Background: an optimization exercise with open tools, aiming at small area. Do not read the settings as production practice.
Only simulation tests tie the RTL to the original design; equivalence was not proved.
The series may have gaps, and a smaller design here may also do less where the tests do not look.

==> flow/design.v, too long to show whole: its modules and the start of the top module <==
// module ha: 4 lines
// module fa: 4 lines
// module booth_enc: 9 lines
// module mac_col1: 1091 lines
// module mac_col2: 971 lines
// module mac_col3: 971 lines
// module top: 143 lines
module top(input clk,
           input rst_n,
           input weight_select,
           input [7:0] fmaps_in1,
           input [7:0] fmaps_in2,
           input [7:0] fmaps_in3,
           input [7:0] fmaps_in4,
           input [7:0] fmaps_in5,
           input [7:0] fmaps_in6,
           input [7:0] fmaps_in7,
           input [7:0] weight_in1,
           input [7:0] weight_in2,
           input [7:0] weight_in3,
           input [7:0] weight_in4,
           input [7:0] weight_in5,
           output [1:0] cs,
           output [1:0] we,
           output [4:0] fmaps_addr,
           output [5:0] weight_addr,
           output valid,
           output signed [20:0] acc);
  // ...
==> flow/flow/run.sh <==
#!/bin/bash
# The standard synthesis and layout (standard.sh), with two changes:
# the input and output ports are buffered with sky130_fd_sc_hd__buf_1
# instead of the placer's default buffer cell, and clock tree synthesis
# uses larger sink clusters and no dummy loads.  Each step's output goes to
# a log file of its own in this folder.
set -euo pipefail
bash standard.sh synth > synth.log 2>&1
export BUFFER_PORTS_ARGS="-buffer_cell sky130_fd_sc_hd__buf_1"
export CTS_ARGS="-sink_clustering_enable -repair_clock_nets -dont_use_dummy_load -sink_clustering_size 30 -sink_clustering_max_diameter 100"
bash standard.sh finish > layout.log 2>&1
==> flow/standard.sh <==
#!/bin/bash
# synth_recipe.tcl (not shown) runs the flow's synth.tcl, then flattens the netlist and writes it again
# the make line also repeats each setting of config.mk as NAME=value (left out here)
make -C /OpenROAD-flow-scripts/flow DESIGN_CONFIG=/design/flow/config.mk WORK_HOME=/design/flow/orfs CLKGATE_MAP_FILE= SYNTH_SCRIPT=/design/flow/synth_recipe.tcl "${@:-finish}"
==> flow/config.mk <==
export PLATFORM = sky130hd
export DESIGN_NAME = top
export DESIGN_NICKNAME = top
export VERILOG_FILES = /design/flow/design.v
export SDC_FILE = /design/flow/constraint.sdc
export NUM_CORES = 4
export LEC_CHECK = 0
export CAP_MARGIN = 20
export CORE_MARGIN = 2
export CORE_UTILIZATION = 65
export SLEW_MARGIN = 20
export SYNTH_HIERARCHICAL = 1
export SYNTH_MINIMUM_KEEP_SIZE = 0
==> flow/constraint.sdc <==
create_clock -name core_clock -period 7.0 [get_ports {clk}]
set_input_delay 1.4000 -clock core_clock [delete_from_list [all_inputs] [get_ports {clk}]]
set_output_delay 1.4000 -clock core_clock [all_outputs]
set_load 0.01 [all_outputs]
### Supply voltage drop heat map, run 1

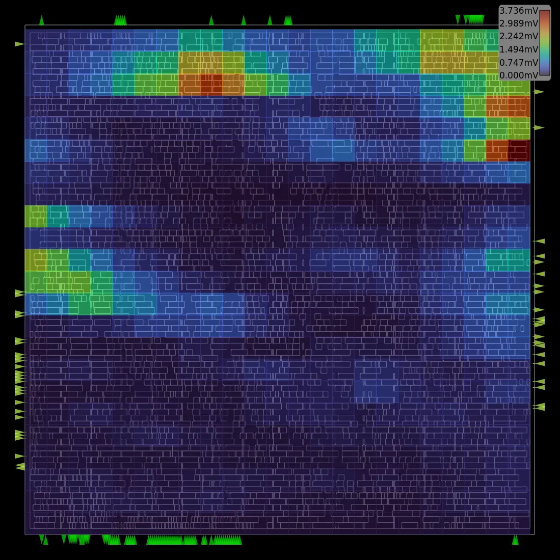

### Gate families picked out, run 1

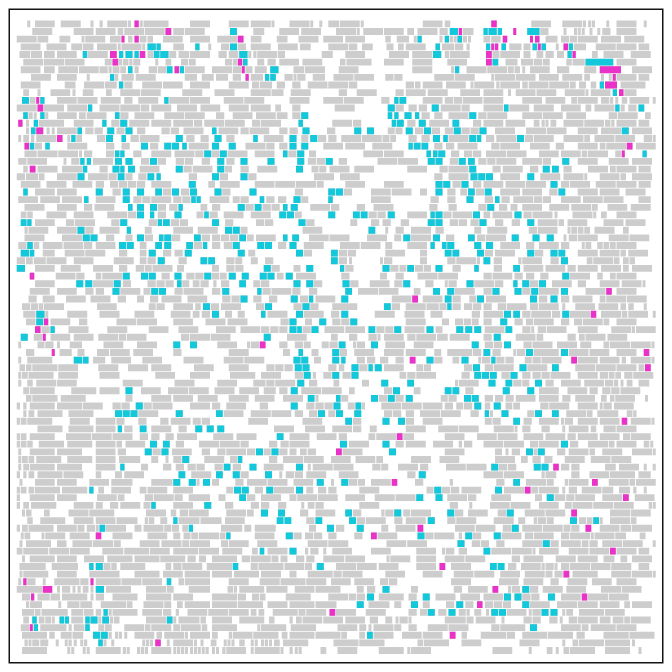
Key: cyan = inverting AOI/OAI gates [cells 554, most used a22oi_1, where widely spread]; magenta = NOR gates [cells 78, most used nor2b_1, where widely spread]

### Sizing map, run 1

Bar = 50 µm.
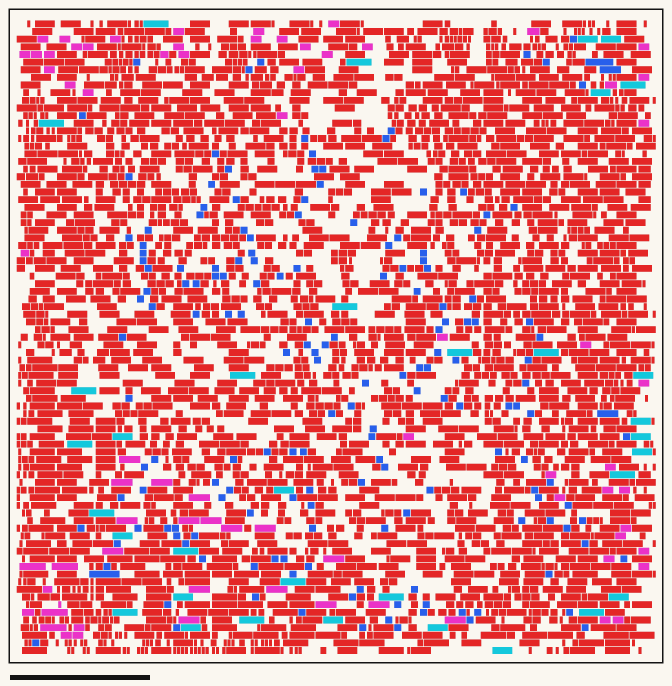
Key: red = drive 1 or less [cells 2674, most used fa_1]; blue = drive 3 to 4 [cells 173, most used buf_4]; cyan = drive 6 and up [cells 34, most used clkbuf_16]; magenta = drive 2 [cells 73, most used mux2_2]

==> metrics.md, run 1 <==
| Metric | Value |
|---|---|
| Met3 Use GR | `0.1178` |
| Critical path class | `flip-flop to flip-flop` |
| Multi-input logic area | `0.02419 mm²` |
| Cell Area, Synth | `0.03381 mm²` |
| Worst min-delay path class | `flip-flop to flip-flop` |
| Post-DRT Antenna Nets | `0` |
| Fill count | `3815` |
| Nets | `3698` |
| Seq cells post-synth | `378` |
| Syn Area/Cell | `11.43 µm²` |
| Grt peak-use layer | `met2` |
| Startpoint types | `flip-flop` |
| Post-DP HPWL | `84140 µm` |
| Max Slew Vio Count | `0` |
| Vias | `24480` |
| Post-synth EDFFs | `0` |
| Layout Cell Area excl Fill | `0.03576 mm²` |
| # setup viols final | `0` |
| Critical path required time | `7.42 ns` |
| Seq/Total Area, Yosys | `0.2380` |
| Chip width | `232.1 µm` |
| Max-Cap Viols | `0` |
| Die area | `0.05385 mm²` |
| DRC viols | `0` |
| RSZ-0062 raised after global routing | `no` |
| Area added between synthesis and finish | `5.762%` |
| Top post-synthesis cells by area | `fa_1 35%, dfxtp_1 17%, xnor2_1 12%` |
| Via/cell ratio | `6.730` |
| CTS tree | `done` |
| Count leader, synth | `fa_1` |
| Average wire per cell in the routed design | `31.32 µm` |
| Max Clock Freq | `145.8 MHz` |
| Status | `finished clean` |
| Placed inst area | `0.03528 mm²` |
| Top cell type by total area after synthesis | `fa_1` |
| Share of cells above drive strength 1 | `0.09479` |
| Final Util | `0.6956` |
| H-tree depth | `1` |
| Initial antenna violation count | `3` |
| Drt initial violations | `2943` |
| Distinct cells, synth | `60` |
| CP Max Fanout | `10` |
| Post CTS Setup Buffer Count | `0` |
| Share of Yosys cell area claimed by the top area cell type | `0.3535` |
| Gate Count Post-Synth | `2957` |
| Crit path cell chain | `buf_4, buf_4, xnor2_1, fa_1, fa_1, fa_1, fa_1, fa_1, fa_1, fa_1, fa_1, ha_1, nand4_1, nor4_4, a2111oi_4, o311ai_1` |
| # rows | `83` |
| Commonest cells after routing, fill and taps aside | `597 x fa_1, 475 x xnor2_1, 394 x a22oi_1` |
| Crit path capture type | `flip-flop` |
| CTS Sinks | `378` |
| Starting Density | `0.6577` |
| Slowest CP cell | `dfxtp_2` |
| CP delay by family, top | `adder cells` |
| PostCTS Resize Cnt | `1` |
| CP most frequent cell | `fa_1` |
| Max stage delay on crit path | `0.64 ns` |
| IO buf count | `133` |
| Gpl congestion | `1.017` |
| Reg clk slew, reported paths | `0.10 ns` |
## run 1: cell type report
type                       count  share of cell area
multi-input combinational   2215              0.6766
sequential                   378              0.2258
timing repair buffer         317             0.05830
tap                          680             0.02379
clock buffer                  18             0.01260
inverter                      26            0.002729
antenna                        3           0.0002100
## run 1: stage by stage
stage,instances,hold WS [ns],worst slack (ns)
finish,3637,0.3328,0.1418
global route,3634,0.3386,0.01323
CTS,3631,0.3315,0.06932
detailed placement,3613,0.3121,-0.1177
global placement,3613,0.3105,-0.07455
floorplan,2958,0.3096,0.6622
## run 1: per-layer routing
| layer | part of all wire | wire, µm |
|---|---|---|
| met1 | 0.36 | 41400 |
| met2 | 0.44 | 50270 |
| met3 | 0.12 | 13630 |
| met4 | 0.075 | 8588 |
| met5 | 0.00011 | 13 |
## run 1: logic make-up (layout without fill, tap and decap cells)
family / Yosys count / after routing / synth area share
adders and majority gates: 643 / 643 / 0.3705
AOI/OAI and AO/OA: 583 / 583 / 0.1215
xor gates and xnor gates: 562 / 562 / 0.1456
DFF: 378 / 378 / 0.2380
and+or+nand+nor: 375 / 375 / 0.06143
buffers and inverters: 365 / 361 / 0.04652
muxes: 49 / 49 / 0.01617
other: 2 / 6 / 0.0002221
==> run 2: changes to the inputs <==
--- a/flow/config.mk
+++ b/flow/config.mk
@@ -8,6 +8,7 @@
 export CAP_MARGIN = 20
 export CORE_MARGIN = 2
 export CORE_UTILIZATION = 65
+export PLACE_DENSITY = 0.7
 export SLEW_MARGIN = 20
 export SYNTH_HIERARCHICAL = 1
 export SYNTH_MINIMUM_KEEP_SIZE = 0
==> run 2 against run 1 <==
  * Die area is the same
  * Synthesized area is the same
  * Via count grew 0.34%
  * Global-route usage grew 0.92 points
  * Cell area grew 0.31%
  * Sequential cell count is the same
  * Final cell count is essentially flat
  * Critical path depth is the same
  * Clock-buffer cell count is the same
  * Highest routed layer unchanged
==> metrics.md, run 2 <==
| Metric | Value |
|---|---|
| Gate Count Post-Synth | `2957` |
| Clk buf depth | `3` |
| Fill count | `3796` |
| Slowest CP cell | `dfstp_4` |
| H-tree depth | `1` |
| CP delay by family, top | `adder cells` |
| Share of Yosys cell area claimed by the top area cell type | `0.3535` |
| Multiplexer area fraction after synthesis | `0.01617` |
| Wire length on met1 | `41960 µm` |
| Met3 routed WL | `14040 µm` |
| Xor and xnor area share after synthesis | `0.1456` |
| Share of cells above drive strength 1 | `0.09574` |
| Pre-CTS setup slack | `0.02894 ns` |
| Top routing layer in use | `met5` |
| Nets | `3700` |
| Average wire per cell in the routed design | `31.75 µm` |
| Syn Area/Cell | `11.43 µm²` |
| Post-synth EDFFs | `0` |
| CTS tree | `done` |
| Gpl congestion | `0.9878` |
| Cell Area, Synth | `0.03381 mm²` |
| Adder-cell area share of the yosys netlist | `0.3705` |
| Starting Density | `0.6577` |
| First-pass GRT wire length | `172600 µm` |
| Final hold slack | `0.3214 ns` |
| Reg clk slew, reported paths | `0.12 ns` |
| Seq/Total Area, Yosys | `0.2380` |
| # rows | `83` |
| Critical path class | `flip-flop to flip-flop` |
| Layout Cell Area excl Fill | `0.03587 mm²` |
| Via/cell ratio | `6.747` |
| Crit path capture type | `flip-flop` |
| Final setup margin | `0.2298 ns` |
| CP most frequent cell | `fa_1` |
| Commonest cells after routing, fill and taps aside | `597 x fa_1, 475 x xnor2_1, 394 x a22oi_1` |
| Drt initial violations | `2998` |
| Worst min-delay path class | `flip-flop to flip-flop` |
| Max Clock Freq | `147.7 MHz` |
| Crit path cell chain | `nor2b_1, fa_1, fa_1, fa_1, fa_1, fa_1, fa_1, fa_1, fa_1, fa_1, ha_1, ha_1, a21o_1, a221o_1, a211o_1, o311ai_1` |
| # setup viols final | `0` |
| Grt peak-use layer | `met2` |
| Post-DP HPWL | `84540 µm` |
| Critical path required time | `7.50 ns` |
| Seq cells post-synth | `378` |
| Count leader, synth | `fa_1` |
| Status | `finished clean` |
| Distinct cells, synth | `60` |
| Die area | `0.05385 mm²` |
| DRC viols | `0` |
| Initial antenna violation count | `4` |
| Met3 Use GR | `0.1272` |
| Largest family of logic cells by synthesized area | `adder cells` |
| Max Slew Vio Count | `0` |
| Max stage delay on crit path | `0.86 ns` |
| Area added between synthesis and finish | `6.092%` |
| DR WL met2 | `52330 µm` |
| Startpoint types | `flip-flop` |
| Max-Cap Viols | `0` |
| Top cell type by total area after synthesis | `fa_1` |
| Cell depth of the worst setup path | `16` |
| Top post-synthesis cells by area | `fa_1 35%, dfxtp_1 17%, xnor2_1 12%` |
| Synth Area in Compound Gates | `0.1215` |
| Vias | `24560` |
-- run 2: cell counts after synthesis --
No cell type changed its count.
-- run 2: worst reg2reg max path: stages, from the launching register on --
cell      delay [ns]
dfstp_4         0.86
nor2b_1         0.17
fa_1            0.51
fa_1            0.45
fa_1            0.41
fa_1            0.43
fa_1            0.44
fa_1            0.43
fa_1            0.44
fa_1            0.41
fa_1            0.40
ha_1            0.38
ha_1            0.30
a21o_1          0.23
a221o_1         0.41
a211o_1         0.32
o311ai_1        0.09
-- run 2: metrics by stage --
stage	util	std cells
global placement	0.6883	3617
floorplan	-	2958
global route	0.6976	3636
CTS	0.6970	3635
finish	0.6977	3640
detailed placement	0.6883	3617
-- run 2: timing repair --
item                                    in CTS  in global routing
endpoints found under the setup margin       0                  5
buffers inserted                             0                  0
gates resized for setup                      0                  2
-- run 2: layout make-up --
cell class                      instances  share of cell area
Antenna cell                            4           0.0002791
Timing Repair Buffer                  319             0.06098
Sequential cell                       378              0.2251
Clock buffer                           18             0.01256
Inverter                               26            0.002721
Multi-Input combinational cell       2215              0.6747
Tap cell                              680             0.02372
### Supply voltage drop heat map, run 2

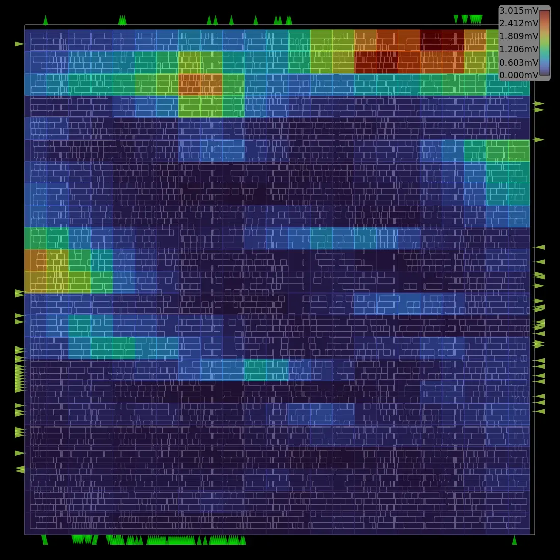

### Ports around the boundary, run 2

Pins as bars across the die edge, other pins in gray.
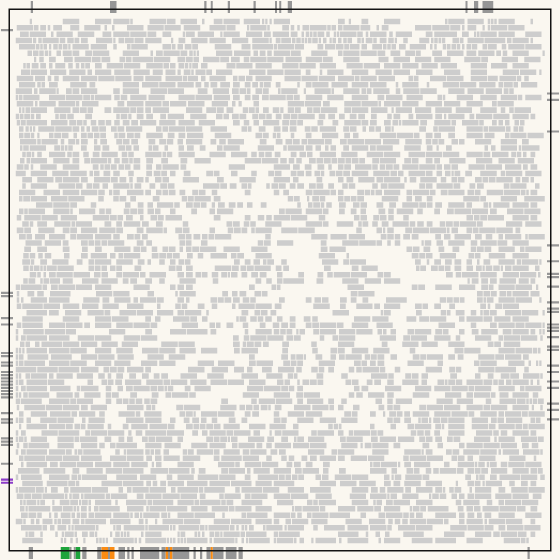
Key: purple = `cs` [pins 2, direction output, edge west]; orange = `weight_in4` [pins 8, direction input, edge south]; green = `weight_addr` [pins 6, direction output, edge south]
All pins by edge: 65 south, 27 west, 24 east, 20 north.
chip width: 232.1 µm
IO buf count: 133
Die Y: 232.1 µm

### The metal 1 layer, run 2

Bar = 50 µm. Supply wires on this layer in gray. Cells faint in the background.
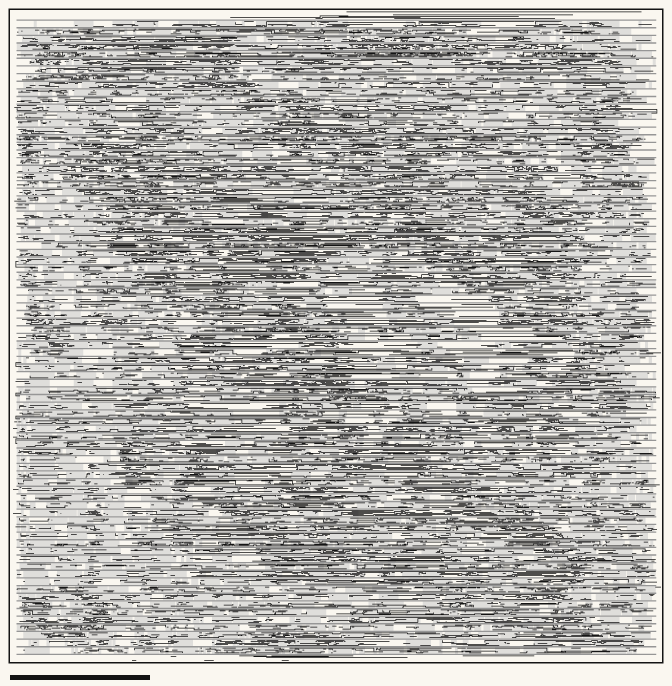
The layer holds 36% of the routed length. The layer carries 42.0 mm of wire. 3298 nets have wire on it. The wires run mostly horizontal. The longest straight run is 105 µm.

### Gate families picked out, run 2

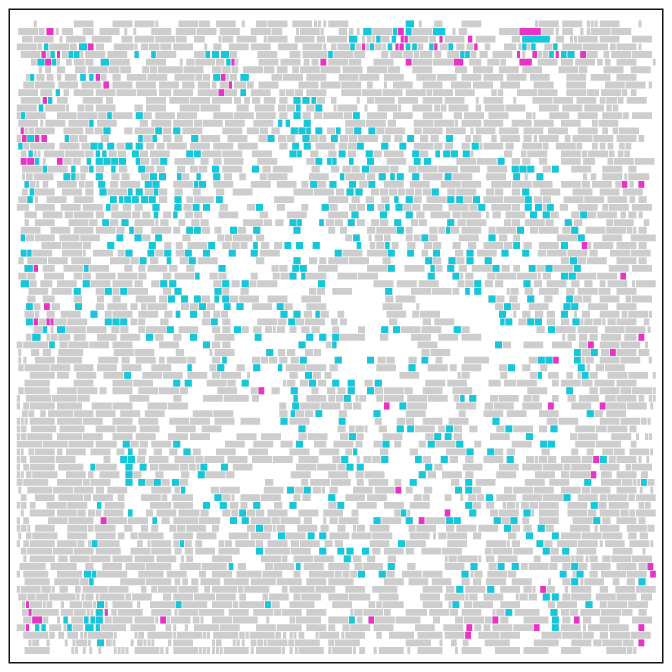
Key: cyan = inverting AOI/OAI gates [cells 554, most used a22oi_1, where widely spread]; magenta = NOR gates [cells 78, most used nor2b_1, where widely spread]

==> run 3: changes to the inputs <==
--- a/flow/design.v
+++ b/flow/design.v
@@ -1002,7 +1002,7 @@
     fa us573 (.a(s569), .b(c542), .c(s571), .s(s573), .co(c574));
     wire s575;
     wire c576;
-    ha us575 (.a(c544), .b(s573), .s(s575), .co(c576));
+    fa us575 (.a(c544), .b(s573), .c(c546), .s(s575), .co(c576));
     wire s577;
     wire c578;
     fa us577 (.a(base[12]), .b(b127), .c(b134), .s(s577), .co(c578));
@@ -1089,7 +1089,7 @@
     fa us631 (.a(c614), .b(s629), .c(c616), .s(s631), .co(c632));
     wire s633;
     wire c634;
-    ha us633 (.a(c618), .b(s631), .s(s633), .co(c634));
+    fa us633 (.a(c618), .b(s631), .c(c620), .s(s633), .co(c634));
     wire s635;
     wire c636;
     fa us635 (.a(base[15]), .b(c622), .c(c624), .s(s635), .co(c636));
@@ -1102,8 +1102,8 @@
     wire s641;
     wire c642;
     fa us641 (.a(base[16]), .b(c636), .c(c638), .s(s641), .co(c642));
-    wire [20:0] ra = {base[20], base[19], base[18], base[17], c640, c634, c620, c602, c576, c546, c510, c470, s469, c378, s377, s333, s299, s267, s245, s225, s213};
-    wire [20:0] rb = {1'b0, 1'b0, 1'b0, c642, s641, s639, s633, s619, s601, s575, s545, s509, 1'b0, s423, 1'b0, 1'b0, 1'b0, 1'b0, 1'b0, 1'b0, s215};
+    wire [20:0] ra = {base[20], base[19], base[18], base[17], c640, c634, s633, c602, c576, s575, c510, c470, s469, c378, s377, s333, s299, s267, s245, s225, s213};
+    wire [20:0] rb = {1'b0, 1'b0, 1'b0, c642, s641, s639, 1'b0, s619, s601, 1'b0, s545, s509, 1'b0, s423, 1'b0, 1'b0, 1'b0, 1'b0, 1'b0, 1'b0, s215};
     assign sum = ra + rb;
 endmodule
 module mac_col2(input [3:0] ex2_one,
@@ -2042,7 +2042,7 @@
     fa us547 (.a(s543), .b(c530), .c(s545), .s(s547), .co(c548));
     wire s549;
     wire c550;
-    ha us549 (.a(s547), .b(c532), .s(s549), .co(c550));
+    fa us549 (.a(s547), .b(c532), .c(c534), .s(s549), .co(c550));
     wire s551;
     wire c552;
     fa us551 (.a(base[14]), .b(b108), .c(b144), .s(s551), .co(c552));
@@ -2073,8 +2073,8 @@
     wire s569;
     wire c570;
     fa us569 (.a(base[16]), .b(c564), .c(c566), .s(s569), .co(c570));
-    wire [20:0] ra = {base[20], base[19], base[18], base[17], c568, s567, c550, c534, c512, c486, s485, c420, s419, c340, s339, s299, s269, s239, s219, s199, s189};
-    wire [20:0] rb = {1'b0, 1'b0, 1'b0, c570, s569, 1'b0, s561, s549, s533, s511, 1'b0, s453, 1'b0, s379, 1'b0, 1'b0, 1'b0, 1'b0, 1'b0, 1'b0, 1'b0};
+    wire [20:0] ra = {base[20], base[19], base[18], base[17], c568, s567, c550, s549, c512, c486, s485, c420, s419, c340, s339, s299, s269, s239, s219, s199, s189};
+    wire [20:0] rb = {1'b0, 1'b0, 1'b0, c570, s569, 1'b0, s561, 1'b0, s533, s511, 1'b0, s453, 1'b0, s379, 1'b0, 1'b0, 1'b0, 1'b0, 1'b0, 1'b0, 1'b0};
     assign sum = ra + rb;
 endmodule
 module mac_col3(input [3:0] ex3_one,
@@ -3013,7 +3013,7 @@
     fa us547 (.a(s543), .b(c530), .c(s545), .s(s547), .co(c548));
     wire s549;
     wire c550;
-    ha us549 (.a(s547), .b(c532), .s(s549), .co(c550));
+    fa us549 (.a(s547), .b(c532), .c(c534), .s(s549), .co(c550));
     wire s551;
     wire c552;
     fa us551 (.a(base[14]), .b(b108), .c(b144), .s(s551), .co(c552));
@@ -3044,8 +3044,8 @@
     wire s569;
     wire c570;
     fa us569 (.a(base[16]), .b(c564), .c(c566), .s(s569), .co(c570));
-    wire [20:0] ra = {base[20], base[19], base[18], base[17], c568, s567, c550, c534, c512, c486, s485, c420, s419, c340, s339, s299, s269, s239, s219, s199, s189};
-    wire [20:0] rb = {1'b0, 1'b0, 1'b0, c570, s569, 1'b0, s561, s549, s533, s511, 1'b0, s453, 1'b0, s379, 1'b0, 1'b0, 1'b0, 1'b0, 1'b0, 1'b0, 1'b0};
+    wire [20:0] ra = {base[20], base[19], base[18], base[17], c568, s567, c550, s549, c512, c486, s485, c420, s419, c340, s339, s299, s269, s239, s219, s199, s189};
+    wire [20:0] rb = {1'b0, 1'b0, 1'b0, c570, s569, 1'b0, s561, 1'b0, s533, s511, 1'b0, s453, 1'b0, s379, 1'b0, 1'b0, 1'b0, 1'b0, 1'b0, 1'b0, 1'b0};
     assign sum = ra + rb;
 endmodule
 module top(input clk,
--- a/flow/config.mk
+++ b/flow/config.mk
@@ -8,7 +8,6 @@
 export CAP_MARGIN = 20
 export CORE_MARGIN = 2
 export CORE_UTILIZATION = 65
-export PLACE_DENSITY = 0.7
 export SLEW_MARGIN = 20
 export SYNTH_HIERARCHICAL = 1
 export SYNTH_MINIMUM_KEEP_SIZE = 0
==> run 3 against run 2 <==
  * Critical endpoint is now s3[16]$_DFF_P_
  * Die area is 0.15% lower
  * Still clean
  * Global-route usage increased by 0.54 points
  * Largest cell class unchanged
  * Critical path depth unchanged
  * Highest routed layer unchanged
  * First-iteration DRC count up 16%
==> metrics.md, run 3 <==
| Metric | Value |
|---|---|
| Final period utilization | `0.9716` |
| Via/cell ratio | `6.829` |
| CP most frequent cell | `fa_1` |
| Met2 GRT Util | `0.6771` |
| Top post-synthesis cells by area | `fa_1 36%, dfxtp_1 17%, xnor2_1 12%` |
| Distinct cells, synth | `64` |
| RSZ-0062 raised after global routing | `no` |
| Largest family of logic cells by synthesized area | `adder cells` |
| Slew at the pin with the worst max-slew slack | `1.061 ns` |
| Top routing layer in use | `met5` |
| IO buf count | `133` |
| Placed inst area | `0.03548 mm²` |
| Reg clk slew, reported paths | `0.11 ns` |
| Post-synth EDFFs | `0` |
| Congestion Overflow GR | `0` |
| Critical path required time | `7.51 ns` |
| Final Util | `0.7011` |
| Reg2Reg Setup Slack | `0.20 ns` |
| Pin count of the biggest net entering global routing | `71` |
| Max Slew Vio Count | `0` |
| Seq/Total Area, Yosys | `0.2384` |
| Commonest cells after routing, fill and taps aside | `601 x fa_1, 473 x xnor2_1, 393 x a22oi_1` |
| Final hold slack | `0.3192 ns` |
| # rows | `83` |
| Syn Area/Cell | `11.47 µm²` |
| # setup viols final | `0` |
| Gate Count Post-Synth | `2942` |
| Starting Density | `0.6580` |
| Startpoint types | `flip-flop` |
| DRC viols | `0` |
| Count leader, synth | `fa_1` |
| Slew headroom | `0.2926` |
| Nets | `3713` |
| CTS tree | `done` |
| Multiplexer area fraction after synthesis | `0.01590` |
| CP delay by family, top | `adder cells` |
| Xor and xnor area share after synthesis | `0.1458` |
| WL final | `117700 µm` |
| Pre-CTS setup slack | `0.1381 ns` |
| Root Driver | `clkbuf_16` |
| Ys Warns | `7` |
| Predominant post-synthesis flop cell | `dfxtp_1` |
| Worst min-delay path class | `flip-flop to flip-flop` |
| Final min period | `6.801 ns` |
| TritonCTS Buffers | `19` |
| TNS Setup | `0 ns` |
| Slowest CP cell | `dfxtp_1` |
| Synth cell count leaders | `601 x fa_1, 473 x xnor2_1, 393 x a22oi_1, 283 x dfxtp_1, 239 x clkbuf_1` |
| Met3 routed WL | `15630 µm` |
| Max-Cap Viols | `0` |
| Initial DRT Pass Iterations | `9` |
| Post-DRT Antenna Nets | `0` |
| Worst skew pair latency | `0.58 ns` |
| Initial antenna violation count | `6` |
| Final Non-Filler Cells | `3656` |
| Post-DP HPWL | `90930 µm` |
| Cell depth of the worst setup path | `16` |
| Crit path buf inv count | `1` |
| Wire length on met1 | `41050 µm` |
| Endpoints failing hold | `0` |
| Crit path cell chain | `buf_4, a22oi_1, xnor2_1, fa_1, fa_1, fa_1, fa_1, fa_1, fa_1, fa_1, fa_1, ha_1, a21oi_1, nor3b_2, a41o_1, xor2_1` |
| First-pass GRT wire length | `173300 µm` |
| Share of cells above drive strength 1 | `0.1066` |
| R2r worst-path depth | `16` |
| Max stage delay on crit path | `0.67 ns` |
| Cell Area, Synth | `0.03376 mm²` |
| Top cell type by total area after synthesis | `fa_1` |
| Seq cells post-synth | `378` |
| Grt peak-use layer | `met2` |
| WHS Path Cells | `0` |
| Synth async-reset ratio | `0.2513` |
| Critical path class | `flip-flop to flip-flop` |
| Vias | `24970` |
| Crit path capture type | `flip-flop` |
| CTS Sinks | `378` |
| Average wire per cell in the routed design | `32.20 µm` |
| Gpl congestion | `1.084` |
| Synth Area in Compound Gates | `0.1214` |
| Max Clock Freq | `147.0 MHz` |
| Drt initial violations | `3480` |
| Die area | `0.05378 mm²` |
| Vias in the first global route | `26680` |
| Commonest non-fill, non-tap cell in the layout | `fa_1` |
| H-tree depth | `1` |
| DR WL met2 | `51460 µm` |
| Gr usage total | `0.4514` |
| Synth Area in Simple Gates | `0.05908` |
| CP Max Fanout | `10` |
| Core Region | `0.05130 mm²` |
| Data arrival time of the worst path | `7.31 ns` |
| DP Cell Count | `3634` |
| Status | `finished clean` |
| Met3 Use GR | `0.1453` |
| Post CTS Setup Buffer Count | `0` |
| Met1 GRT Util | `0.5677` |
| Clk_skew | `0.06251 ns` |
| Ports | `136` |
| Adder-cell area share of the yosys netlist | `0.3705` |
| Clk buf depth | `3` |
| Hold buffer count at cts | `0` |
| Share of Yosys cell area claimed by the top area cell type | `0.3564` |
[run 3: worst reg2reg max path, delay by kind of cell, from the launching register on]
| kind | cells | cell delay, ns |
|---|---|---|
| adders and majority gates | 9 | 4.21 |
| AOI/OAI and AO/OA | 3 | 0.45 |
| xor gates and xnor gates | 2 | 0.70 |
| and+or+nand+nor | 1 | 0.38 |
| DFF | 1 | 0.67 |
| buffers and inverters | 1 | 0.32 |
[run 3: repair_timing]
| item | 4_1_cts | 5_1_grt |
|---|---|---|
| endpoints found under the setup margin | 0 | 1 |
| resized for setup | 0 | 1 |
| endpoints found under the hold margin | 0 | 0 |
[run 3: logic make-up (layout without fill, tap and decap cells)]
group	count (synthesis)	in the layout
buffers and inverters	372	402
AOI/OAI and AO/OA	583	583
xor gates and xnor gates	562	562
and+or+nand+nor	358	358
other	2	6
muxes	48	48
adders and majority gates	639	639
DFF	378	378
[run 3: cell type report]
class                           instances  area, µm²
Clock buffer                           19      475.5
Fill cell                            3843      15330
Sequential cell                       378       8074
Multi-Input combinational cell       2193      24070
Inverter                               31      116.4
Tap cell                              680      850.8
Antenna cell                            3      7.507
Timing Repair Buffer                  352       2372
### Sizing map, run 3

Bar = 50 µm.
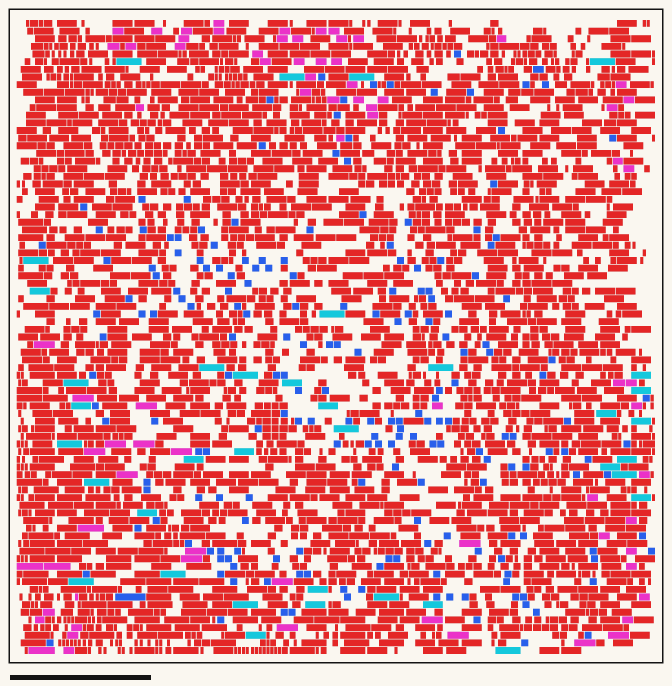
Key: blue = drive 3 to 4 [cells 204, most used buf_4]; cyan = drive 6 and up [cells 37, most used clkbuf_16]; red = drive 1 or less [cells 2656, most used fa_1]; magenta = drive 2 [cells 76, most used mux2_2]
final setup margin: 0.1991 ns
number of signal-net buffers in the layout: 352
area added between synthesis and finish: 6.542%
Layout Cell Area excl Fill: 0.03597 mm²

### The metal 1 layer, run 3

Bar = 50 µm. Supply wires on this layer in gray. Cells faint in the background.
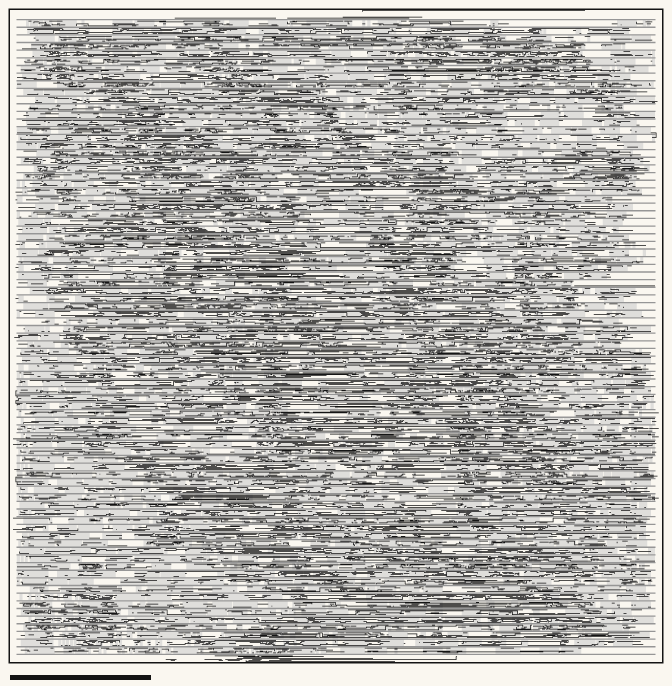
The wires run mostly horizontal. The longest straight run is 80.5 µm. 3303 nets have wire on it. The layer holds 35% of the routed length. The layer carries 41.0 mm of wire.

### Ports around the boundary, run 3

Pins as bars across the die edge, other pins in gray.
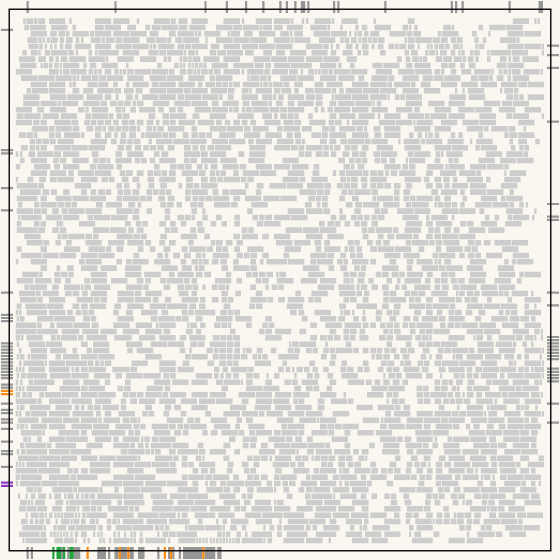
Key: purple = `cs` [pins 2, direction output, edge west]; green = `weight_addr` [pins 6, direction output, edge south]; orange = `weight_in4` [pins 8, direction input, edge 6 south, 2 west]
chip width: 231.9 µm
Die Y: 231.9 µm

### Gate families picked out, run 3

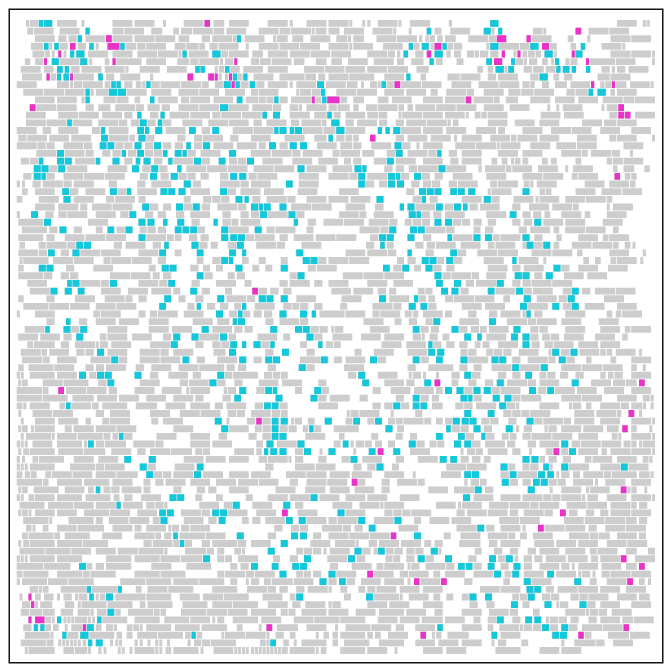
Key: cyan = inverting AOI/OAI gates [cells 557, most used a22oi_1, where widely spread]; magenta = NOR gates [cells 68, most used nor2b_1, where widely spread]

### Supply voltage drop heat map, run 3

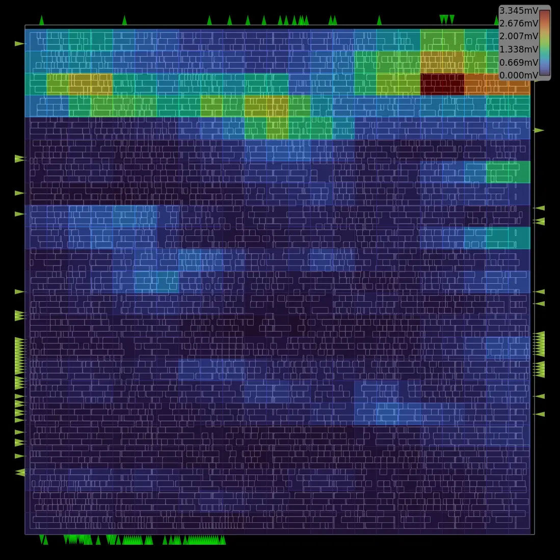

==> run 4: changes to the inputs <==
--- a/flow/design.v
+++ b/flow/design.v
@@ -774,7 +774,7 @@
     fa us421 (.a(c374), .b(s417), .c(s419), .s(s421), .co(c422));
     wire s423;
     wire c424;
-    ha us423 (.a(c376), .b(s421), .s(s423), .co(c424));
+    fa us423 (.a(c376), .b(s421), .c(c378), .s(s423), .co(c424));
     wire s425;
     wire c426;
     fa us425 (.a(base[8]), .b(b109), .c(b116), .s(s425), .co(c426));
@@ -843,7 +843,7 @@
     fa us467 (.a(c420), .b(s463), .c(s465), .s(s467), .co(c468));
     wire s469;
     wire c470;
-    fa us469 (.a(c422), .b(s467), .c(c424), .s(s469), .co(c470));
+    ha us469 (.a(c422), .b(s467), .s(s469), .co(c470));
     wire s471;
     wire c472;
     fa us471 (.a(base[9]), .b(b117), .c(b124), .s(s471), .co(c472));
@@ -1041,7 +1041,7 @@
     fa us599 (.a(s595), .b(c572), .c(s597), .s(s599), .co(c600));
     wire s601;
     wire c602;
-    ha us601 (.a(c574), .b(s599), .s(s601), .co(c602));
+    fa us601 (.a(c574), .b(s599), .c(c576), .s(s601), .co(c602));
     wire s603;
     wire c604;
     fa us603 (.a(base[13]), .b(b135), .c(b171), .s(s603), .co(c604));
@@ -1102,8 +1102,8 @@
     wire s641;
     wire c642;
     fa us641 (.a(base[16]), .b(c636), .c(c638), .s(s641), .co(c642));
-    wire [20:0] ra = {base[20], base[19], base[18], base[17], c640, c634, s633, c602, c576, s575, c510, c470, s469, c378, s377, s333, s299, s267, s245, s225, s213};
-    wire [20:0] rb = {1'b0, 1'b0, 1'b0, c642, s641, s639, 1'b0, s619, s601, 1'b0, s545, s509, 1'b0, s423, 1'b0, 1'b0, 1'b0, 1'b0, 1'b0, 1'b0, s215};
+    wire [20:0] ra = {base[20], base[19], base[18], base[17], c640, c634, s633, c602, s601, s575, c510, c470, c424, s423, s377, s333, s299, s267, s245, s225, s213};
+    wire [20:0] rb = {1'b0, 1'b0, 1'b0, c642, s641, s639, 1'b0, s619, 1'b0, 1'b0, s545, s509, s469, 1'b0, 1'b0, 1'b0, 1'b0, 1'b0, 1'b0, 1'b0, s215};
     assign sum = ra + rb;
 endmodule
 module mac_col2(input [3:0] ex2_one,
@@ -1787,7 +1787,7 @@
     fa us377 (.a(s373), .b(c336), .c(s375), .s(s377), .co(c378));
     wire s379;
     wire c380;
-    ha us379 (.a(c338), .b(s377), .s(s379), .co(c380));
+    fa us379 (.a(c338), .b(s377), .c(c340), .s(s379), .co(c380));
     wire s381;
     wire c382;
     fa us381 (.a(base[8]), .b(b102), .c(b117), .s(s381), .co(c382));
@@ -1847,7 +1847,7 @@
     fa us417 (.a(c376), .b(s413), .c(s415), .s(s417), .co(c418));
     wire s419;
     wire c420;
-    fa us419 (.a(c378), .b(s417), .c(c380), .s(s419), .co(c420));
+    ha us419 (.a(c378), .b(s417), .s(s419), .co(c420));
     wire s421;
     wire c422;
     fa us421 (.a(base[9]), .b(b103), .c(b125), .s(s421), .co(c422));
@@ -1985,7 +1985,7 @@
     fa us509 (.a(s505), .b(c482), .c(s507), .s(s509), .co(c510));
     wire s511;
     wire c512;
-    ha us511 (.a(c484), .b(s509), .s(s511), .co(c512));
+    fa us511 (.a(c484), .b(s509), .c(c486), .s(s511), .co(c512));
     wire s513;
     wire c514;
     fa us513 (.a(base[12]), .b(b106), .c(b135), .s(s513), .co(c514));
@@ -2073,8 +2073,8 @@
     wire s569;
     wire c570;
     fa us569 (.a(base[16]), .b(c564), .c(c566), .s(s569), .co(c570));
-    wire [20:0] ra = {base[20], base[19], base[18], base[17], c568, s567, c550, s549, c512, c486, s485, c420, s419, c340, s339, s299, s269, s239, s219, s199, s189};
-    wire [20:0] rb = {1'b0, 1'b0, 1'b0, c570, s569, 1'b0, s561, 1'b0, s533, s511, 1'b0, s453, 1'b0, s379, 1'b0, 1'b0, 1'b0, 1'b0, 1'b0, 1'b0, 1'b0};
+    wire [20:0] ra = {base[20], base[19], base[18], base[17], c568, s567, c550, s549, c512, s511, s485, c420, c380, s379, s339, s299, s269, s239, s219, s199, s189};
+    wire [20:0] rb = {1'b0, 1'b0, 1'b0, c570, s569, 1'b0, s561, 1'b0, s533, 1'b0, 1'b0, s453, s419, 1'b0, 1'b0, 1'b0, 1'b0, 1'b0, 1'b0, 1'b0, 1'b0};
     assign sum = ra + rb;
 endmodule
 module mac_col3(input [3:0] ex3_one,
@@ -2758,7 +2758,7 @@
     fa us377 (.a(s373), .b(c336), .c(s375), .s(s377), .co(c378));
     wire s379;
     wire c380;
-    ha us379 (.a(c338), .b(s377), .s(s379), .co(c380));
+    fa us379 (.a(c338), .b(s377), .c(c340), .s(s379), .co(c380));
     wire s381;
     wire c382;
     fa us381 (.a(base[8]), .b(b102), .c(b117), .s(s381), .co(c382));
@@ -2818,7 +2818,7 @@
     fa us417 (.a(c376), .b(s413), .c(s415), .s(s417), .co(c418));
     wire s419;
     wire c420;
-    fa us419 (.a(c378), .b(s417), .c(c380), .s(s419), .co(c420));
+    ha us419 (.a(c378), .b(s417), .s(s419), .co(c420));
     wire s421;
     wire c422;
     fa us421 (.a(base[9]), .b(b103), .c(b125), .s(s421), .co(c422));
@@ -2956,7 +2956,7 @@
     fa us509 (.a(s505), .b(c482), .c(s507), .s(s509), .co(c510));
     wire s511;
     wire c512;
-    ha us511 (.a(c484), .b(s509), .s(s511), .co(c512));
+    fa us511 (.a(c484), .b(s509), .c(c486), .s(s511), .co(c512));
     wire s513;
     wire c514;
     fa us513 (.a(base[12]), .b(b106), .c(b135), .s(s513), .co(c514));
@@ -3044,8 +3044,8 @@
     wire s569;
     wire c570;
     fa us569 (.a(base[16]), .b(c564), .c(c566), .s(s569), .co(c570));
-    wire [20:0] ra = {base[20], base[19], base[18], base[17], c568, s567, c550, s549, c512, c486, s485, c420, s419, c340, s339, s299, s269, s239, s219, s199, s189};
-    wire [20:0] rb = {1'b0, 1'b0, 1'b0, c570, s569, 1'b0, s561, 1'b0, s533, s511, 1'b0, s453, 1'b0, s379, 1'b0, 1'b0, 1'b0, 1'b0, 1'b0, 1'b0, 1'b0};
+    wire [20:0] ra = {base[20], base[19], base[18], base[17], c568, s567, c550, s549, c512, s511, s485, c420, c380, s379, s339, s299, s269, s239, s219, s199, s189};
+    wire [20:0] rb = {1'b0, 1'b0, 1'b0, c570, s569, 1'b0, s561, 1'b0, s533, 1'b0, 1'b0, s453, s419, 1'b0, 1'b0, 1'b0, 1'b0, 1'b0, 1'b0, 1'b0, 1'b0};
     assign sum = ra + rb;
 endmodule
 module top(input clk,
### Supply voltage drop heat map, run 4

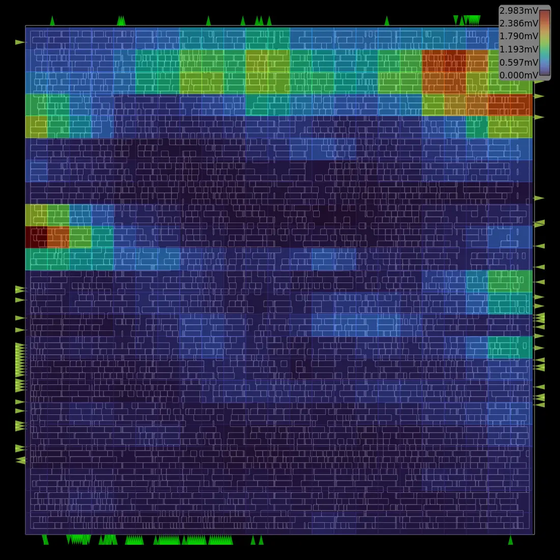

### The metal 1 layer, run 4

Bar = 50 µm. Supply wires on this layer in gray. Cells faint in the background.
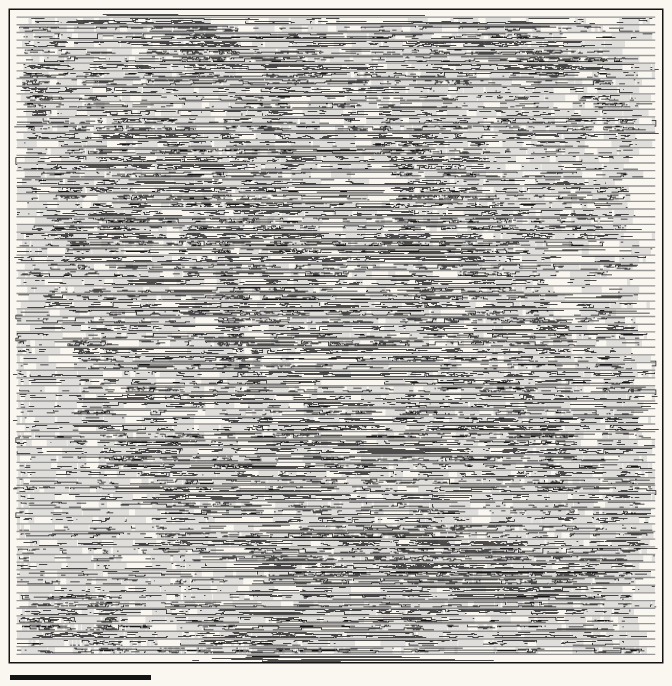
The layer carries 40.1 mm of wire. The layer holds 35% of the routed length. 3313 nets have wire on it. The longest straight run is 113 µm. The wires run mostly horizontal.
WL final: 113700 µm
met1 GRT Util: 0.5594

==> run 4 against run 3 <==
  * Still clean
  * Critical path depth is 2 higher
  * Cell area is 0.39% higher
  * Setup slack worse by 0.059 ns
  * Sequential cell count stayed put
  * Die area is 0.77% lower
  * First-iteration DRC count is 17% lower
  * Sequential share of layout area is 0.074 points lower
  * Register-to-register slack worse by 0.06 ns
==> metrics.md, run 4 <==
| Metric | Value |
|---|---|
| Congestion Overflow GR | `0` |
| Synth cell count leaders | `606 x fa_1, 479 x xnor2_1, 392 x a22oi_1, 283 x dfxtp_1, 237 x clkbuf_1` |
| Starting Density | `0.6555` |
| Hold buffer count at cts | `0` |
| Top routing layer in use | `met5` |
| Post-DRT Antenna Nets | `0` |
| Critical path required time | `7.44 ns` |
| Area added between synthesis and finish | `7.804%` |
| Largest family of logic cells by synthesized area | `adder cells` |
| IO buf count | `133` |
| Chip width | `231 µm` |
| Slew at the pin with the worst max-slew slack | `1.014 ns` |
| Endpoints failing hold | `0` |
| Syn Area/Cell | `11.58 µm²` |
| Initial DRT Pass Iterations | `8` |
| Post-synth EDFFs | `0` |
| # setup viols final | `0` |
| Multi-Input Combinational | `2144` |
| Vias | `24180` |
| Seq_cells | `378` |
| Final min period | `6.860 ns` |
| # Taps | `680` |
| Via/cell ratio | `6.650` |
| Average wire per cell in the routed design | `31.27 µm` |
| H-tree depth | `1` |
| ClkCell Share | `0.01317` |
| Worst skew pair latency | `0.59 ns` |
| Share of Yosys cell area claimed by the top area cell type | `0.3622` |
| Crit path capture type | `flip-flop` |
| Die Y | `231 µm` |
| Met3 Use GR | `0.1344` |
| RSZ-0062 raised after global routing | `no` |
| PostCTS Resize Cnt | `0` |
| First-pass GRT wire length | `170500 µm` |
| Worst min-delay path class | `flip-flop to flip-flop` |
| Pin count of the biggest net entering global routing | `71` |
| Gate Count Post-Synth | `2892` |
| Wire length on met1 | `40140 µm` |
| Reg clk slew, reported paths | `0.10 ns` |
| R2r worst-path depth | `18` |
| Vias in the first global route | `26510` |
| Final hold slack | `0.2995 ns` |
| DRC viols | `0` |
| CTS tree | `done` |
| Met2 GRT Util | `0.6673` |
| Nets | `3691` |
| Die area | `0.05336 mm²` |
| Number of signal-net buffers in the layout | `381` |
| Dominant class by area | `multi-input combinational cells` |
| Reg2Reg Setup Slack | `0.14 ns` |
| Total inserted antenna cells | `2` |
| Data arrival time of the worst path | `7.30 ns` |
| Drt initial violations | `2900` |
| Met3 routed WL | `14450 µm` |
| Post CTS Setup Buffer Count | `0` |
| Commonest cells after routing, fill and taps aside | `606 x fa_1, 479 x xnor2_1, 392 x a22oi_1` |
| Predominant post-synthesis flop cell | `dfxtp_1` |
| Crit path cell chain | `buf_4, nand2_1, xnor2_1, fa_1, fa_1, fa_1, fa_1, fa_1, fa_1, fa_1, fa_1, fa_1, ha_1, nand4_1, or4_4, a211oi_1, o21ai_1, xnor2_1` |
| Slowest CP cell | `dfxtp_1` |
| Gr usage total | `0.4433` |
| Max Slew Vio Count | `0` |
| WHS Path Cells | `0` |
| TritonCTS Buffers | `19` |
| Inverters | `32` |
| Sequential share of cell area | `0.2237` |
| Synth Area in Simple Gates | `0.05506` |
| Fill count | `3733` |
| Cell Area, Synth | `0.03349 mm²` |
| Slew headroom | `0.3241` |
| Clk buf depth | `3` |
| Distinct cells, synth | `54` |
| Max Clock Freq | `145.8 MHz` |
| Gpl congestion | `1.020` |
| DR WL met2 | `49910 µm` |
| Multi-input logic area | `0.02381 mm²` |
| CP most frequent cell | `fa_1` |
| # rows | `83` |
| Max-Cap Viols | `0` |
| Xor and xnor area share after synthesis | `0.1485` |
| Top cell type by total area after synthesis | `fa_1` |
| Count leader, synth | `fa_1` |
| Register area | `0.008079 mm²` |
| TNS Setup | `0 ns` |
| CP Max Fanout | `8` |
| Ys Warns | `7` |
| Critical path class | `flip-flop to flip-flop` |
| Startpoint types | `flip-flop` |
| Ports | `136` |
| Multiplexer area fraction after synthesis | `0.01603` |
| Root Driver | `clkbuf_16` |
| Synth async-reset ratio | `0.2513` |
| Max stage delay on crit path | `0.56 ns` |
| Core Region | `0.05109 mm²` |
| Top post-synthesis cells by area | `fa_1 36%, dfxtp_1 17%, xnor2_1 13%` |
| Seq cells post-synth | `378` |
| Adder-cell area share of the yosys netlist | `0.3734` |
| Non-clk buf share | `0.07668` |
| Initial antenna violation count | `8` |
| Final Util | `0.7067` |
| Status | `finished clean` |
| Final period utilization | `0.9800` |
| Share of cells above drive strength 1 | `0.1225` |
| Clk_skew | `0.05669 ns` |
| Synth Area in Compound Gates | `0.1174` |
| Seq/Total Area, Yosys | `0.2403` |
| Grt peak-use layer | `met2` |
| CTS Sinks | `378` |
| Post-DP HPWL | `86640 µm` |
| Layout clock buffers | `19` |
### Sizing map, run 4

Bar = 50 µm.
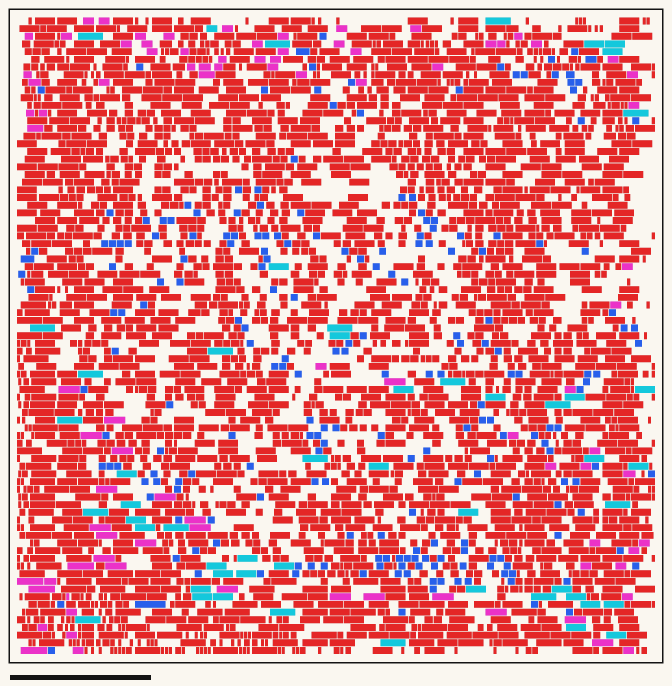
Key: magenta = drive 2 [cells 89, most used mux2_2]; red = drive 1 or less [cells 2592, most used fa_1]; blue = drive 3 to 4 [cells 221, most used buf_4]; cyan = drive 6 and up [cells 52, most used buf_12]

### Gate families picked out, run 4

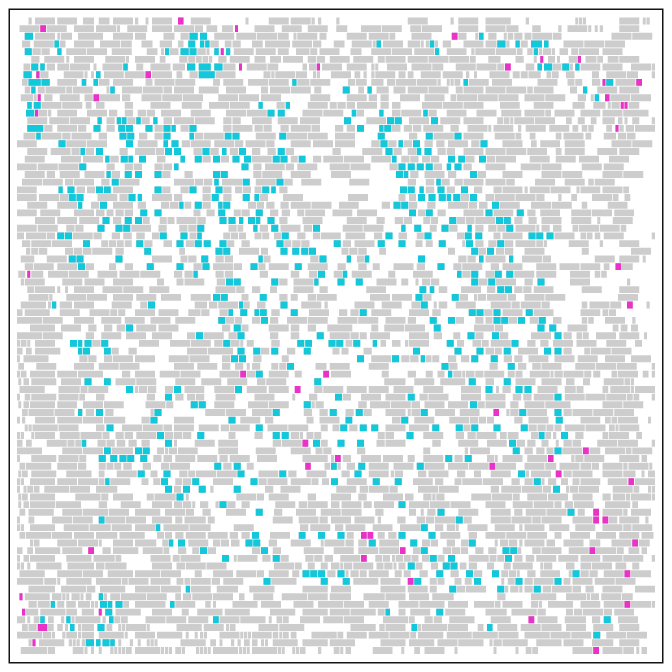
Key: magenta = NOR gates [cells 56, most used nor2b_1, where widely spread]; cyan = inverting AOI/OAI gates [cells 536, most used a22oi_1, where widely spread]
commonest non-fill, non-tap cell in the layout: fa_1
Final Non-Filler Cells: 3636
fraction of area in multi-input gates: 0.6594

## run 4: per-stage QoR
stage,worst slack (ns),instances,instance area (µm²)
finish,0.1398,3636,36110
CTS,0.07524,3633,36070
global placement,-0.04229,3614,35590
floorplan,0.3991,2893,33500
global route,0.006238,3634,36100
detailed placement,-0.1658,3614,35590
## run 4: kinds of logic (layout without fill, tap and decap cells)
family	Yosys count	count (layout)
adders and majority gates	636	636
xor gates and xnor gates	568	568
AOI/OAI and AO/OA	554	554
DFF	378	378
buffers and inverters	371	432
and+or+nand+nor	335	335
muxes	48	48
other	2	5
## run 4: worst max-delay path, delay by kind of cell (launching register included)
| family | cells | cell delay (ns) |
|---|---|---|
| AO/OA/AOI/OAI | 2 | 0.41 |
| XOR/XNOR | 2 | 0.30 |
| adder cells (fa/ha/maj) | 10 | 4.32 |
| buffers and inverters | 1 | 0.27 |
| flip-flops | 1 | 0.56 |
| AND/OR/NAND/NOR | 3 | 0.84 |
### Ports around the boundary, run 4

Pins as bars across the die edge, other pins in gray.
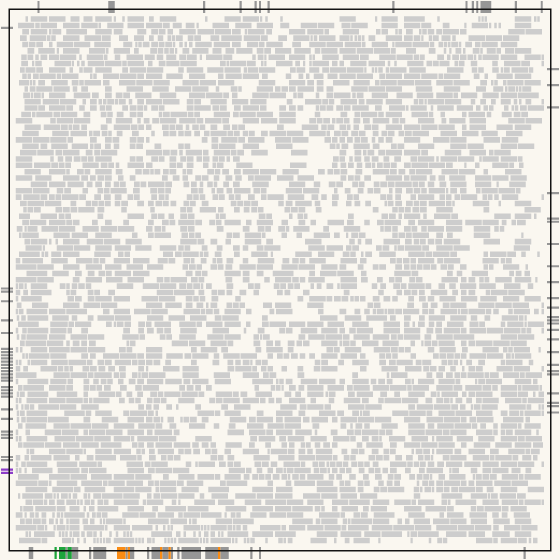

==> run 5: changes to the inputs <==
--- a/flow/design.v
+++ b/flow/design.v
@@ -705,7 +705,7 @@
     fa us375 (.a(c330), .b(s371), .c(s373), .s(s375), .co(c376));
     wire s377;
     wire c378;
-    fa us377 (.a(c332), .b(s375), .c(c334), .s(s377), .co(c378));
+    ha us377 (.a(c332), .b(s375), .s(s377), .co(c378));
     wire s379;
     wire c380;
     fa us379 (.a(base[7]), .b(c336), .c(b108), .s(s379), .co(c380));
@@ -774,7 +774,7 @@
     fa us421 (.a(c374), .b(s417), .c(s419), .s(s421), .co(c422));
     wire s423;
     wire c424;
-    fa us423 (.a(c376), .b(s421), .c(c378), .s(s423), .co(c424));
+    ha us423 (.a(c376), .b(s421), .s(s423), .co(c424));
     wire s425;
     wire c426;
     fa us425 (.a(base[8]), .b(b109), .c(b116), .s(s425), .co(c426));
@@ -1002,7 +1002,7 @@
     fa us573 (.a(s569), .b(c542), .c(s571), .s(s573), .co(c574));
     wire s575;
     wire c576;
-    fa us575 (.a(c544), .b(s573), .c(c546), .s(s575), .co(c576));
+    ha us575 (.a(c544), .b(s573), .s(s575), .co(c576));
     wire s577;
     wire c578;
     fa us577 (.a(base[12]), .b(b127), .c(b134), .s(s577), .co(c578));
@@ -1041,7 +1041,7 @@
     fa us599 (.a(s595), .b(c572), .c(s597), .s(s599), .co(c600));
     wire s601;
     wire c602;
-    fa us601 (.a(c574), .b(s599), .c(c576), .s(s601), .co(c602));
+    ha us601 (.a(c574), .b(s599), .s(s601), .co(c602));
     wire s603;
     wire c604;
     fa us603 (.a(base[13]), .b(b135), .c(b171), .s(s603), .co(c604));
@@ -1089,7 +1089,7 @@
     fa us631 (.a(c614), .b(s629), .c(c616), .s(s631), .co(c632));
     wire s633;
     wire c634;
-    fa us633 (.a(c618), .b(s631), .c(c620), .s(s633), .co(c634));
+    ha us633 (.a(c618), .b(s631), .s(s633), .co(c634));
     wire s635;
     wire c636;
     fa us635 (.a(base[15]), .b(c622), .c(c624), .s(s635), .co(c636));
@@ -1102,8 +1102,8 @@
     wire s641;
     wire c642;
     fa us641 (.a(base[16]), .b(c636), .c(c638), .s(s641), .co(c642));
-    wire [20:0] ra = {base[20], base[19], base[18], base[17], c640, c634, s633, c602, s601, s575, c510, c470, c424, s423, s377, s333, s299, s267, s245, s225, s213};
-    wire [20:0] rb = {1'b0, 1'b0, 1'b0, c642, s641, s639, 1'b0, s619, 1'b0, 1'b0, s545, s509, s469, 1'b0, 1'b0, 1'b0, 1'b0, 1'b0, 1'b0, 1'b0, s215};
+    wire [20:0] ra = {base[20], base[19], base[18], base[17], c640, c634, c620, c602, c576, c546, c510, c470, c424, c378, c334, s333, s299, s267, s245, s225, s213};
+    wire [20:0] rb = {1'b0, 1'b0, 1'b0, c642, s641, s639, s633, s619, s601, s575, s545, s509, s469, s423, s377, 1'b0, 1'b0, 1'b0, 1'b0, 1'b0, s215};
     assign sum = ra + rb;
 endmodule
 module mac_col2(input [3:0] ex2_one,
@@ -1727,7 +1727,7 @@
     fa us337 (.a(c296), .b(s333), .c(s335), .s(s337), .co(c338));
     wire s339;
     wire c340;
-    fa us339 (.a(c298), .b(s337), .c(c300), .s(s339), .co(c340));
+    ha us339 (.a(c298), .b(s337), .s(s339), .co(c340));
     wire s341;
     wire c342;
     fa us341 (.a(base[7]), .b(c302), .c(b101), .s(s341), .co(c342));
@@ -1787,7 +1787,7 @@
     fa us377 (.a(s373), .b(c336), .c(s375), .s(s377), .co(c378));
     wire s379;
     wire c380;
-    fa us379 (.a(c338), .b(s377), .c(c340), .s(s379), .co(c380));
+    ha us379 (.a(c338), .b(s377), .s(s379), .co(c380));
     wire s381;
     wire c382;
     fa us381 (.a(base[8]), .b(b102), .c(b117), .s(s381), .co(c382));
@@ -1946,7 +1946,7 @@
     fa us483 (.a(s479), .b(c450), .c(s481), .s(s483), .co(c484));
     wire s485;
     wire c486;
-    fa us485 (.a(c452), .b(s483), .c(c454), .s(s485), .co(c486));
+    ha us485 (.a(c452), .b(s483), .s(s485), .co(c486));
     wire s487;
     wire c488;
     fa us487 (.a(base[11]), .b(b105), .c(b134), .s(s487), .co(c488));
@@ -1985,7 +1985,7 @@
     fa us509 (.a(s505), .b(c482), .c(s507), .s(s509), .co(c510));
     wire s511;
     wire c512;
-    fa us511 (.a(c484), .b(s509), .c(c486), .s(s511), .co(c512));
+    ha us511 (.a(c484), .b(s509), .s(s511), .co(c512));
     wire s513;
     wire c514;
     fa us513 (.a(base[12]), .b(b106), .c(b135), .s(s513), .co(c514));
@@ -2042,7 +2042,7 @@
     fa us547 (.a(s543), .b(c530), .c(s545), .s(s547), .co(c548));
     wire s549;
     wire c550;
-    fa us549 (.a(s547), .b(c532), .c(c534), .s(s549), .co(c550));
+    ha us549 (.a(s547), .b(c532), .s(s549), .co(c550));
     wire s551;
     wire c552;
     fa us551 (.a(base[14]), .b(b108), .c(b144), .s(s551), .co(c552));
@@ -2069,12 +2069,12 @@
     fa us565 (.a(c556), .b(s563), .c(c558), .s(s565), .co(c566));
     wire s567;
     wire c568;
-    fa us567 (.a(c560), .b(s565), .c(c562), .s(s567), .co(c568));
+    ha us567 (.a(c560), .b(s565), .s(s567), .co(c568));
     wire s569;
     wire c570;
     fa us569 (.a(base[16]), .b(c564), .c(c566), .s(s569), .co(c570));
-    wire [20:0] ra = {base[20], base[19], base[18], base[17], c568, s567, c550, s549, c512, s511, s485, c420, c380, s379, s339, s299, s269, s239, s219, s199, s189};
-    wire [20:0] rb = {1'b0, 1'b0, 1'b0, c570, s569, 1'b0, s561, 1'b0, s533, 1'b0, 1'b0, s453, s419, 1'b0, 1'b0, 1'b0, 1'b0, 1'b0, 1'b0, 1'b0, 1'b0};
+    wire [20:0] ra = {base[20], base[19], base[18], base[17], c568, c562, c550, c534, c512, c486, c454, c420, c380, c340, c300, s299, s269, s239, s219, s199, s189};
+    wire [20:0] rb = {1'b0, 1'b0, 1'b0, c570, s569, s567, s561, s549, s533, s511, s485, s453, s419, s379, s339, 1'b0, 1'b0, 1'b0, 1'b0, 1'b0, 1'b0};
     assign sum = ra + rb;
 endmodule
 module mac_col3(input [3:0] ex3_one,
@@ -2698,7 +2698,7 @@
     fa us337 (.a(c296), .b(s333), .c(s335), .s(s337), .co(c338));
     wire s339;
     wire c340;
-    fa us339 (.a(c298), .b(s337), .c(c300), .s(s339), .co(c340));
+    ha us339 (.a(c298), .b(s337), .s(s339), .co(c340));
     wire s341;
     wire c342;
     fa us341 (.a(base[7]), .b(c302), .c(b101), .s(s341), .co(c342));
@@ -2758,7 +2758,7 @@
     fa us377 (.a(s373), .b(c336), .c(s375), .s(s377), .co(c378));
     wire s379;
     wire c380;
-    fa us379 (.a(c338), .b(s377), .c(c340), .s(s379), .co(c380));
+    ha us379 (.a(c338), .b(s377), .s(s379), .co(c380));
     wire s381;
     wire c382;
     fa us381 (.a(base[8]), .b(b102), .c(b117), .s(s381), .co(c382));
@@ -2917,7 +2917,7 @@
     fa us483 (.a(s479), .b(c450), .c(s481), .s(s483), .co(c484));
     wire s485;
     wire c486;
-    fa us485 (.a(c452), .b(s483), .c(c454), .s(s485), .co(c486));
+    ha us485 (.a(c452), .b(s483), .s(s485), .co(c486));
     wire s487;
     wire c488;
     fa us487 (.a(base[11]), .b(b105), .c(b134), .s(s487), .co(c488));
@@ -2956,7 +2956,7 @@
     fa us509 (.a(s505), .b(c482), .c(s507), .s(s509), .co(c510));
     wire s511;
     wire c512;
-    fa us511 (.a(c484), .b(s509), .c(c486), .s(s511), .co(c512));
+    ha us511 (.a(c484), .b(s509), .s(s511), .co(c512));
     wire s513;
     wire c514;
     fa us513 (.a(base[12]), .b(b106), .c(b135), .s(s513), .co(c514));
@@ -3013,7 +3013,7 @@
     fa us547 (.a(s543), .b(c530), .c(s545), .s(s547), .co(c548));
     wire s549;
     wire c550;
-    fa us549 (.a(s547), .b(c532), .c(c534), .s(s549), .co(c550));
+    ha us549 (.a(s547), .b(c532), .s(s549), .co(c550));
     wire s551;
     wire c552;
     fa us551 (.a(base[14]), .b(b108), .c(b144), .s(s551), .co(c552));
@@ -3040,12 +3040,12 @@
     fa us565 (.a(c556), .b(s563), .c(c558), .s(s565), .co(c566));
     wire s567;
     wire c568;
-    fa us567 (.a(c560), .b(s565), .c(c562), .s(s567), .co(c568));
+    ha us567 (.a(c560), .b(s565), .s(s567), .co(c568));
     wire s569;
     wire c570;
     fa us569 (.a(base[16]), .b(c564), .c(c566), .s(s569), .co(c570));
-    wire [20:0] ra = {base[20], base[19], base[18], base[17], c568, s567, c550, s549, c512, s511, s485, c420, c380, s379, s339, s299, s269, s239, s219, s199, s189};
-    wire [20:0] rb = {1'b0, 1'b0, 1'b0, c570, s569, 1'b0, s561, 1'b0, s533, 1'b0, 1'b0, s453, s419, 1'b0, 1'b0, 1'b0, 1'b0, 1'b0, 1'b0, 1'b0, 1'b0};
+    wire [20:0] ra = {base[20], base[19], base[18], base[17], c568, c562, c550, c534, c512, c486, c454, c420, c380, c340, c300, s299, s269, s239, s219, s199, s189};
+    wire [20:0] rb = {1'b0, 1'b0, 1'b0, c570, s569, s567, s561, s549, s533, s511, s485, s453, s419, s379, s339, 1'b0, 1'b0, 1'b0, 1'b0, 1'b0, 1'b0};
     assign sum = ra + rb;
 endmodule
 module top(input clk,
### Ports around the boundary, run 5

Pins as bars across the die edge, other pins in gray.
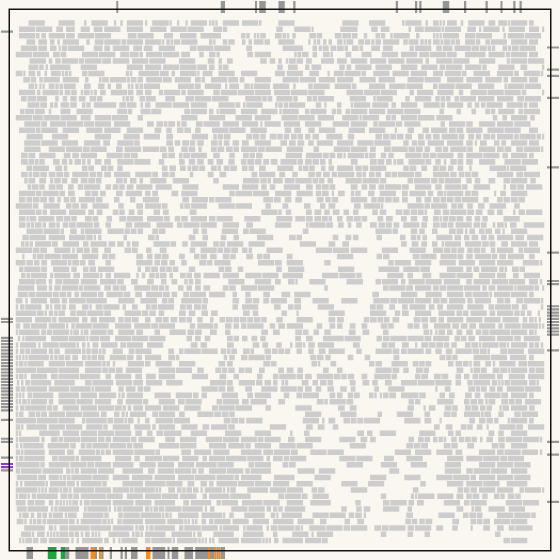
Key: orange = `weight_in4` [pins 8, direction input, edge south]; green = `weight_addr` [pins 6, direction output, edge south]; purple = `cs` [pins 2, direction output, edge west]
All pins by edge: 58 south, 34 west, 22 north, 22 east.

### Gate families picked out, run 5

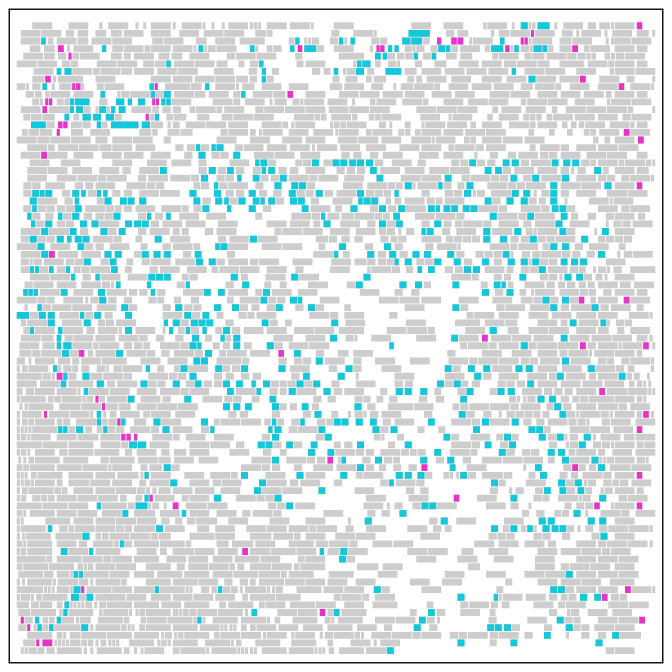
Key: magenta = NOR gates [cells 72, most used nor2b_1, where widely spread]; cyan = inverting AOI/OAI gates [cells 582, most used a22oi_1, where widely spread]

==> run 5 against run 4 <==
  * First-iteration DRC count increased by 34%
  * Largest cell class unchanged
  * Setup slack improved by 0.038 ns
  * Clock-buffer cell count increased by 2
  * Critical path type unchanged
  * Worst hold slack worse by 0.013 ns
  * Routed wire length increased by 8.5%
  * Synthesized area grew 1.5%
  * Critical path depth unchanged
  * Sequential cell count did not move
  * Maximum frequency grew 0.56%
  * Clock skew grew 0.0034 ns
  * Critical endpoint is now s3[20]$_DFF_P_
==> metrics.md, run 5 <==
| Metric | Value |
|---|---|
| Clk_skew | `0.06006 ns` |
| Cell Area, Synth | `0.03401 mm²` |
| Startpoint types | `flip-flop` |
| Initial DRT Pass Iterations | `9` |
| Syn Area/Cell | `11.39 µm²` |
| DP Cell Count | `3695` |
| Nets | `3790` |
| Clk buf depth | `3` |
| Post-DRT Antenna Nets | `0` |
| Average wire per cell in the routed design | `33.16 µm` |
| Gate Count Post-Synth | `2986` |
| CP most frequent cell | `fa_1` |
| CTS Sinks | `378` |
| Reg clk slew, reported paths | `0.11 ns` |
| Commonest cells after routing, fill and taps aside | `589 x fa_1, 475 x xnor2_1, 392 x a22oi_1` |
| Status | `finished clean` |
| Ys Warns | `7` |
| TNS Setup | `0 ns` |
| Wire length on met1 | `45060 µm` |
| Met2 GRT Util | `0.6855` |
| First-pass GRT wire length | `180700 µm` |
| Top post-synthesis cells by area | `fa_1 35%, dfxtp_1 17%, xnor2_1 12%` |
| Via/cell ratio | `6.883` |
| Initial antenna violation count | `2` |
| Max Slew Vio Count | `0` |
| Placed inst area | `0.03593 mm²` |
| # rows | `83` |
| Top routing layer in use | `met5` |
| Drt initial violations | `3900` |
| Slew at the pin with the worst max-slew slack | `1.136 ns` |
| Congestion Overflow GR | `0` |
| Layout Cell Area excl Fill | `0.03647 mm²` |
| Distinct cells, synth | `68` |
| Data arrival time of the worst path | `7.30 ns` |
| Synth async-reset ratio | `0.2513` |
| Final hold slack | `0.2863 ns` |
| Worst skew pair latency | `0.58 ns` |
| Max Clock Freq | `146.6 MHz` |
| Crit path capture type | `flip-flop` |
| Commonest non-fill, non-tap cell in the layout | `fa_1` |
| Hold buffer count at cts | `0` |
| Starting Density | `0.6602` |
| # setup viols final | `0` |
| DRC viols | `0` |
| Core Region | `0.05151 mm²` |
| CP Max Fanout | `9` |
| Predominant post-synthesis flop cell | `dfxtp_1` |
| Final period utilization | `0.9746` |
| WHS Path Cells | `0` |
| Chip width | `232.7 µm` |
| Cell depth of the worst setup path | `18` |
| Top cell type by total area after synthesis | `fa_1` |
| Share of cells above drive strength 1 | `0.1140` |
| Met3 routed WL | `16660 µm` |
| Die area | `0.05417 mm²` |
| Seq/Total Area, Yosys | `0.2366` |
| Critical path class | `flip-flop to flip-flop` |
| CP delay by family, top | `adder cells` |
| H-tree depth | `1` |
| Grt peak-use layer | `met2` |
| Die Y | `232.7 µm` |
| Final Non-Filler Cells | `3721` |
| Final min period | `6.822 ns` |
| Ports | `136` |
| IO buf count | `133` |
| TritonCTS Buffers | `21` |
| Reg2Reg Setup Slack | `0.18 ns` |
| RSZ-0062 raised after global routing | `no` |
| Gr usage total | `0.4700` |
| Pre-CTS setup slack | `0.1162 ns` |
| Slew headroom | `0.2416` |
| Met3 Use GR | `0.1554` |
| R2r worst-path depth | `18` |
| Max-Cap Viols | `0` |
| Final Util | `0.7081` |
| Critical path required time | `7.48 ns` |
| Slowest CP cell | `dfxtp_1` |
| Pin count of the biggest net entering global routing | `71` |
| Count leader, synth | `fa_1` |
| Max stage delay on crit path | `0.99 ns` |
| Crit path cell chain | `buf_4, a22oi_1, xnor2_1, fa_1, fa_1, fa_1, fa_1, fa_1, fa_1, fa_1, ha_1, fa_1, a21oi_1, nor2_1, o211ai_1, a31oi_1, o211ai_2, xnor2_1` |
| Area added between synthesis and finish | `7.244%` |
| Synth cell count leaders | `589 x fa_1, 475 x xnor2_1, 392 x a22oi_1, 283 x dfxtp_1, 278 x clkbuf_1` |
| Share of Yosys cell area claimed by the top area cell type | `0.3467` |
| Root Driver | `clkbuf_16` |
| Gpl congestion | `0.9991` |
| Final setup margin | `0.1777 ns` |
| CTS tree | `done` |
| Post-DP HPWL | `90030 µm` |
| Seq cells post-synth | `378` |
| DR WL met2 | `51980 µm` |
| Crit path buf inv count | `1` |
| Post-synth EDFFs | `0` |
| Worst min-delay path class | `flip-flop to flip-flop` |
| Vias in the first global route | `27410` |
| Endpoints failing hold | `0` |
### Sizing map, run 5

Bar = 50 µm.
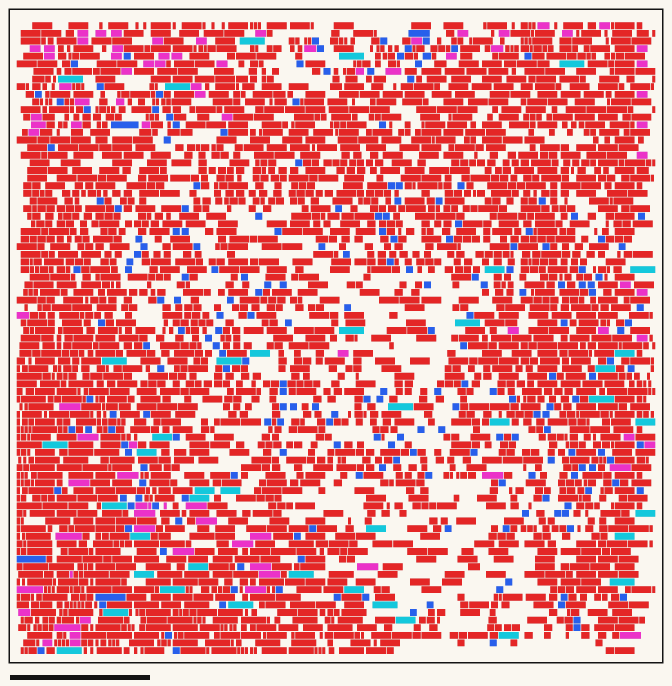
Key: blue = drive 3 to 4 [cells 220, most used buf_4]; cyan = drive 6 and up [cells 41, most used clkbuf_16]; red = drive 1 or less [cells 2690, most used fa_1]; magenta = drive 2 [cells 85, most used mux2_2]

### The metal 1 layer, run 5

Bar = 50 µm. Supply wires on this layer in gray. Cells faint in the background.
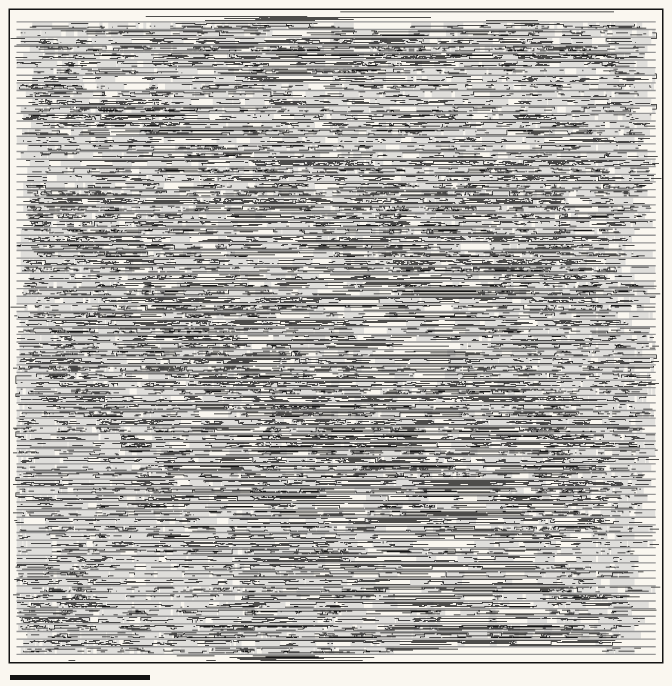
3375 nets have wire on it. The longest straight run is 97.5 µm. The wires run mostly horizontal.
WL final: 123400 µm
met1 GRT Util: 0.6192
Vias: 25610

-- run 5: cell count changes after synthesis, sizes merged, moves of 6 or more --
cell,delta
a21oi,+16
buf,-41
clkbuf,+41
fa,-17
ha,+34
nand2,+6
nor3,+9
o21ai,+9
xor2,+7
-- run 5: logic make-up (layout without fill, tap and decap cells) --
kind of cell	count (synthesis)	in the layout	share of synthesized area
DFF	378	378	0.2366
muxes	48	48	0.01578
and+or+nand+nor	363	363	0.05769
other	2	8	0.0002208
buffers and inverters	368	417	0.04639
adders and majority gates	653	653	0.3703
xor gates and xnor gates	571	571	0.1471
AOI/OAI and AO/OA	603	603	0.1259
-- run 5: timing repair --
action	CTS	global route
setup endpoints to repair	0	2
setup buffers	0	0
resized for setup	0	2
-- run 5: area by class of cell --
class / count / area (µm²)
well taps: 680 / 850.8
multi-input cells: 2241 / 24390
diodes: 5 / 12.51
clock buffers: 21 / 525.5
flip-flops and latches: 378 / 8078
fillers: 3610 / 15040
inverters: 29 / 108.9
repair buffers: 367 / 2510

static timing again, ports no longer ideal:
The results above use ideal ports. As a check the final layouts listed here were re-extracted and re-timed, cells and wires unchanged. Step 1 assumes that a clkbuf_16 drives the clock port and a buf_2 every other input. Step 2 adds t to the input delays and takes it off the output delays; t is the mean of the earliest and latest rising clock arrival at the registers after step 1. Input paths then give back, and output paths get back, about the clock's delay inside the block. a / b / c = ideal ports / drivers / drivers and shift; a / b = the first two.
run	t (ns)	setup slack, ns	worst hold slack (ns)	pins driven straight from the clock port
run 1	0.621	0.142 / 0.142 / -0.022	0.333 / 0.333 / 0.333	1
run 2	0.611	0.230 / 0.230 / -0.241	0.321 / 0.321 / 0.321	1
run 3	0.611	0.199 / 0.199 / 0.039	0.319 / 0.319 / 0.319	1
run 4	0.619	0.140 / 0.140 / -0.193	0.300 / 0.300 / 0.300	1
run 5	0.619	0.178 / 0.178 / -0.033	0.286 / 0.286 / 0.286	1
Met with ideal ports but missed after step 2: setup timing in run 1, run 2, run 4 and run 5. The setup slack of run 2, which loses most, moves by 0.000 ns with the drivers and by -0.471 ns with both steps.
